This design comes from an exercise in tuning for small area on the open sky130 flow, not from production work. Only simulation tests tie the RTL to the original design; equivalence was not proved. Some runs may be left out. An edit can pass the tests and still lose a function that they never use. No activity file was given, so power comes from the tool's default toggle rates.

## design.v

```verilog
module alu (
    input  [31:0] A,
    input  [31:0] B,
    input  [4:0]  sh,
    input         Srai,
    input         Andi,
    output [31:0] Sum,
    output [31:0] C
);
    assign Sum = A + B;
    wire [63:0] ext = {{32{A[31]}}, A} >> sh;
    wire [31:0] sra = ext[31:0];
    assign C = Srai ? sra : (Andi ? (A & B) : Sum);
endmodule
module ext (
    input  [31:0] inst,
    input         SType,
    input         ShamtImm,
    output [31:0] imm
);
    wire        sgn = inst[31] & ~ShamtImm;
    assign imm[4:0]   = SType ? inst[11:7] : inst[24:20];
    assign imm[11:5]  = ShamtImm ? 7'b0 : inst[31:25];
    assign imm[31:12] = {20{sgn}};
endmodule
module dm (
    input         clk,
    input         DMWr,
    input  [4:0]  address,
    input  [31:0] din,
    output [31:0] dout
);
    wire [2:0] aw = address[4:2];
    wire [1:0] al = address[1:0];
    wire [63:0] dd = {din, din};
    wire [31:0] wdat = dd[(6'd32 - {al, 3'b0}) +: 32];
    wire [255:0] q;
    wire [31:0]  lane;
    genvar l, w;
    generate
        for (l = 0; l < 4; l = l + 1) begin : L
            wire [2:0] wl = aw + ((l < al) ? 3'd1 : 3'd0);
            reg  [7:0] rb;
            integer k;
            always @(*) begin
                rb = 8'b0;
                for (k = 0; k < 8; k = k + 1)
                    rb = rb | (q[(k*4+l)*8 +: 8] & {8{wl == k}});
            end
            assign lane[l*8 +: 8] = rb;
            for (w = 0; w < 8; w = w + 1) begin : W
                reg [7:0] m;
                wire e = DMWr & (wl == w);
                always @(posedge clk)
                    m <= (wdat[l*8 +: 8] & {8{e}}) | (m & {8{~e}});
                assign q[(w*4+l)*8 +: 8] = m;
            end
        end
    endgenerate
    wire [63:0] ll = {lane, lane};
    assign dout = ll[{al, 3'b0} +: 32];
endmodule
module ctrl (
    input  [6:0] Op,
    input  [6:0] Funct7,
    input  [2:0] Funct3,
    output       RegWrite,
    output       MemWrite,
    output       Load,
    output       RType,
    output       SType,
    output       Srai,
    output       Andi,
    output       ShamtImm
);
    wire itype = (Op == 7'b0010011);
    assign RType    = (Op == 7'b0110011);
    assign Load     = (Op == 7'b0000011);
    assign SType    = (Op == 7'b0100011);
    assign MemWrite = SType;
    assign RegWrite = RType | itype | Load;
    assign Srai     = itype & (Funct3 == 3'b101) & (Funct7 == 7'b0100000);
    assign Andi     = itype & (Funct3 == 3'b111);
    assign ShamtImm = itype & (Funct3[1:0] == 2'b01);
endmodule
module rf (
    input         clk,
    input         rstn,
    input         wen,
    input  [4:0]  rs1,
    input  [4:0]  rs2,
    input  [4:0]  rd,
    input  [31:0] wd,
    output [31:0] rd1,
    output [31:0] rd2
);
    reg  [31:1] valid;
    wire [31:0] we;
    wire [31:0] sel1, sel2;
    wire [32*32-1:0] q;
    assign we[0]   = 1'b0;
    assign sel1[0] = 1'b0;
    assign sel2[0] = 1'b0;
    assign q[31:0] = 32'b0;
    genvar g;
    generate
        for (g = 1; g < 32; g = g + 1) begin : R
            reg [31:0] x;
            assign we[g] = wen & (rd == g);
            always @(posedge clk)
                x <= (wd & {32{we[g]}}) | (x & {32{~we[g]}});
            assign q[g*32 +: 32] = x;
            assign sel1[g] = valid[g] & (rs1 == g);
            assign sel2[g] = valid[g] & (rs2 == g);
        end
    endgenerate
    always @(posedge clk, negedge rstn) begin
        if (!rstn) valid <= 31'b0;
        else valid <= valid | we[31:1];
    end
    reg [31:0] o1, o2;
    integer i;
    always @(*) begin
        o1 = 32'b0;
        o2 = 32'b0;
        for (i = 1; i < 32; i = i + 1) begin
            o1 = o1 | (q[i*32 +: 32] & {32{sel1[i]}});
            o2 = o2 | (q[i*32 +: 32] & {32{sel2[i]}});
        end
    end
    wire hit1 = |sel1;
    wire hit2 = |sel2;
    assign rd1 = o1 | {27'b0, rs1 & {5{~hit1}}};
    assign rd2 = o2 | {27'b0, rs2 & {5{~hit2}}};
endmodule
module cpu (
    input clk,
    input rstn,
    input [15:0] sw_i,
    input [31:0] inst_i,
    output [31:0] pc_o,
    output wb_en_o,
    output [4:0] wb_rd_o,
    output [31:0] wb_data_o
);
    wire [31:0] inst = inst_i;
    reg  [31:0] PC;
    assign pc_o = PC;
    always @(posedge clk, negedge rstn) begin
        if (!rstn) PC <= 0;
        else PC <= PC + 1;
    end
    wire [4:0] rs1 = inst[19:15];
    wire [4:0] rs2 = inst[24:20];
    wire [4:0] rd  = inst[11:7];
    wire RegWrite, MemWrite, Load, RType, SType, Srai, Andi, ShamtImm;
    ctrl u_ctrl (
        .Op(inst[6:0]),
        .Funct7(inst[31:25]),
        .Funct3(inst[14:12]),
        .RegWrite(RegWrite),
        .MemWrite(MemWrite),
        .Load(Load),
        .RType(RType),
        .SType(SType),
        .Srai(Srai),
        .Andi(Andi),
        .ShamtImm(ShamtImm)
    );
    wire wen = RegWrite & (rd != 5'b0) & ~sw_i[1];
    wire [31:0] rs1_data, rs2_data, rd_data;
    rf u_rf (
        .clk(clk),
        .rstn(rstn),
        .wen(wen),
        .rs1(rs1),
        .rs2(rs2),
        .rd(rd),
        .wd(rd_data),
        .rd1(rs1_data),
        .rd2(rs2_data)
    );
    wire [31:0] imm;
    ext u_ext (
        .inst(inst),
        .SType(SType),
        .ShamtImm(ShamtImm),
        .imm(imm)
    );
    wire [31:0] Sum, ALUResult;
    alu u_alu (
        .A(rs1_data),
        .B(RType ? rs2_data : imm),
        .sh(inst[24:20]),
        .Srai(Srai),
        .Andi(Andi),
        .Sum(Sum),
        .C(ALUResult)
    );
    wire [31:0] dout;
    dm u_dm (
        .clk(clk),
        .DMWr(MemWrite),
        .address(Sum[4:0]),
        .din(rs2_data),
        .dout(dout)
    );
    assign rd_data   = Load ? dout : ALUResult;
    assign wb_en_o   = wen;
    assign wb_rd_o   = rd;
    assign wb_data_o = rd_data;
endmodule
```

## run.sh

```bash
#!/bin/bash
# synth_recipe.tcl (not shown) runs the flow's synth.tcl, then flattens the netlist and writes it again
# the make line also repeats each setting of config.mk as NAME=value (left out here)
make -C /OpenROAD-flow-scripts/flow DESIGN_CONFIG=/design/flow/config.mk WORK_HOME=/design/flow/orfs CLKGATE_MAP_FILE= SYNTH_SCRIPT=/design/flow/synth_recipe.tcl finish
```

## config.mk

```make
export PLATFORM = sky130hd
export DESIGN_NAME = cpu
export DESIGN_NICKNAME = cpu
export VERILOG_FILES = /design/flow/design.v
export SDC_FILE = /design/flow/constraint.sdc
export NUM_CORES = 4
export LEC_CHECK = 0
export CAP_MARGIN = 20
export CORE_MARGIN = 2
export CORE_UTILIZATION = 35
export PLACE_DENSITY = 0.42
export SLEW_MARGIN = 20
```

## constraint.sdc

```tcl
create_clock -name core_clock -period 20.0 [get_ports {clk}]
set_input_delay 4.0000 -clock core_clock [delete_from_list [all_inputs] [get_ports {clk}]]
set_output_delay 4.0000 -clock core_clock [all_outputs]
set_load 0.01 [all_outputs]
```

==> impl_metrics.env, run 1 <==
export IMPL_hp_start="PC[31]"
export IMPL_critPathBufInv=6
export IMPL_track_usage_pct=38.96
export IMPL_final_layout_size_suffix_gt1_share_pct=15.37
export IMPL_synthMuxAreaShare_pct=3.776
export IMPL_synth_top_family_by_area="compound AO/OA/AOI/OAI gates"
export IMPL_stdcell_count=7378
export IMPL_drc_errors=0
export IMPL_port_buffers=104
export IMPL_post_cts_buffers=0
export IMPL_switching_power_mw=1.794
export IMPL_cts_sinks=1311
export IMPL_fin_nets=4928
export IMPL_placed_cells=7025
export IMPL_status="no timing/DRC/antenna violations"
export IMPL_synth_edf_count=1248
export IMPL_antenna_found_initial=48
export IMPL_relSlewSlack_pct=16.46
export IMPL_final_area_sq_um=72220
export IMPL_timing_rr_start="u_rf.valid[6]"
export IMPL_met3_length_mm=49.66
export IMPL_synthDominantCellAreaShare_pct=60.54
export IMPL_critPathSlowestCell="o211ai_1"
export IMPL_worst_pin_slew_ns=1.243
export IMPL_clk_pin_slew_ns=0.05
export IMPL_grt_pass1_wl_mm=468.5
export IMPL_critPathArrivalTime_ns=14.53
export IMPL_synth_top_area_cell="edfxtp_1"
export IMPL_worstPathRequired_ns=16.00
export IMPL_wl_met2_mm=152.4
export IMPL_grt_pass1_vias=49161
export IMPL_synthArstFlopShare_pct=4.805
==> run 1: worst paths after layout <==
path / slack, ns / to / depth (start not counted)
max in group asynchronous: 16.20 / u_rf.valid[18] / 1
worst max register to register: 10.40 / register / 21
worst max-delay path: 1.47 / wb_data_o[18] / 23
min in group asynchronous: 3.22 / PC[25] / 1
worst min register to register: 0.48 / PC[31] / 1
worst min-delay path: 0.48 / PC[31] / 1
==> run 1: area by class of cell <==
type | count | area (sq um) | share of cell area (%)
clock buffers | 187 | 3974 | 5.503
well taps | 2340 | 2928 | 4.054
diodes | 79 | 197.7 | 0.2737
clock inverters | 87 | 984.7 | 1.364
flip-flops and latches | 1311 | 39050 | 54.08
multi-input cells | 2933 | 21730 | 30.09
repair buffers | 383 | 3137 | 4.343
inverters | 58 | 217.7 | 0.3015
==> run 1: power by group through the flow <==
stage               combinational, mW  clock (mW)  sequential, mW
floorplan                       0.430           0            3.13
global placement                0.804           0            3.13
detailed placement              0.804           0            3.13
CTS                             0.807        2.84            3.07
global route                    0.854        2.96            3.07
finish                          0.818        2.83            3.07
==> run_1/cell_density.png <==
The die is cut into 21 by 21 equal tiles; dark blue is low, red is high, 0 to 100% covered.
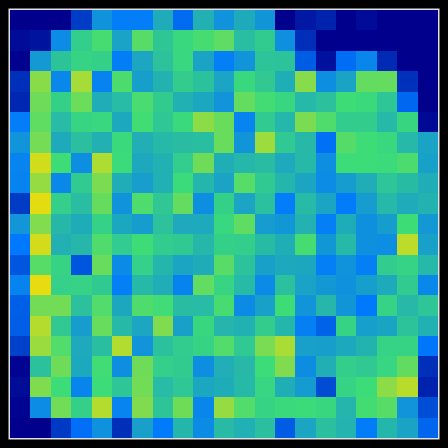
emptiest ninth of the die	north-east
fullest tile	72%
nearly empty tiles	5.4%
mean over tiles	38%
final core occ: 41.05%
initial core utilization: 35.19%
core area: 175900 sq um

==> run_1/layer_met1.png <==
The bar under the picture is 100 um long. Supply wires on this layer in grey.
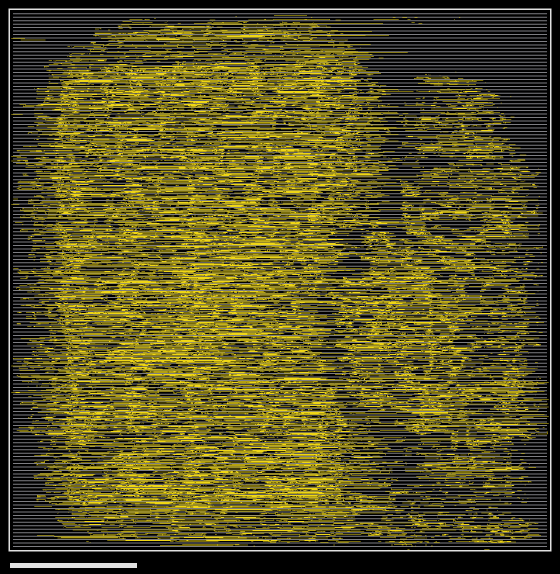
longest straight run	138 um
share of all routed wire	36%
total number of vias: 53523
drt total wl: 360.0 mm
GRT met1 Usage: 48.71%

==> run_1/worst_path.png <==
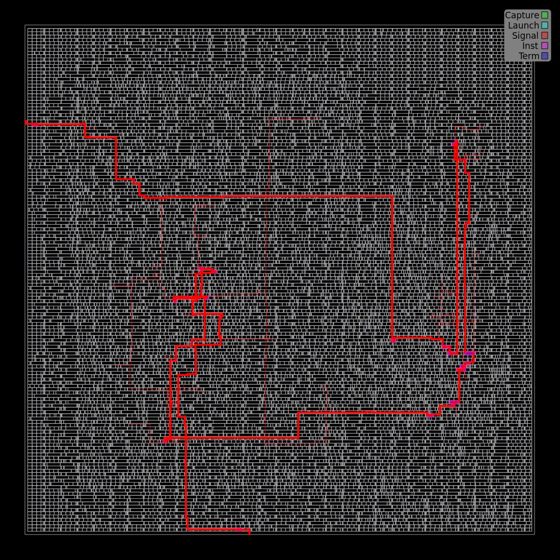
worst setup margin: 1.473 ns
final setup TNS: 0 ns

==> run_1/clk_routes.png <==
The bar under the picture is 100 um long.
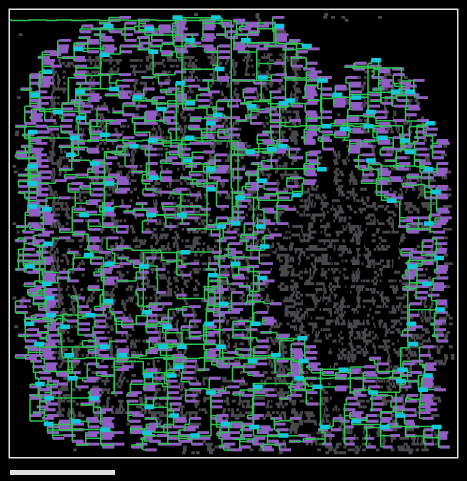
[green] clock wires | length: 17900 um
[cyan] clock drivers | count: 149
[purple] flip-flops | count: 1311
flops lie	all over the die
routed clock nets	150
final clock skew: 0.06424 ns
Clk. pwr: 2.83 mW
Clock power frac: 42.2%

==> run_1/wires.png <==
The bar under the picture is 100 um long. Two of the layers only.
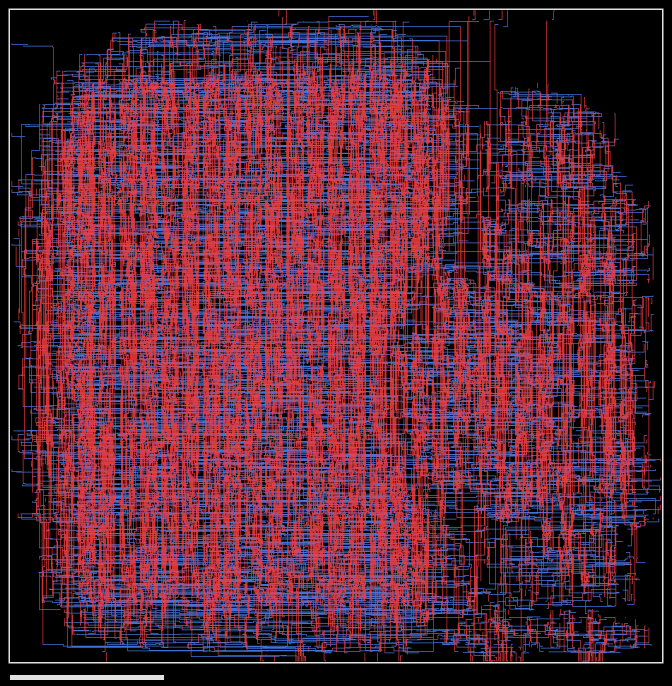

--- run 2 (diff from run 1) ---
==> flow/run.sh (new file) <==
#!/bin/bash
# Standard synthesis, then the logic mapped again with an area-minded ABC
# script (flip-flops untouched), then the standard layout.
set -euo pipefail
W=$PWD
R=$W/orfs/results/$FLOW_PLATFORM/cpu/base
LIB=$FLOW_HOME/platforms/$FLOW_PLATFORM/lib/sky130_fd_sc_hd__tt_025C_1v80.lib
YOSYS=yosys
[ -x "$FLOW_HOME/../tools/install/yosys/bin/yosys" ] && YOSYS=$FLOW_HOME/../tools/install/yosys/bin/yosys

bash standard.sh "$R/1_2_yosys.v" > $W/synth.log 2>&1

python3 $W/flow/mkmap.py $LIB > $W/remap_cells.v
printf 'set_driving_cell sky130_fd_sc_hd__buf_1\nset_load 5\n' > $W/remap.constr
cp $R/1_2_yosys.v $W/standard_synth.v
REMAP_LIB=$LIB REMAP_IN=$W/standard_synth.v REMAP_OUT=$W/remap_out.v \
REMAP_CELLS=$W/remap_cells.v REMAP_CONSTR=$W/remap.constr REMAP_DELAY=12000 \
REMAP_SCRIPT=$W/flow/remap.abc REMAP_STAT=$W/remap_stat.txt \
REMAP_DONT_USE="sky130_fd_sc_hd__probe_p_8 sky130_fd_sc_hd__probec_p_8 sky130_fd_sc_hd__lpflow_bleeder_1 sky130_fd_sc_hd__lpflow_clkbufkapwr_1 sky130_fd_sc_hd__lpflow_clkbufkapwr_16 sky130_fd_sc_hd__lpflow_clkbufkapwr_2 sky130_fd_sc_hd__lpflow_clkbufkapwr_4 sky130_fd_sc_hd__lpflow_clkbufkapwr_8 sky130_fd_sc_hd__lpflow_clkinvkapwr_1 sky130_fd_sc_hd__lpflow_clkinvkapwr_16 sky130_fd_sc_hd__lpflow_clkinvkapwr_2 sky130_fd_sc_hd__lpflow_clkinvkapwr_4 sky130_fd_sc_hd__lpflow_clkinvkapwr_8 sky130_fd_sc_hd__lpflow_decapkapwr_12 sky130_fd_sc_hd__lpflow_decapkapwr_3 sky130_fd_sc_hd__lpflow_decapkapwr_4 sky130_fd_sc_hd__lpflow_decapkapwr_6 sky130_fd_sc_hd__lpflow_decapkapwr_8 sky130_fd_sc_hd__lpflow_inputiso0n_1 sky130_fd_sc_hd__lpflow_inputiso0p_1 sky130_fd_sc_hd__lpflow_inputiso1n_1 sky130_fd_sc_hd__lpflow_inputiso1p_1 sky130_fd_sc_hd__lpflow_inputisolatch_1 sky130_fd_sc_hd__lpflow_isobufsrc_1 sky130_fd_sc_hd__lpflow_isobufsrc_16 sky130_fd_sc_hd__lpflow_isobufsrc_2 sky130_fd_sc_hd__lpflow_isobufsrc_4 sky130_fd_sc_hd__lpflow_isobufsrc_8 sky130_fd_sc_hd__lpflow_isobufsrckapwr_16 sky130_fd_sc_hd__lpflow_lsbuf_lh_hl_isowell_tap_1 sky130_fd_sc_hd__lpflow_lsbuf_lh_hl_isowell_tap_2 sky130_fd_sc_hd__lpflow_lsbuf_lh_hl_isowell_tap_4 sky130_fd_sc_hd__lpflow_lsbuf_lh_isowell_4 sky130_fd_sc_hd__lpflow_lsbuf_lh_isowell_tap_1 sky130_fd_sc_hd__lpflow_lsbuf_lh_isowell_tap_2 sky130_fd_sc_hd__lpflow_lsbuf_lh_isowell_tap_4" \
  $YOSYS -c $W/flow/remap.tcl > $W/remap.log 2>&1
cp $W/remap_out.v $R/1_2_yosys.v
touch $R/1_2_yosys.v

# ports buffered with the smallest buffer; no dummy loads in the clock tree
export BUFFER_PORTS_ARGS="-buffer_cell sky130_fd_sc_hd__buf_1"
export CTS_ARGS="-sink_clustering_enable -repair_clock_nets -dont_use_dummy_load -buf_list sky130_fd_sc_hd__clkbuf_8 -root_buf sky130_fd_sc_hd__clkbuf_16"
bash standard.sh finish > $W/layout.log 2>&1
==> flow/mkmap.py (new file) <==
# Writes a Yosys techmap file that turns each combinational cell of a liberty
# file into plain logic, so that ABC can map the logic again.
import re, sys
lib = open(sys.argv[1]).read()
out = []
pos = 0
cell_re = re.compile(r'\bcell\s*\(\s*"?([\w]+)"?\s*\)\s*\{')
def block_end(s, i):
    d = 0
    while i < len(s):
        c = s[i]
        if c == '{': d += 1
        elif c == '}':
            d -= 1
            if d == 0: return i
        i += 1
    return i
for m in cell_re.finditer(lib):
    name = m.group(1)
    start = m.end() - 1
    end = block_end(lib, start)
    body = lib[start:end]
    if re.search(r'\b(ff|latch|statetable)\s*\(', body): continue
    if 'dont_use' in body and re.search(r'dont_use\s*:\s*true', body): continue
    pins = []
    for pm in re.finditer(r'\bpin\s*\(\s*"?(\w+)"?\s*\)\s*\{', body):
        ps = pm.end() - 1
        pe = block_end(body, ps)
        pb = body[ps:pe]
        dm = re.search(r'direction\s*:\s*"?(\w+)"?', pb)
        fm = re.search(r'\bfunction\s*:\s*"([^"]*)"', pb)
        pins.append((pm.group(1), dm.group(1) if dm else None, fm.group(1) if fm else None))
    outs = [p for p in pins if p[1] == 'output']
    ins = [p for p in pins if p[1] == 'input']
    if not outs or any(p[2] is None for p in outs): continue
    if any(p[1] not in ('input', 'output') for p in pins): continue
    ports = [p[0] for p in ins] + [p[0] for p in outs]
    lines = ['module %s (%s);' % (name, ', '.join(ports))]
    for p in ins: lines.append('  input %s;' % p[0])
    for p in outs:
        f = p[2].replace('!', '~')
        f = re.sub(r'(\w)\s+(?=[\w(~])', r'\1 & ', f)
        f = re.sub(r'\)\s+(?=[\w(~])', r') & ', f)
        lines.append('  output %s;' % p[0])
        lines.append('  assign %s = %s;' % (p[0], f))
    lines.append('endmodule')
    out.append('\n'.join(lines))
print('\n\n'.join(out))
==> flow/remap.abc (new file) <==
&get -n
&st
&syn2
&deepsyn -T 120
&dch -f
&nf -R 1000
&put
topo
==> flow/remap.tcl (new file) <==
# Map the standard synthesis's logic again with ABC, keeping its flip-flops.
yosys -import
set lib $::env(REMAP_LIB)
read_liberty -lib $lib
read_verilog $::env(REMAP_IN)
hierarchy -top $::env(FLOW_TOP)
stat -liberty $lib
techmap -map $::env(REMAP_CELLS)
techmap
opt -fast
set du {}
foreach c $::env(REMAP_DONT_USE) { lappend du -dont_use $c }
abc -liberty $lib {*}$du -constr $::env(REMAP_CONSTR) -D $::env(REMAP_DELAY) -script $::env(REMAP_SCRIPT)
opt_clean -purge
hilomap -singleton -hicell sky130_fd_sc_hd__conb_1 HI -locell sky130_fd_sc_hd__conb_1 LO
insbuf -buf sky130_fd_sc_hd__buf_4 A X
splitnets
opt_clean -purge
tee -o $::env(REMAP_STAT) stat -liberty $lib
check -assert -mapped
write_verilog -noattr -nohex -nodec $::env(REMAP_OUT)
==> standard.sh (new file) <==
#!/bin/bash
# synth_recipe.tcl (not shown) runs the flow's synth.tcl, then flattens the netlist and writes it again
# the make line also repeats each setting of config.mk as NAME=value (left out here)
make -C /OpenROAD-flow-scripts/flow DESIGN_CONFIG=/design/flow/config.mk WORK_HOME=/design/flow/orfs CLKGATE_MAP_FILE= SYNTH_SCRIPT=/design/flow/synth_recipe.tcl "${@:-finish}"
==> config.mk (replaced) <==
export PLATFORM = sky130hd
export DESIGN_NAME = cpu
export DESIGN_NICKNAME = cpu
export VERILOG_FILES = /design/flow/design.v
export SDC_FILE = /design/flow/constraint.sdc
export NUM_CORES = 4
export LEC_CHECK = 0
export CAP_MARGIN = 10
export CORE_MARGIN = 2
export CORE_UTILIZATION = 40
export PLACE_DENSITY = 0.5
export SLEW_MARGIN = 10
removed: run.sh
==> run_2/wires.png <==
The bar under the picture is 100 um long. Two of the layers only.
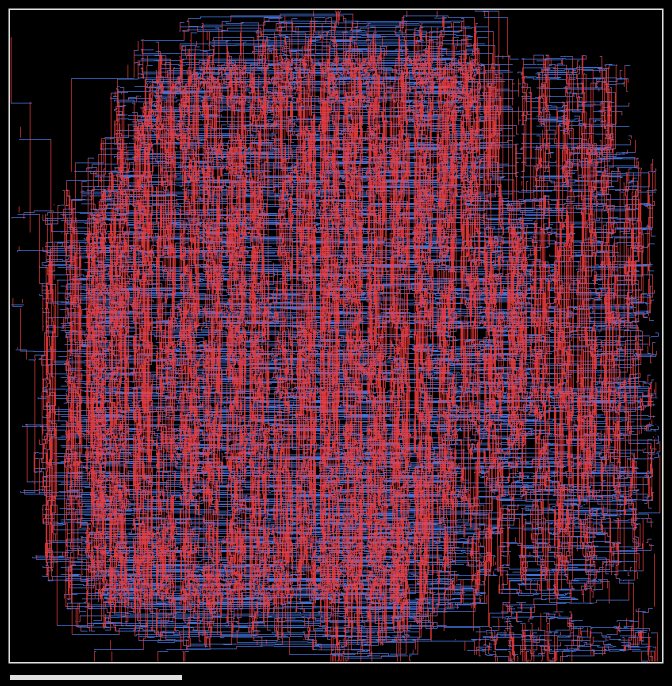
colour	layer	wire length
blue	metal 1	100 mm
red	metal 2	120 mm
post-DR wirelength/cell: 46.33 um
drt total wl: 288.8 mm

==> run_2/cell_density.png <==
The die is cut into 38 by 38 equal tiles; dark blue is low, red is high, 0 to 100% covered.
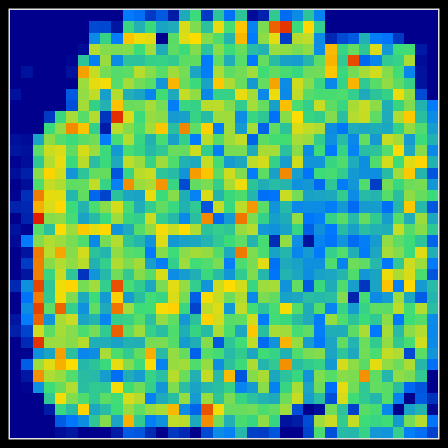
emptiest ninth of the die	north-west
mean over tiles	43%
tiles over 75% full	5.3%
fullest tile	97%
nearly empty tiles	9.3%
final core occ: 46.01%
initial core utilization: 40.25%
core area: 139200 sq um

==> run_2/clk_routes.png <==
The bar under the picture is 100 um long.
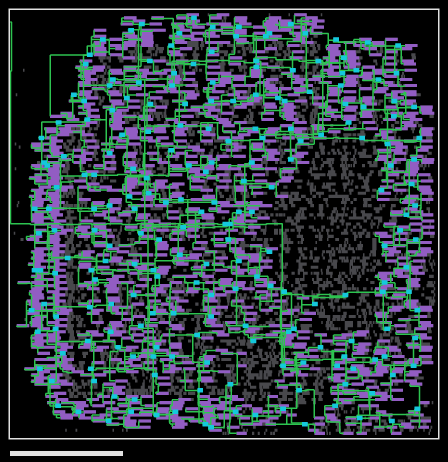
[cyan] clock drivers | count: 213
[purple] flip-flops | count: 1311
[green] clock wires | length: 16900 um
routed clock nets	214
Clk. pwr: 1.93 mW
final clock skew: 0.1135 ns
Clock power frac: 35.1%
clk latency of the worst-skew pair: 0.84 ns

==> impl_metrics.env, run 2 <==
export IMPL_seq_area_share_pct=60.98
export IMPL_worstPathRequired_ns=16.00
export IMPL_wl_met2_mm=119.9
export IMPL_drc_errors=0
export IMPL_track_usage_pct=39.61
export IMPL_final_setup_tns_ns=0
export IMPL_multi_input_area_sq_um=17350
export IMPL_vias=47138
export IMPL_nonClkBufAreaFrac_pct=3.425
export IMPL_final_area_sq_um=64050
export IMPL_die_area_sq_um=143100
export IMPL_relSlewSlack_pct=13.33
export IMPL_multi_input_gates=2445
export IMPL_timing_rr_start="u_rf.valid[7]"
export IMPL_post_cts_buffers=0
export IMPL_antenna_found_initial=5
export IMPL_met3_length_mm=46.32
export IMPL_grt_pass1_vias=44106
export IMPL_placed_cells=6012
export IMPL_tap_cells=1876
export IMPL_use_met1_pct=48.99
export IMPL_status="no timing/DRC/antenna violations"
export IMPL_signal_buffers=343
export IMPL_inverters_excl_clock=37
export IMPL_area_share_clock_buf_inv_pct=4.595
export IMPL_clk_pin_slew_ns=0.06
export IMPL_critPathSlowestCell="and3_2"
export IMPL_seq_cell_count=1311
export IMPL_clock_buffers=213
export IMPL_largest_cell_class="flip-flops and latches"
export IMPL_regArea_sq_um=39050
export IMPL_slew_viol_final=0
export IMPL_syn_to_final_growth_pct=14.33
export IMPL_mostFrequentLayoutCell="edfxtp_1"
export IMPL_port_buffers=104
export IMPL_hp_start="PC[31]"
export IMPL_setup_slack_ns=0.7801
export IMPL_fin_nets=4401
export IMPL_stdcell_count=6234
export IMPL_worst_pin_slew_ns=1.289
export IMPL_grt_pass1_wl_mm=382.2
export IMPL_critPathArrivalTime_ns=15.22
-- run 2: power groups by stage --
stage / Clock, mW / Sequential, mW / Combinational (mW)
2_1_floorplan: 0 / 3.10 / 0.267
3_3_place_gp: 0 / 3.10 / 0.516
3_5_place_dp: 0 / 3.10 / 0.517
4_1_cts: 1.94 / 3.04 / 0.518
5_1_grt: 2.04 / 3.04 / 0.556
6_report: 1.93 / 3.04 / 0.529
-- run 2: worst register-to-register path, delay by kind of cell, from the launching register on --
kind,cells,cell delay (ns)
AO/OA/AOI/OAI,22,5.25
XOR/XNOR,1,0.20
adder cells (fa/ha/maj),3,0.73
flip-flops,1,0.41
AND/OR/NAND/NOR,23,4.05
buffers and inverters,2,0.35
-- run 2: what timing repair did --
action,in CTS,in global routing
endpoints found under the setup margin,0,2
resized for setup,0,7
endpoints found under the hold margin,0,0
-- run 2: worst paths after layout --
check	end	slack [ns]	cells after the start
worst max-delay path	wb_data_o[31]	0.78	55
worst min-delay path	PC[31]	0.47	1
worst max register to register	register	8.70	51
worst min register to register	PC[31]	0.47	1
max in group asynchronous	PC[1]	16.03	2
min in group asynchronous	u_rf.valid[29]	3.41	2
==> run_2/layer_met1.png <==
The bar under the picture is 100 um long. Supply wires on this layer in grey.
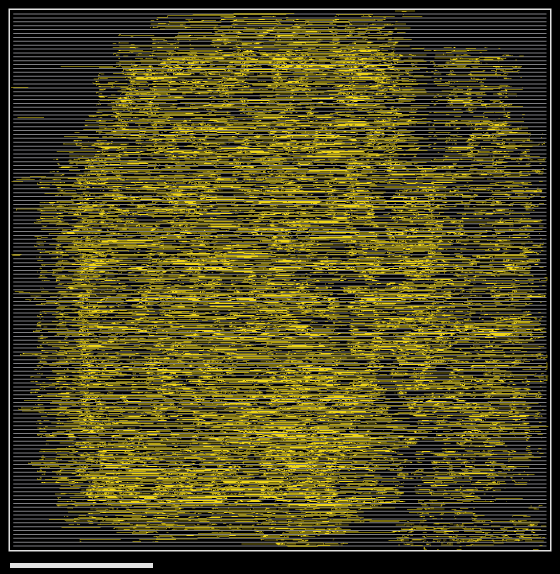

--- run 3 (diff from run 2) ---
--- a/flow/run.sh
+++ b/flow/run.sh
@@ -23,5 +23,5 @@
 
 # ports buffered with the smallest buffer; no dummy loads in the clock tree
 export BUFFER_PORTS_ARGS="-buffer_cell sky130_fd_sc_hd__buf_1"
-export CTS_ARGS="-sink_clustering_enable -repair_clock_nets -dont_use_dummy_load -buf_list sky130_fd_sc_hd__clkbuf_8 -root_buf sky130_fd_sc_hd__clkbuf_16"
+export CTS_ARGS="-sink_clustering_enable -repair_clock_nets -dont_use_dummy_load -buf_list sky130_fd_sc_hd__clkbuf_16 -sink_clustering_size 24 -sink_clustering_max_diameter 100"
 bash standard.sh finish > $W/layout.log 2>&1
--- a/config.mk
+++ b/config.mk
@@ -6,7 +6,9 @@
 export NUM_CORES = 4
 export LEC_CHECK = 0
 export CAP_MARGIN = 10
+export CELL_PAD_IN_SITES_DETAIL_PLACEMENT = 1
+export CELL_PAD_IN_SITES_GLOBAL_PLACEMENT = 1
 export CORE_MARGIN = 2
-export CORE_UTILIZATION = 40
-export PLACE_DENSITY = 0.5
+export CORE_UTILIZATION = 35
+export PLACE_DENSITY = 0.45
 export SLEW_MARGIN = 10
==> run_3/layer_met1.png <==
The bar under the picture is 100 um long. Supply wires on this layer in grey.
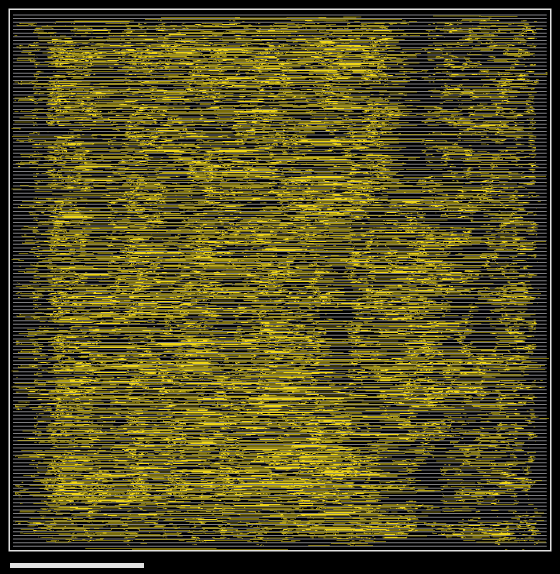
main direction	horizontal
share of all routed wire	37%
longest straight run	203 um
GRT met1 Usage: 49.31%
total number of vias: 46602
drt total wl: 322.7 mm

==> run_3/wires.png <==
The bar under the picture is 100 um long. Two of the layers only.
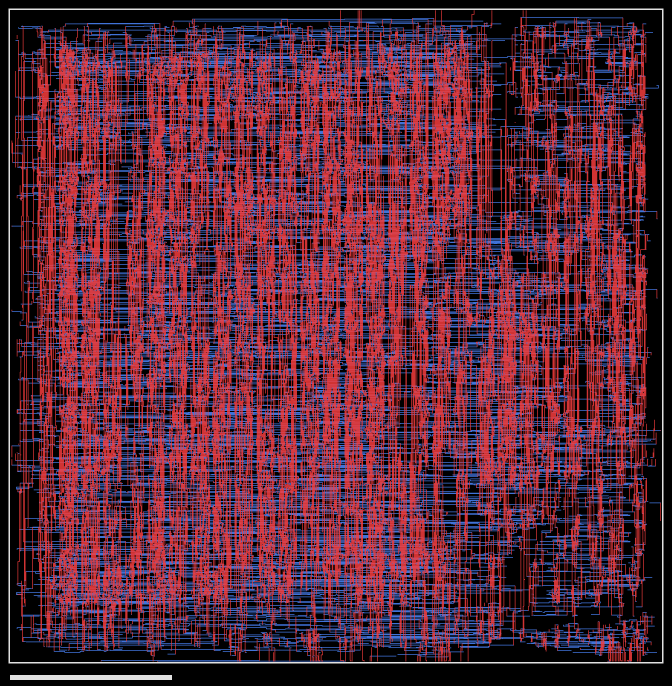
colour	layer	wire length
blue	metal 1	118 mm
red	metal 2	144 mm
post-DR wirelength/cell: 51.28 um
GR Util All Layers: 38.72%

==> impl_metrics.env, run 3 <==
export IMPL_status="no timing/DRC/antenna violations"
export IMPL_antenna_found_initial=15
export IMPL_critPathSlowestCell="a2111oi_2"
export IMPL_die_y_um=403.6
export IMPL_cts_sinks=1311
export IMPL_hp_start="PC[31]"
export IMPL_final_setup_tns_ns=0
export IMPL_die_area_sq_um=162900
export IMPL_drc_errors=0
export IMPL_post_cts_resized=0
export IMPL_slew_viol_final=0
export IMPL_placed_cells=6214
export IMPL_initial_core_util_pct=35.28
export IMPL_final_layout_size_suffix_gt1_share_pct=12.23
export IMPL_critPathArrivalTime_ns=15.37
export IMPL_skew_ns=0.09839
export IMPL_fin_nets=4264
export IMPL_post_cts_buffers=0
export IMPL_relSlewSlack_pct=13.22
export IMPL_stdcell_count=6293
export IMPL_max_clock_path_buffers=3
export IMPL_worst_pin_slew_ns=1.302
export IMPL_grt_pass1_vias=45370
export IMPL_rrSetupSlack_ns=8.63
export IMPL_met3_length_mm=39.27
export IMPL_wl_met2_mm=143.7
export IMPL_port_buffers=104
export IMPL_post_route_util_pct=40.07
export IMPL_critPathBufInv=5
export IMPL_routed_via_density=7.405
export IMPL_hold_path_end="PC[31]"
export IMPL_clk_pin_slew_ns=0.10
export IMPL_core_area_sq_um=158400
export IMPL_ff2ff_path_depth=56
export IMPL_final_area_sq_um=63460
export IMPL_syn_to_final_growth_pct=13.57
export IMPL_firstDrtPassIters=10
export IMPL_mostFrequentLayoutCell="edfxtp_1"
export IMPL_grt_pass1_wl_mm=424.0
export IMPL_timing_rr_start="u_rf.valid[29]"
export IMPL_worstPathRequired_ns=16.00
export IMPL_min_path_cells=1
==> run_3/clk_routes.png <==
The bar under the picture is 100 um long.
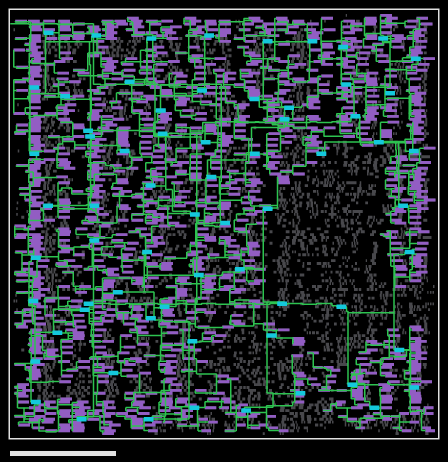
[purple] flip-flops | count: 1311
[cyan] clock drivers | count: 67
[green] clock wires | length: 15700 um
routed clock nets	68
Clock power frac: 29.3%
clk latency of the worst-skew pair: 0.74 ns

==> run 3: final cells by class <==
class	count	area share (%)
inverter	46	0.2839
clock buffer	67	2.642
sequential	1311	61.54
multi-input combinational	2378	27.06
tap	2072	4.085
timing repair buffer	410	4.350
antenna	9	0.03549
==> run 3: metrics by stage <==
stage,power [mW],hold slack [ns],setup slack (ns)
after floorplan,3.377,0.4493,0.4857
final,5.121,0.4823,0.6350
after global placement,3.666,0.4569,0.2766
after CTS,5.124,0.4847,0.4782
after global routing,5.225,0.5082,-0.005649
after detailed placement,3.679,0.4681,0.5383
==> run 3: worst max-delay path by stage <==
stage | start | end | slack [ns] | cells after the start
after CTS | inst_i[24] | wb_data_o[31] | 0.48 | 58
after global routing | inst_i[24] | wb_data_o[31] | -0.006 | 61
final | inst_i[16] | wb_data_o[31] | 0.63 | 57
after detailed placement | inst_i[24] | wb_data_o[31] | 0.54 | 58
after global placement | inst_i[24] | wb_data_o[31] | 0.28 | 58
after floorplan | inst_i[22] | wb_data_o[18] | 0.49 | 22
==> run 3: report_power, final <==
group	leakage [nW]	switching [mW]	internal [mW]
sequential	11.9	0.00301	3.03
combinational	7.73	0.433	0.151
clock	0.826	0.899	0.602
==> run_3/cell_density.png <==
The die is cut into 20 by 20 equal tiles; dark blue is low, red is high, 0 to 100% covered.
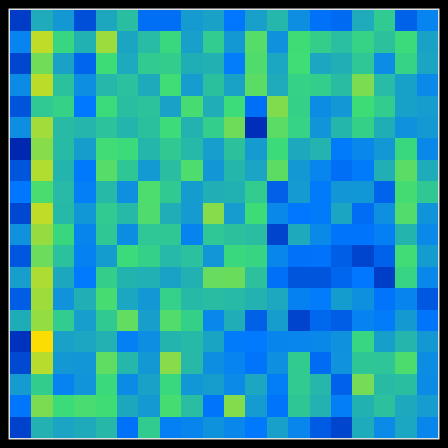

--- run 4 (diff from run 3) ---
--- a/config.mk
+++ b/config.mk
@@ -9,6 +9,6 @@
 export CELL_PAD_IN_SITES_DETAIL_PLACEMENT = 1
 export CELL_PAD_IN_SITES_GLOBAL_PLACEMENT = 1
 export CORE_MARGIN = 2
-export CORE_UTILIZATION = 35
-export PLACE_DENSITY = 0.45
+export CORE_UTILIZATION = 42
+export PLACE_DENSITY = 0.52
 export SLEW_MARGIN = 10
==> run_4/cell_density.png <==
The die is cut into 37 by 37 equal tiles; dark blue is low, red is high, 0 to 100% covered.
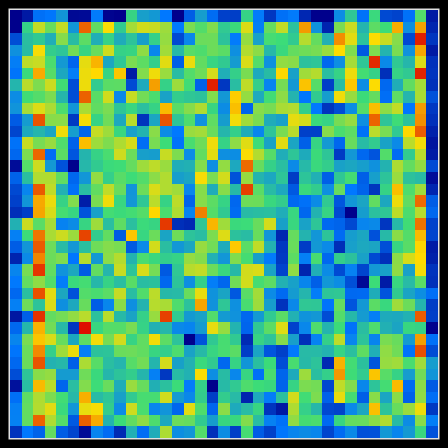
fullest tile	98%
tiles over 75% full	5.6%
mean over tiles	45%
nearly empty tiles	1.0%
initial core utilization: 42.44%
core area: 132000 sq um

==> run_4/wires.png <==
The bar under the picture is 100 um long. Two of the layers only.
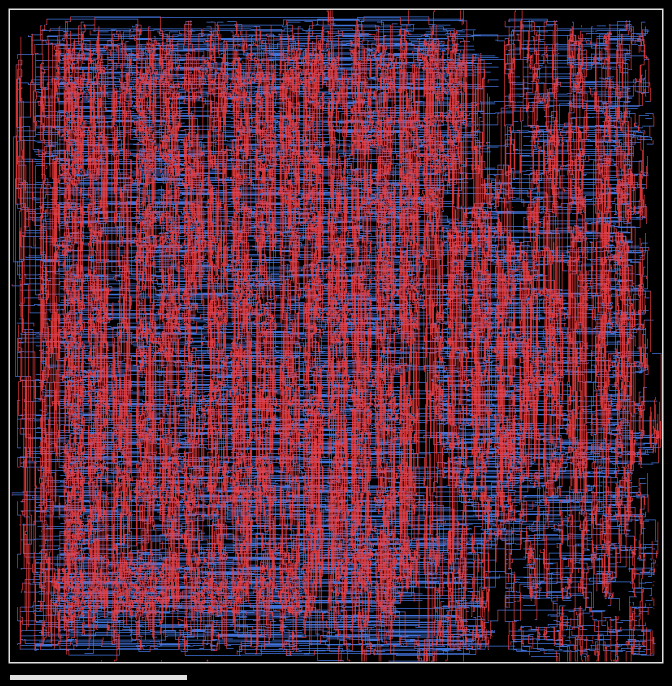
colour	layer	wire length
blue	metal 1	105 mm
red	metal 2	130 mm
total number of vias: 47608
drt total wl: 305.5 mm
GR Util All Layers: 43.58%
post-DR wirelength/cell: 50.92 um

==> impl_metrics.env, run 4 <==
export IMPL_status="no timing/DRC/antenna violations"
export IMPL_skew_ns=0.09592
export IMPL_grt_pass1_wl_mm=402.9
export IMPL_largest_cell_class="flip-flops and latches"
export IMPL_mostFrequentLayoutCell="edfxtp_1"
export IMPL_multi_input_area_share_pct=27.62
export IMPL_rrSetupSlack_ns=8.70
export IMPL_seq_area_share_pct=61.80
export IMPL_port_buffers=104
export IMPL_area_share_clock_buf_inv_pct=2.653
export IMPL_critPathSlowestCell="buf_4"
export IMPL_slew_viol_final=0
export IMPL_placed_cells=5914
export IMPL_place_ws_ns=0.3183
export IMPL_clk_pin_slew_ns=0.09
export IMPL_firstDrtPassIters=13
export IMPL_insertion_delay_ns=0.72
export IMPL_hp_start="PC[31]"
export IMPL_power_mw=5.041
export IMPL_wl_met2_mm=129.7
export IMPL_switching_power_mw=1.273
export IMPL_grt_pass1_vias=46034
export IMPL_worstPathRequired_ns=16.00
export IMPL_inverters_excl_clock=35
export IMPL_crit_start="inst_i[22]"
export IMPL_met3_length_mm=44.92
export IMPL_fin_nets=4287
export IMPL_timing_rr_start="u_rf.valid[8]"
export IMPL_seqPwrFrac_pct=60.2
export IMPL_critPathArrivalTime_ns=15.28
export IMPL_critPathBufInv=8
export IMPL_final_layout_size_suffix_gt1_share_pct=11.74
export IMPL_die_y_um=369.2
export IMPL_clock_buffers=67
export IMPL_power_internal_mw=3.769
export IMPL_regArea_sq_um=39050
export IMPL_drc_errors=0
==> run_4/worst_path.png <==
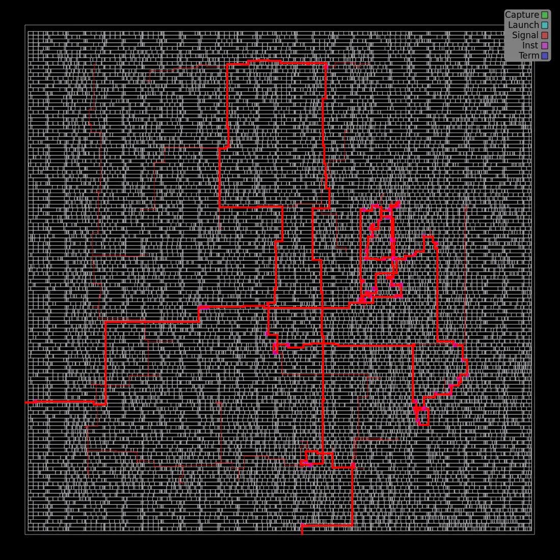
Post-Layout Cell Count: 5999
worst setup margin: 0.7248 ns
fin crit period: 19.28 ns
final core occ: 47.89%

==> run 4: repair_timing <==
action,in CTS,in global routing
gates resized for setup,0,39
setup endpoints to repair,0,3
setup buffers,0,6
==> run 4: power by group through the flow <==
stage | Clock, mW | Combinational [mW] | Sequential, mW
after global placement | 0 | 0.506 | 3.10
after global routing | 1.55 | 0.556 | 3.03
after CTS | 1.48 | 0.518 | 3.03
final | 1.48 | 0.530 | 3.03
after detailed placement | 0 | 0.518 | 3.10
after floorplan | 0 | 0.264 | 3.10
==> run 4: metrics by stage <==
step                      util (%)  hold WS, ns  area, sq um
after global placement       46.39       0.4591        61210
after detailed placement     46.39       0.4640        61220
final                        47.89       0.4725        63190
after CTS                    47.66       0.4815        62890
after floorplan                  -       0.4493        56010
after global routing         47.87       0.5082        63170
==> run 4: worst paths after layout <==
| path | cells after the start | end |
|---|---|---|
| worst min-delay path | 1 | PC[31] |
| min in group asynchronous | 2 | u_rf.valid[12] |
| worst max-delay path | 58 | wb_data_o[31] |
| max in group asynchronous | 2 | u_rf.valid[31] |
| worst min register to register | 1 | PC[31] |
| worst max register to register | 53 | register |
==> run_4/layer_met1.png <==
The bar under the picture is 100 um long. Supply wires on this layer in grey.
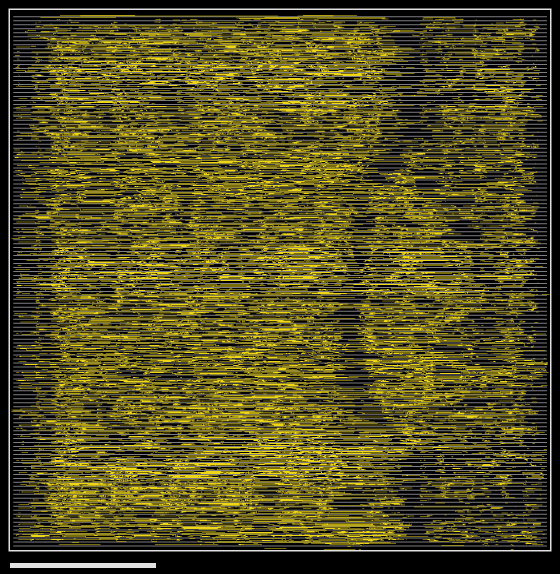

--- run 5 (diff from run 4) ---
--- a/config.mk
+++ b/config.mk
@@ -9,6 +9,6 @@
 export CELL_PAD_IN_SITES_DETAIL_PLACEMENT = 1
 export CELL_PAD_IN_SITES_GLOBAL_PLACEMENT = 1
 export CORE_MARGIN = 2
-export CORE_UTILIZATION = 42
-export PLACE_DENSITY = 0.52
+export CORE_UTILIZATION = 48
+export PLACE_DENSITY = 0.58
 export SLEW_MARGIN = 10
==> run_5/layer_met1.png <==
The bar under the picture is 100 um long. Supply wires on this layer in grey.
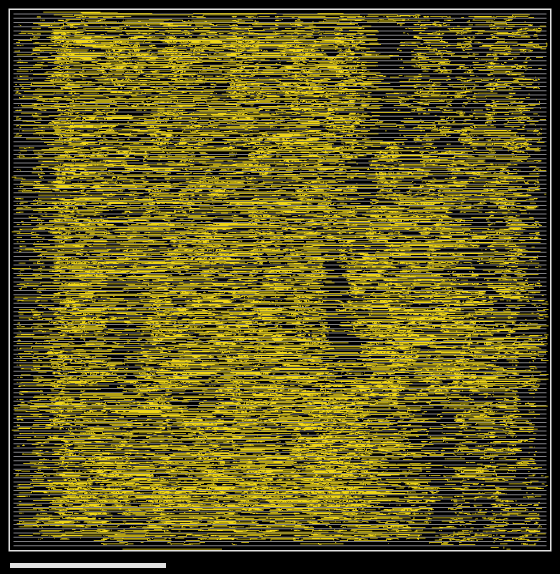
nets with wire on the layer	4057
main direction	horizontal
wire length on this layer	93.5 mm
longest straight run	131 um
total number of vias: 47662
drt total wl: 285.5 mm
GRT met1 Usage: 58.80%

==> run_5/wires.png <==
The bar under the picture is 100 um long. Two of the layers only.
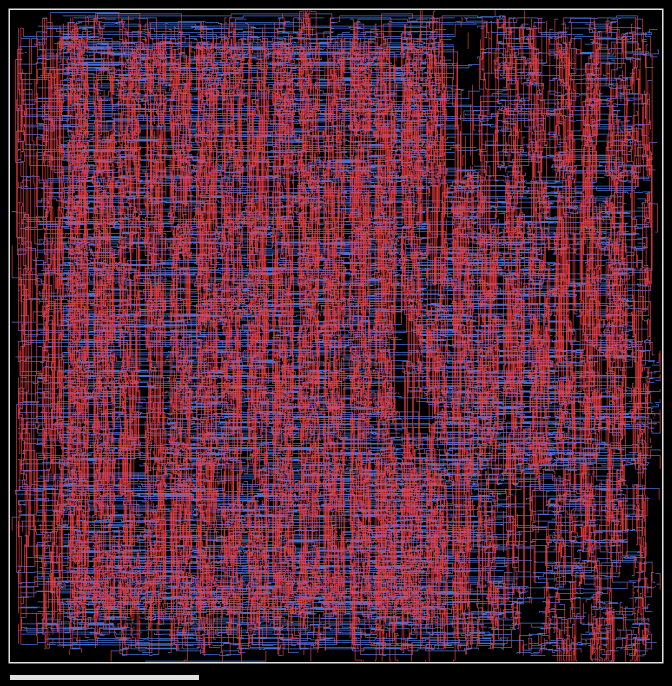
colour	layer	wire length
blue	metal 1	93.5 mm
red	metal 2	118 mm
post-DR wirelength/cell: 49.92 um
GR Util All Layers: 46.82%

==> impl_metrics.env, run 5 <==
export IMPL_antenna_found_initial=18
export IMPL_post_route_util_pct=53.47
export IMPL_core_area_sq_um=115900
export IMPL_cts_sinks=1311
export IMPL_fin_nets=4237
export IMPL_initial_core_util_pct=48.26
export IMPL_min_period_ns=19.45
export IMPL_power_internal_mw=3.715
export IMPL_clock_power_share_pct=28.0
export IMPL_post_cts_buffers=0
export IMPL_max_clock_path_buffers=3
export IMPL_die_area_sq_um=119300
export IMPL_critPathBufInv=6
export IMPL_worst_pin_slew_ns=1.296
export IMPL_worstPathRequired_ns=16.00
export IMPL_setup_slack_ns=0.5508
export IMPL_placed_area_sq_um=60380
export IMPL_min_path_cells=1
export IMPL_timing_rr_start="u_rf.valid[23]"
export IMPL_post_cts_resized=0
export IMPL_place_ws_ns=0.3563
export IMPL_stdcell_count=5720
export IMPL_timing_hold_ws_ns=0.4935
export IMPL_switching_share_pct=25.17
export IMPL_combPwrFrac_pct=10.9
export IMPL_critPathArrivalTime_ns=15.45
export IMPL_crit_cells=59
export IMPL_firstDrtPassIters=14
export IMPL_critPathSlowestCell="and3_2"
export IMPL_port_buffers=104
export IMPL_clk_pin_slew_ns=0.09
export IMPL_final_area_sq_um=61970
export IMPL_status="no timing/DRC/antenna violations"
export IMPL_routed_via_density=8.333
export IMPL_placed_cells=5647
export IMPL_mostFrequentLayoutCell="edfxtp_1"
export IMPL_regArea_sq_um=39050
export IMPL_switching_power_mw=1.250
export IMPL_drc_errors=0
export IMPL_slew_viol_final=0
export IMPL_die_y_um=345.3
export IMPL_syn_to_final_growth_pct=10.81
==> run_5/clk_routes.png <==
The bar under the picture is 100 um long.
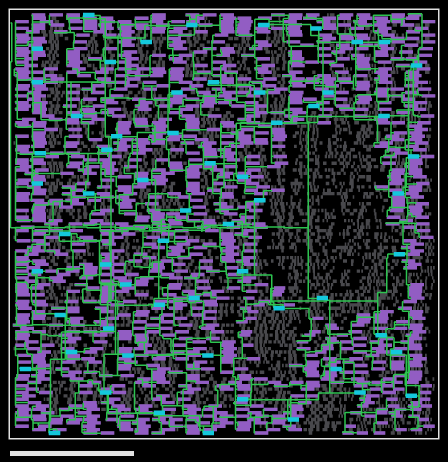
[cyan] clock drivers | count: 61
[green] clock wires | length: 13700 um
[purple] flip-flops | count: 1311
routed clock nets	62
final clock skew: 0.1219 ns
clk latency of the worst-skew pair: 0.79 ns
Clk. pwr: 1.39 mW

## run 5: power groups by stage
stage | sequential, mW | combinational (mW) | clock, mW
after floorplan | 3.10 | 0.276 | 0
after global placement | 3.10 | 0.508 | 0
after detailed placement | 3.10 | 0.526 | 0
after CTS | 3.04 | 0.527 | 1.38
after global routing | 3.04 | 0.568 | 1.46
final | 3.04 | 0.540 | 1.39
## run 5: how the worst min path moves through the flow
stage	start	endpoint
6_report	PC[31]	PC[31]
5_1_grt	PC[31]	PC[31]
4_1_cts	u_rf.valid[7]	u_rf.valid[7]
3_5_place_dp	u_rf.valid[7]	u_rf.valid[7]
3_3_place_gp	PC[31]	PC[31]
2_1_floorplan	u_rf.valid[10]	u_rf.valid[10]
## run 5: metal layers
layer	wire [um]	vias to the layer above
li1	-	17245
met1	93480	23505
met2	118200	5350
met3	49080	1542
met4	24530	20
met5	277	-
## run 5: area by class of cell
class,count,area share (%)
multi-input combinational,2452,27.85
inverter,39,0.2362
timing repair buffer,322,3.307
sequential,1311,63.02
tap,1524,3.077
clock buffer,61,2.463
antenna,11,0.04442
==> run_5/cell_density.png <==
The die is cut into 35 by 35 equal tiles; dark blue is low, red is high, 0 to 100% covered.
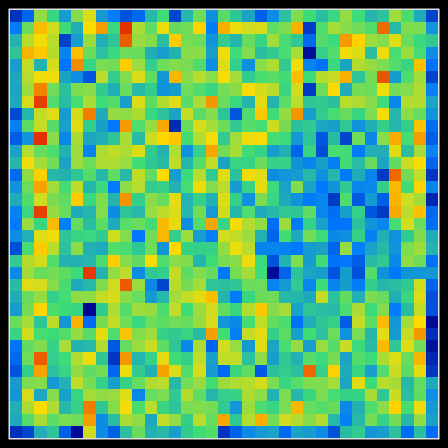

--- run 6 (diff from run 5) ---
--- a/config.mk
+++ b/config.mk
@@ -9,6 +9,6 @@
 export CELL_PAD_IN_SITES_DETAIL_PLACEMENT = 1
 export CELL_PAD_IN_SITES_GLOBAL_PLACEMENT = 1
 export CORE_MARGIN = 2
-export CORE_UTILIZATION = 48
-export PLACE_DENSITY = 0.58
+export CORE_UTILIZATION = 53
+export PLACE_DENSITY = 0.63
 export SLEW_MARGIN = 10
==> run_6/cell_density.png <==
The die is cut into 33 by 33 equal tiles; dark blue is low, red is high, 0 to 100% covered.
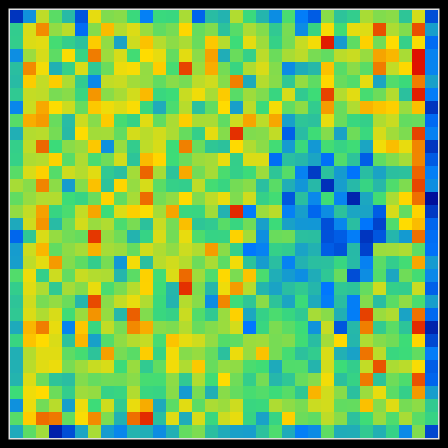
fullest tile	98%
mean over tiles	56%
emptiest ninth of the die	east
tiles over 75% full	13%
initial core utilization: 53.28%
final core occ: 59.12%
core area: 105000 sq um

==> run_6/layer_met1.png <==
The bar under the picture is 100 um long. Supply wires on this layer in grey.
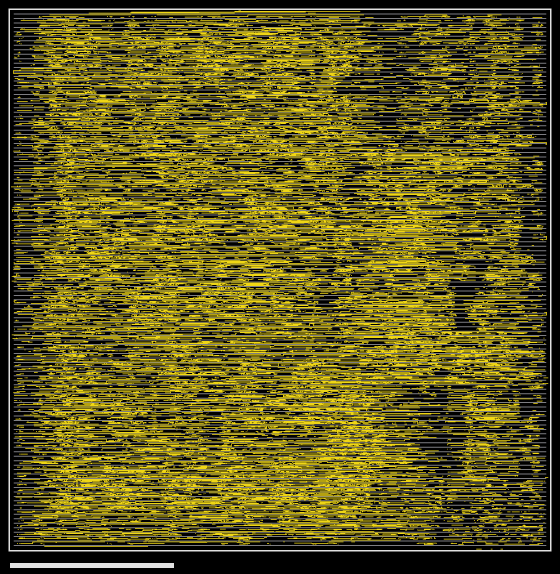
longest straight run	106 um
nets with wire on the layer	4072
main direction	horizontal
share of all routed wire	31%
drt total wl: 280.7 mm
total number of vias: 48431
GRT met1 Usage: 61.17%

==> impl_metrics.env, run 6 <==
export IMPL_status="no timing/DRC/antenna violations"
export IMPL_stdcell_count=5608
export IMPL_seq_cell_count=1311
export IMPL_seq_area_share_pct=62.93
export IMPL_port_buffers=104
export IMPL_critPathArrivalTime_ns=15.55
export IMPL_fin_nets=4251
export IMPL_worst_pin_slew_ns=1.317
export IMPL_wl_met1_mm=87.10
export IMPL_insertion_delay_ns=0.71
export IMPL_post_cts_resized=0
export IMPL_grt_pass1_vias=46640
export IMPL_ff2ff_path_depth=52
export IMPL_clock_buffers=67
export IMPL_hp_start="PC[31]"
export IMPL_critPathBufInv=4
export IMPL_signal_buffers=330
export IMPL_power_mw=5.028
export IMPL_syn_to_final_growth_pct=10.96
export IMPL_final_setup_tns_ns=0
export IMPL_min_period_ns=19.55
export IMPL_placed_area_sq_um=60270
export IMPL_die_y_um=328.8
export IMPL_setup_slack_ns=0.4521
export IMPL_cts_sinks=1311
export IMPL_wl_met2_mm=113.3
export IMPL_critPathSlowestCell="o31ai_4"
export IMPL_hold_path_end="PC[31]"
export IMPL_relSlewSlack_pct=11.83
export IMPL_placed_cells=5523
export IMPL_multi_input_gates=2452
export IMPL_multi_input_area_sq_um=17290
export IMPL_tap_cells=1391
export IMPL_place_ws_ns=0.2671
export IMPL_die_area_sq_um=108100
export IMPL_antenna_found_initial=17
export IMPL_drc_errors=0
export IMPL_min_path_cells=1
export IMPL_firstDrtPassIters=17
==> run_6/wires.png <==
The bar under the picture is 100 um long. Two of the layers only.
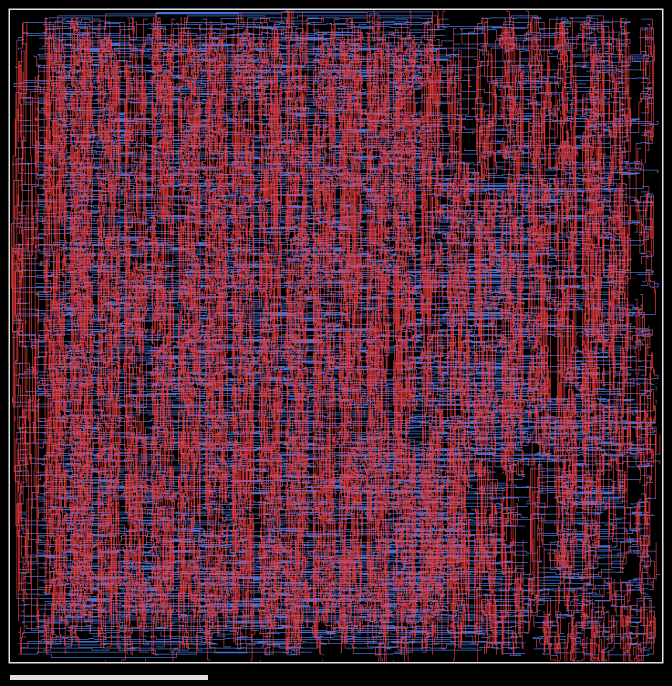
colour	layer	wire length
red	metal 2	113 mm
blue	metal 1	87.1 mm
GR Util All Layers: 51.10%
post-DR wirelength/cell: 50.06 um

## run 6: changes by cell type in the layout (fill, tap and decap cells not counted), moves of 3 or more
cell,previous run,this run
diode_2,11,18
nor3_1,35,31
clkbuf_16,61,67
buf_4,216,225
nor2_1,182,178
nor3_2,6,9
## run 6: how the worst max path moves through the flow
stage	from	slack, ns	to
3_5_place_dp	inst_i[22]	0.27	wb_data_o[31]
2_1_floorplan	inst_i[23]	0.87	wb_data_o[0]
5_1_grt	inst_i[22]	-0.01	wb_data_o[31]
4_1_cts	inst_i[22]	0.22	wb_data_o[31]
3_3_place_gp	inst_i[22]	0.57	wb_data_o[31]
6_report	inst_i[22]	0.45	wb_data_o[31]
## run 6: power by group
group	total, mW	switching (mW)	internal [mW]
Sequential	3.04	0.00290	3.03
Combinational	0.535	0.398	0.138
Clock	1.46	0.856	0.601
## run 6: worst reg2reg max path: cells and delay by family (launching register included)
kind / cells / cell delay [ns]
DFF: 1 / 0.42
buffers and inverters: 2 / 0.70
adders and majority gates: 1 / 0.41
AOI/OAI and AO/OA: 21 / 5.57
and+or+nand+nor: 27 / 4.04
xor gates and xnor gates: 1 / 0.23
==> run_6/worst_path.png <==
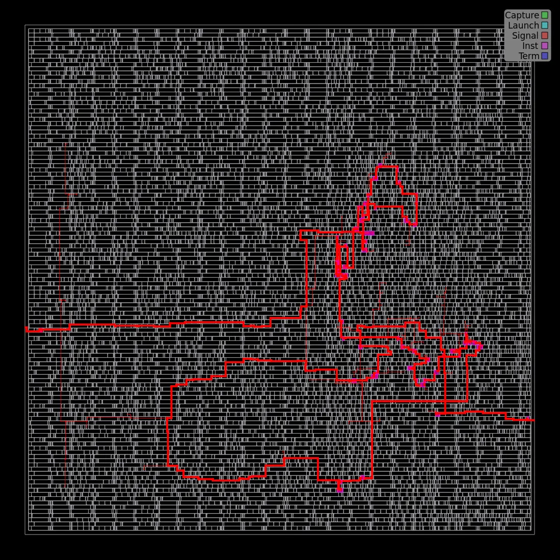

--- run 7 (diff from run 6) ---
==> config.mk (replaced) <==
export PLATFORM = sky130hd
export DESIGN_NAME = cpu
export DESIGN_NICKNAME = cpu
export VERILOG_FILES = /design/flow/design.v
export SDC_FILE = /design/flow/constraint.sdc
export NUM_CORES = 4
export LEC_CHECK = 0
export CAP_MARGIN = 0
export CELL_PAD_IN_SITES_DETAIL_PLACEMENT = 1
export CELL_PAD_IN_SITES_GLOBAL_PLACEMENT = 1
export CORE_MARGIN = 2
export CORE_UTILIZATION = 42
export PLACE_DENSITY = 0.52
export SLEW_MARGIN = 0
==> run_7/worst_path.png <==
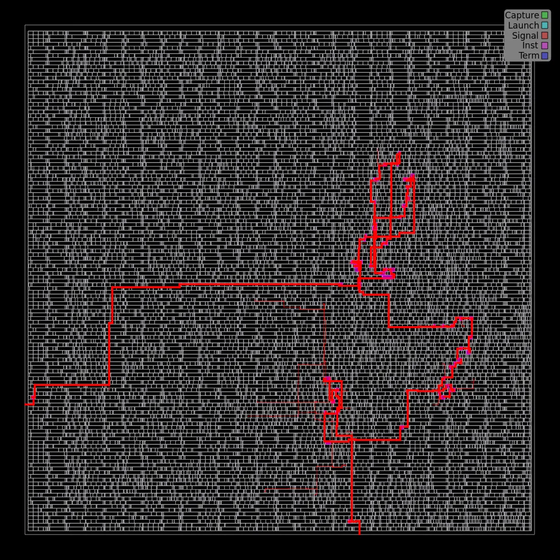
fin crit period: 19.46 ns
worst setup margin: 0.5448 ns
Post-Layout Cell Count: 5978

==> run_7/wires.png <==
The bar under the picture is 100 um long. Two of the layers only.
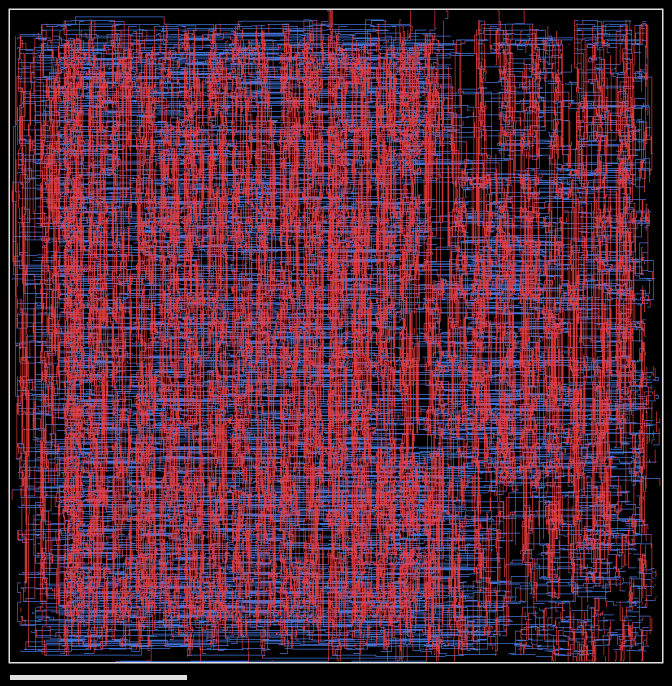
colour	layer	wire length
blue	metal 1	105 mm
red	metal 2	130 mm
post-DR wirelength/cell: 50.66 um
drt total wl: 302.9 mm
GR Util All Layers: 43.63%
total number of vias: 47245

==> run_7/cell_density.png <==
The die is cut into 37 by 37 equal tiles; dark blue is low, red is high, 0 to 100% covered.
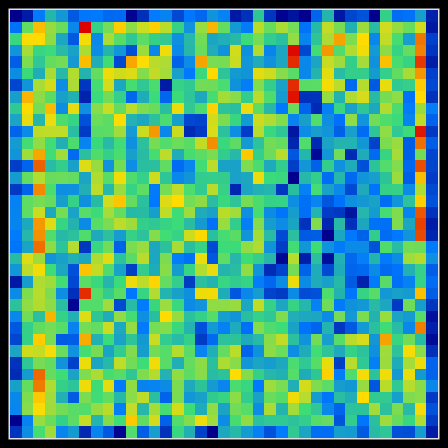
nearly empty tiles	0.90%
tiles over 75% full	4.5%
fullest tile	100%
emptiest ninth of the die	east
mean over tiles	44%
core area: 131800 sq um
final core occ: 47.52%
initial core utilization: 42.43%

==> impl_metrics.env, run 7 <==
export IMPL_status="no timing/DRC/antenna violations"
export IMPL_routed_via_density=7.903
export IMPL_insertion_delay_ns=0.73
export IMPL_syn_to_final_growth_pct=11.99
export IMPL_grt_pass1_vias=45675
export IMPL_min_path_cells=1
export IMPL_relSlewSlack_pct=13.20
export IMPL_hold_buffers=0
export IMPL_cts_sinks=1311
export IMPL_cts_root_buf="clkbuf_16"
export IMPL_drc_errors=0
export IMPL_synthesis_nets=3857
export IMPL_critPathArrivalTime_ns=15.46
export IMPL_wl_met2_mm=129.7
export IMPL_clk_pin_slew_ns=0.09
export IMPL_timing_hold_ws_ns=0.4984
export IMPL_worst_pin_slew_ns=1.296
export IMPL_critPathBufInv=4
export IMPL_fp_row_count=133
export IMPL_skew_ns=0.1059
export IMPL_ff2ff_path_depth=53
export IMPL_critPathSlowestCell="nor2_1"
export IMPL_placed_area_sq_um=60890
export IMPL_max_stage_delay_ns=0.78
export IMPL_final_layout_size_suffix_gt1_share_pct=10.53
export IMPL_use_met1_pct=54.48
export IMPL_port_buffers=104
export IMPL_max_clock_path_buffers=3
export IMPL_ant_nets=0
export IMPL_grt_pass1_wl_mm=402.3
export IMPL_die_w_um=368.9
export IMPL_fin_nets=4267
export IMPL_grt_busiest_layer="met2"
export IMPL_met3_length_mm=45.94
export IMPL_final_area_sq_um=62630
export IMPL_die_area_sq_um=136100
export IMPL_syn_area_sq_um=55920
export IMPL_slew_viol_final=0
export IMPL_final_setup_tns_ns=0
export IMPL_start_kind="input pin"
export IMPL_dr_first_iter_drc_count=11481
export IMPL_antenna_found_initial=10
export IMPL_cap_violations=0
export IMPL_cts_tree="done"
export IMPL_final_cell_mix="1248 x edfxtp_1, 379 x a222oi_1, 338 x nand2_1, 316 x a22oi_1, 237 x buf_4"
export IMPL_worstPathRequired_ns=16.00
export IMPL_highest_layer="met5"
export IMPL_cellLeakagePower_nw=20.18
export IMPL_yosysWarningCount=3
export IMPL_placed_cells=5903
export IMPL_firstDrtPassIters=10
export IMPL_power_mw=5.057
export IMPL_die_y_um=368.9
export IMPL_use_met3_pct=15.67
export IMPL_wl_met1_mm=104.6
export IMPL_place_ws_ns=0.6916
export IMPL_crit_fanout=9
export IMPL_mostFrequentLayoutCell="edfxtp_1"
export IMPL_crit_cells=55
export IMPL_grt_overflow_total=0
==> run 7: repair_timing <==
action,in CTS,in global routing
endpoints found under the hold margin,0,0
buffers inserted,0,0
endpoints found under the setup margin,0,2
gates resized for setup,0,11
==> run 7: cell type report <==
| cell class | instances | area [sq um] |
|---|---|---|
| antenna | 8 | 20.02 |
| clock buffer | 67 | 1677 |
| fill | 13071 | 69170 |
| inverter | 39 | 146.4 |
| multi-input combinational | 2452 | 17270 |
| sequential | 1311 | 39050 |
| tap | 1755 | 2196 |
| timing repair buffer | 346 | 2273 |
==> run 7: path summary, 6_finish.rpt <==
path | from | to | slack, ns
max | inst_i[19] | wb_data_o[31] | 0.54
min | PC[31] | PC[31] | 0.50
max reg2reg | u_rf.valid[28] | register | 8.52
min reg2reg | PC[31] | PC[31] | 0.50
max in group asynchronous | rstn | u_rf.valid[10] | 15.85
min in group asynchronous | rstn | u_rf.valid[23] | 3.50
==> run 7: power breakdown <==
part	leakage [nW]	internal, mW	switching [mW]	total, mW
registers	12.0	3.03	0.00314	3.04
logic	7.39	0.141	0.408	0.548
clock network	0.826	0.602	0.871	1.47
total	20.2	3.78	1.28	5.06
==> run_7/clk_routes.png <==
The bar under the picture is 100 um long.
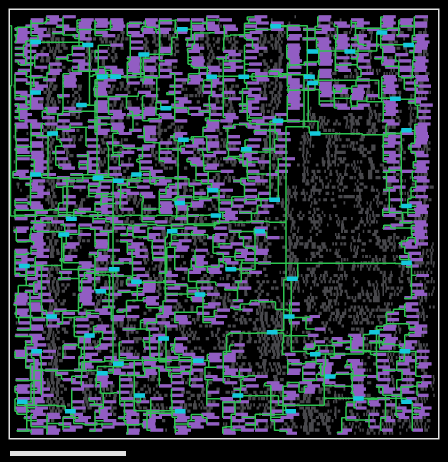

--- run 8 (diff from run 7) ---
--- a/config.mk
+++ b/config.mk
@@ -9,6 +9,6 @@
 export CELL_PAD_IN_SITES_DETAIL_PLACEMENT = 1
 export CELL_PAD_IN_SITES_GLOBAL_PLACEMENT = 1
 export CORE_MARGIN = 2
-export CORE_UTILIZATION = 42
-export PLACE_DENSITY = 0.52
+export CORE_UTILIZATION = 48
+export PLACE_DENSITY = 0.58
 export SLEW_MARGIN = 0
==> run_8/clk_routes.png <==
The bar under the picture is 100 um long.
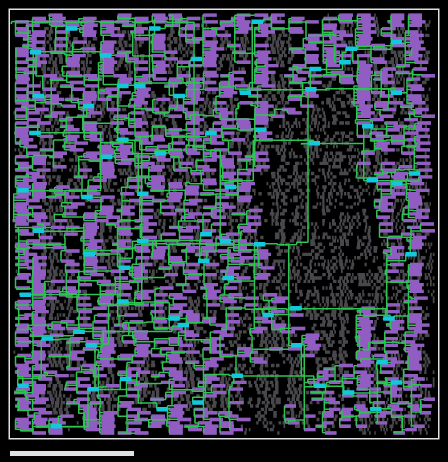
[cyan] clock drivers | count: 66
[green] clock wires | length: 13800 um
[purple] flip-flops | count: 1311
flops lie	all over the die
routed clock nets	67
clk latency of the worst-skew pair: 0.72 ns
Clock power frac: 28.9%
final clock skew: 0.1129 ns

==> run_8/wires.png <==
The bar under the picture is 100 um long. Two of the layers only.
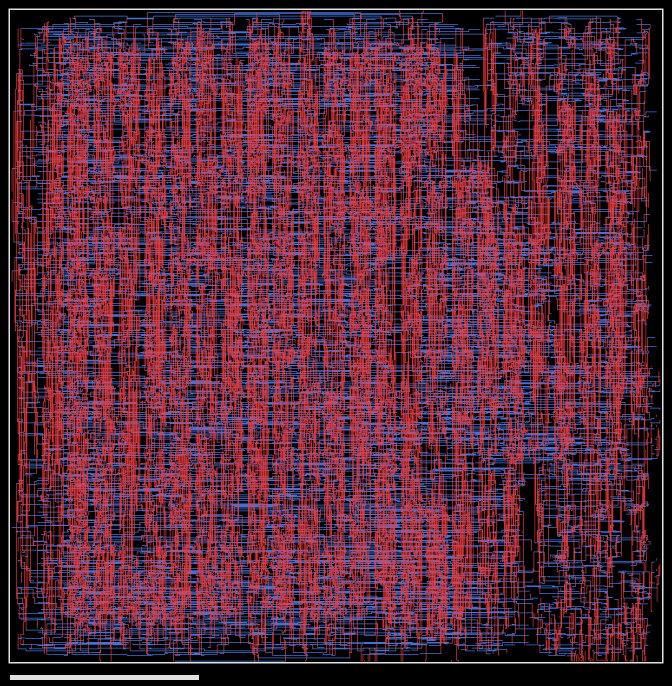
colour	layer	wire length
blue	metal 1	94.7 mm
red	metal 2	119 mm
GR Util All Layers: 46.89%
total number of vias: 47819
drt total wl: 287.3 mm

==> impl_metrics.env, run 8 <==
export IMPL_power_internal_mw=3.764
export IMPL_syn_to_final_growth_pct=11.70
export IMPL_crit_fanout=13
export IMPL_grt_overflow_total=0
export IMPL_yosysWarningCount=3
export IMPL_critPathBufInv=5
export IMPL_hold_path_end="PC[24]"
export IMPL_start_kind="input pin"
export IMPL_final_layout_size_suffix_gt1_share_pct=11.07
export IMPL_status="no timing/DRC/antenna violations"
export IMPL_hp_start="PC[24]"
export IMPL_final_cell_mix="1248 x edfxtp_1, 355 x a222oi_1, 337 x a22oi_1, 286 x nand2_1, 254 x buf_4"
export IMPL_syn_area_sq_um=55980
export IMPL_timing_hold_ws_ns=0.5001
export IMPL_antenna_cells=14
export IMPL_min_path_cells=1
export IMPL_min_period_ns=19.48
export IMPL_grt_busiest_layer="met2"
export IMPL_cellLeakagePower_nw=20.27
export IMPL_synthesis_nets=3845
export IMPL_ff2ff_path_depth=55
export IMPL_fill_cells=11093
export IMPL_grt_pass1_wl_mm=386.0
export IMPL_tap_cells=1524
export IMPL_drc_errors=0
export IMPL_fin_nets=4269
export IMPL_area_share_clock_buf_inv_pct=2.641
export IMPL_highest_layer="met5"
export IMPL_slew_viol_final=0
export IMPL_combPwrFrac_pct=10.7
export IMPL_cts_tree="done"
export IMPL_use_met3_pct=19.20
export IMPL_placed_area_sq_um=60740
export IMPL_rrSetupSlack_ns=8.40
export IMPL_routed_via_density=8.309
export IMPL_place_ws_ns=0.3220
export IMPL_clock_buffers=66
export IMPL_timing_rr_start="u_rf.valid[2]"
export IMPL_switching_share_pct=25.09
export IMPL_cts_sinks=1311
export IMPL_placed_cells=5673
export IMPL_cap_violations=0
export IMPL_clk_pin_slew_ns=0.09
export IMPL_seq_area_share_pct=62.46
export IMPL_wl_per_cell_um=49.92
export IMPL_wl_met2_mm=118.9
export IMPL_inverters_excl_clock=33
export IMPL_antenna_found_initial=14
export IMPL_dr_first_iter_drc_count=12314
export IMPL_cts_root_buf="clkbuf_16"
export IMPL_max_clock_path_buffers=3
export IMPL_setup_slack_ns=0.5186
export IMPL_port_buffers=104
export IMPL_switching_power_mw=1.261
==> run_8/layer_met1.png <==
The bar under the picture is 100 um long. Supply wires on this layer in grey.
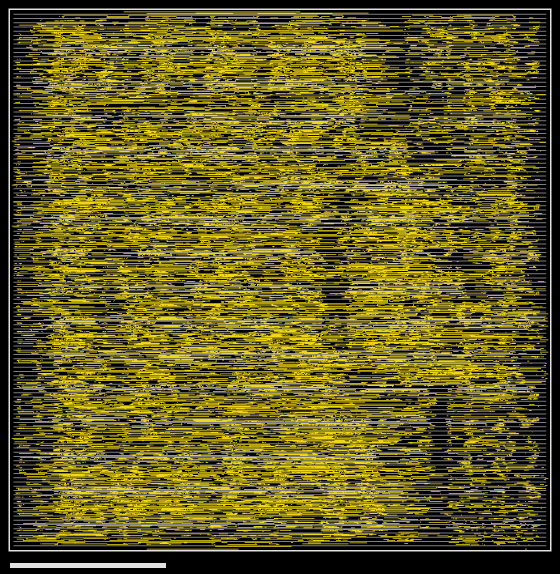
wire length on this layer	94.7 mm
main direction	horizontal
share of all routed wire	33%
nets with wire on the layer	4082
GRT met1 Usage: 58.33%

[run 8: worst max path at each step]
| stage | end | start | slack [ns] | cells past startpoint |
|---|---|---|---|---|
| 2_1_floorplan | wb_data_o[16] | inst_i[22] | 0.43 | 19 |
| 3_3_place_gp | wb_data_o[31] | inst_i[16] | 0.45 | 56 |
| 3_5_place_dp | wb_data_o[31] | inst_i[16] | 0.32 | 56 |
| 4_1_cts | wb_data_o[31] | inst_i[16] | 0.27 | 56 |
| 5_1_grt | wb_data_o[31] | inst_i[16] | -0.03 | 57 |
| 6_report | wb_data_o[31] | inst_i[22] | 0.52 | 56 |
[run 8: repair_timing]
action | 4_1_cts | 5_1_grt
endpoints found under the setup margin | 0 | 2
buffers inserted | 0 | 1
hold buffers | 0 | 0
gates resized for setup | 0 | 19
[run 8: power by group through the flow]
stage / logic (mW) / clock network, mW / registers (mW)
2_1_floorplan: 0.273 / 0 / 3.10
4_1_cts: 0.522 / 1.44 / 3.03
3_5_place_dp: 0.521 / 0 / 3.10
3_3_place_gp: 0.503 / 0 / 3.10
6_report: 0.537 / 1.45 / 3.04
5_1_grt: 0.563 / 1.52 / 3.04

[static timing again, ports no longer ideal]
Ports are ideal in the flow. The routed layouts listed here were re-timed in OpenROAD. Step 1: set_driving_cell puts a clkbuf_16 on clk and a buf_2 on each other input, an assumption about the parent block. Step 2 times the ports against the registers' clock, not the clock port: input delays grow and output delays shrink by t, the midpoint of the rising clock arrivals with the driver on. Three values: ideal, step 1, step 2; two values: the first two.
run | t (ns) | slack for setup (ns) | worst hold slack (ns)
run 1 | 0.904 | 1.473 / 1.446 / 1.446 | 0.477 / 0.477 / 0.477
run 2 | 0.862 | 0.780 / 0.752 / 0.752 | 0.470 / 0.470 / 0.470
run 3 | 0.778 | 0.635 / 0.528 / 0.528 | 0.482 / 0.482 / 0.482
run 4 | 0.762 | 0.725 / 0.703 / 0.703 | 0.472 / 0.472 / 0.472
run 5 | 0.807 | 0.551 / 0.492 / 0.492 | 0.494 / 0.494 / 0.494
run 6 | 0.736 | 0.452 / 0.430 / 0.430 | 0.492 / 0.492 / 0.492
run 7 | 0.759 | 0.545 / 0.485 / 0.485 | 0.498 / 0.498 / 0.498
run 8 | 0.744 | 0.519 / 0.429 / 0.429 | 0.500 / 0.500 / 0.500
After both steps setup and hold are still met in every run listed. For run 3, which loses most, drivers alone change the setup slack by -0.107 ns; drivers and shift together by -0.107 ns.
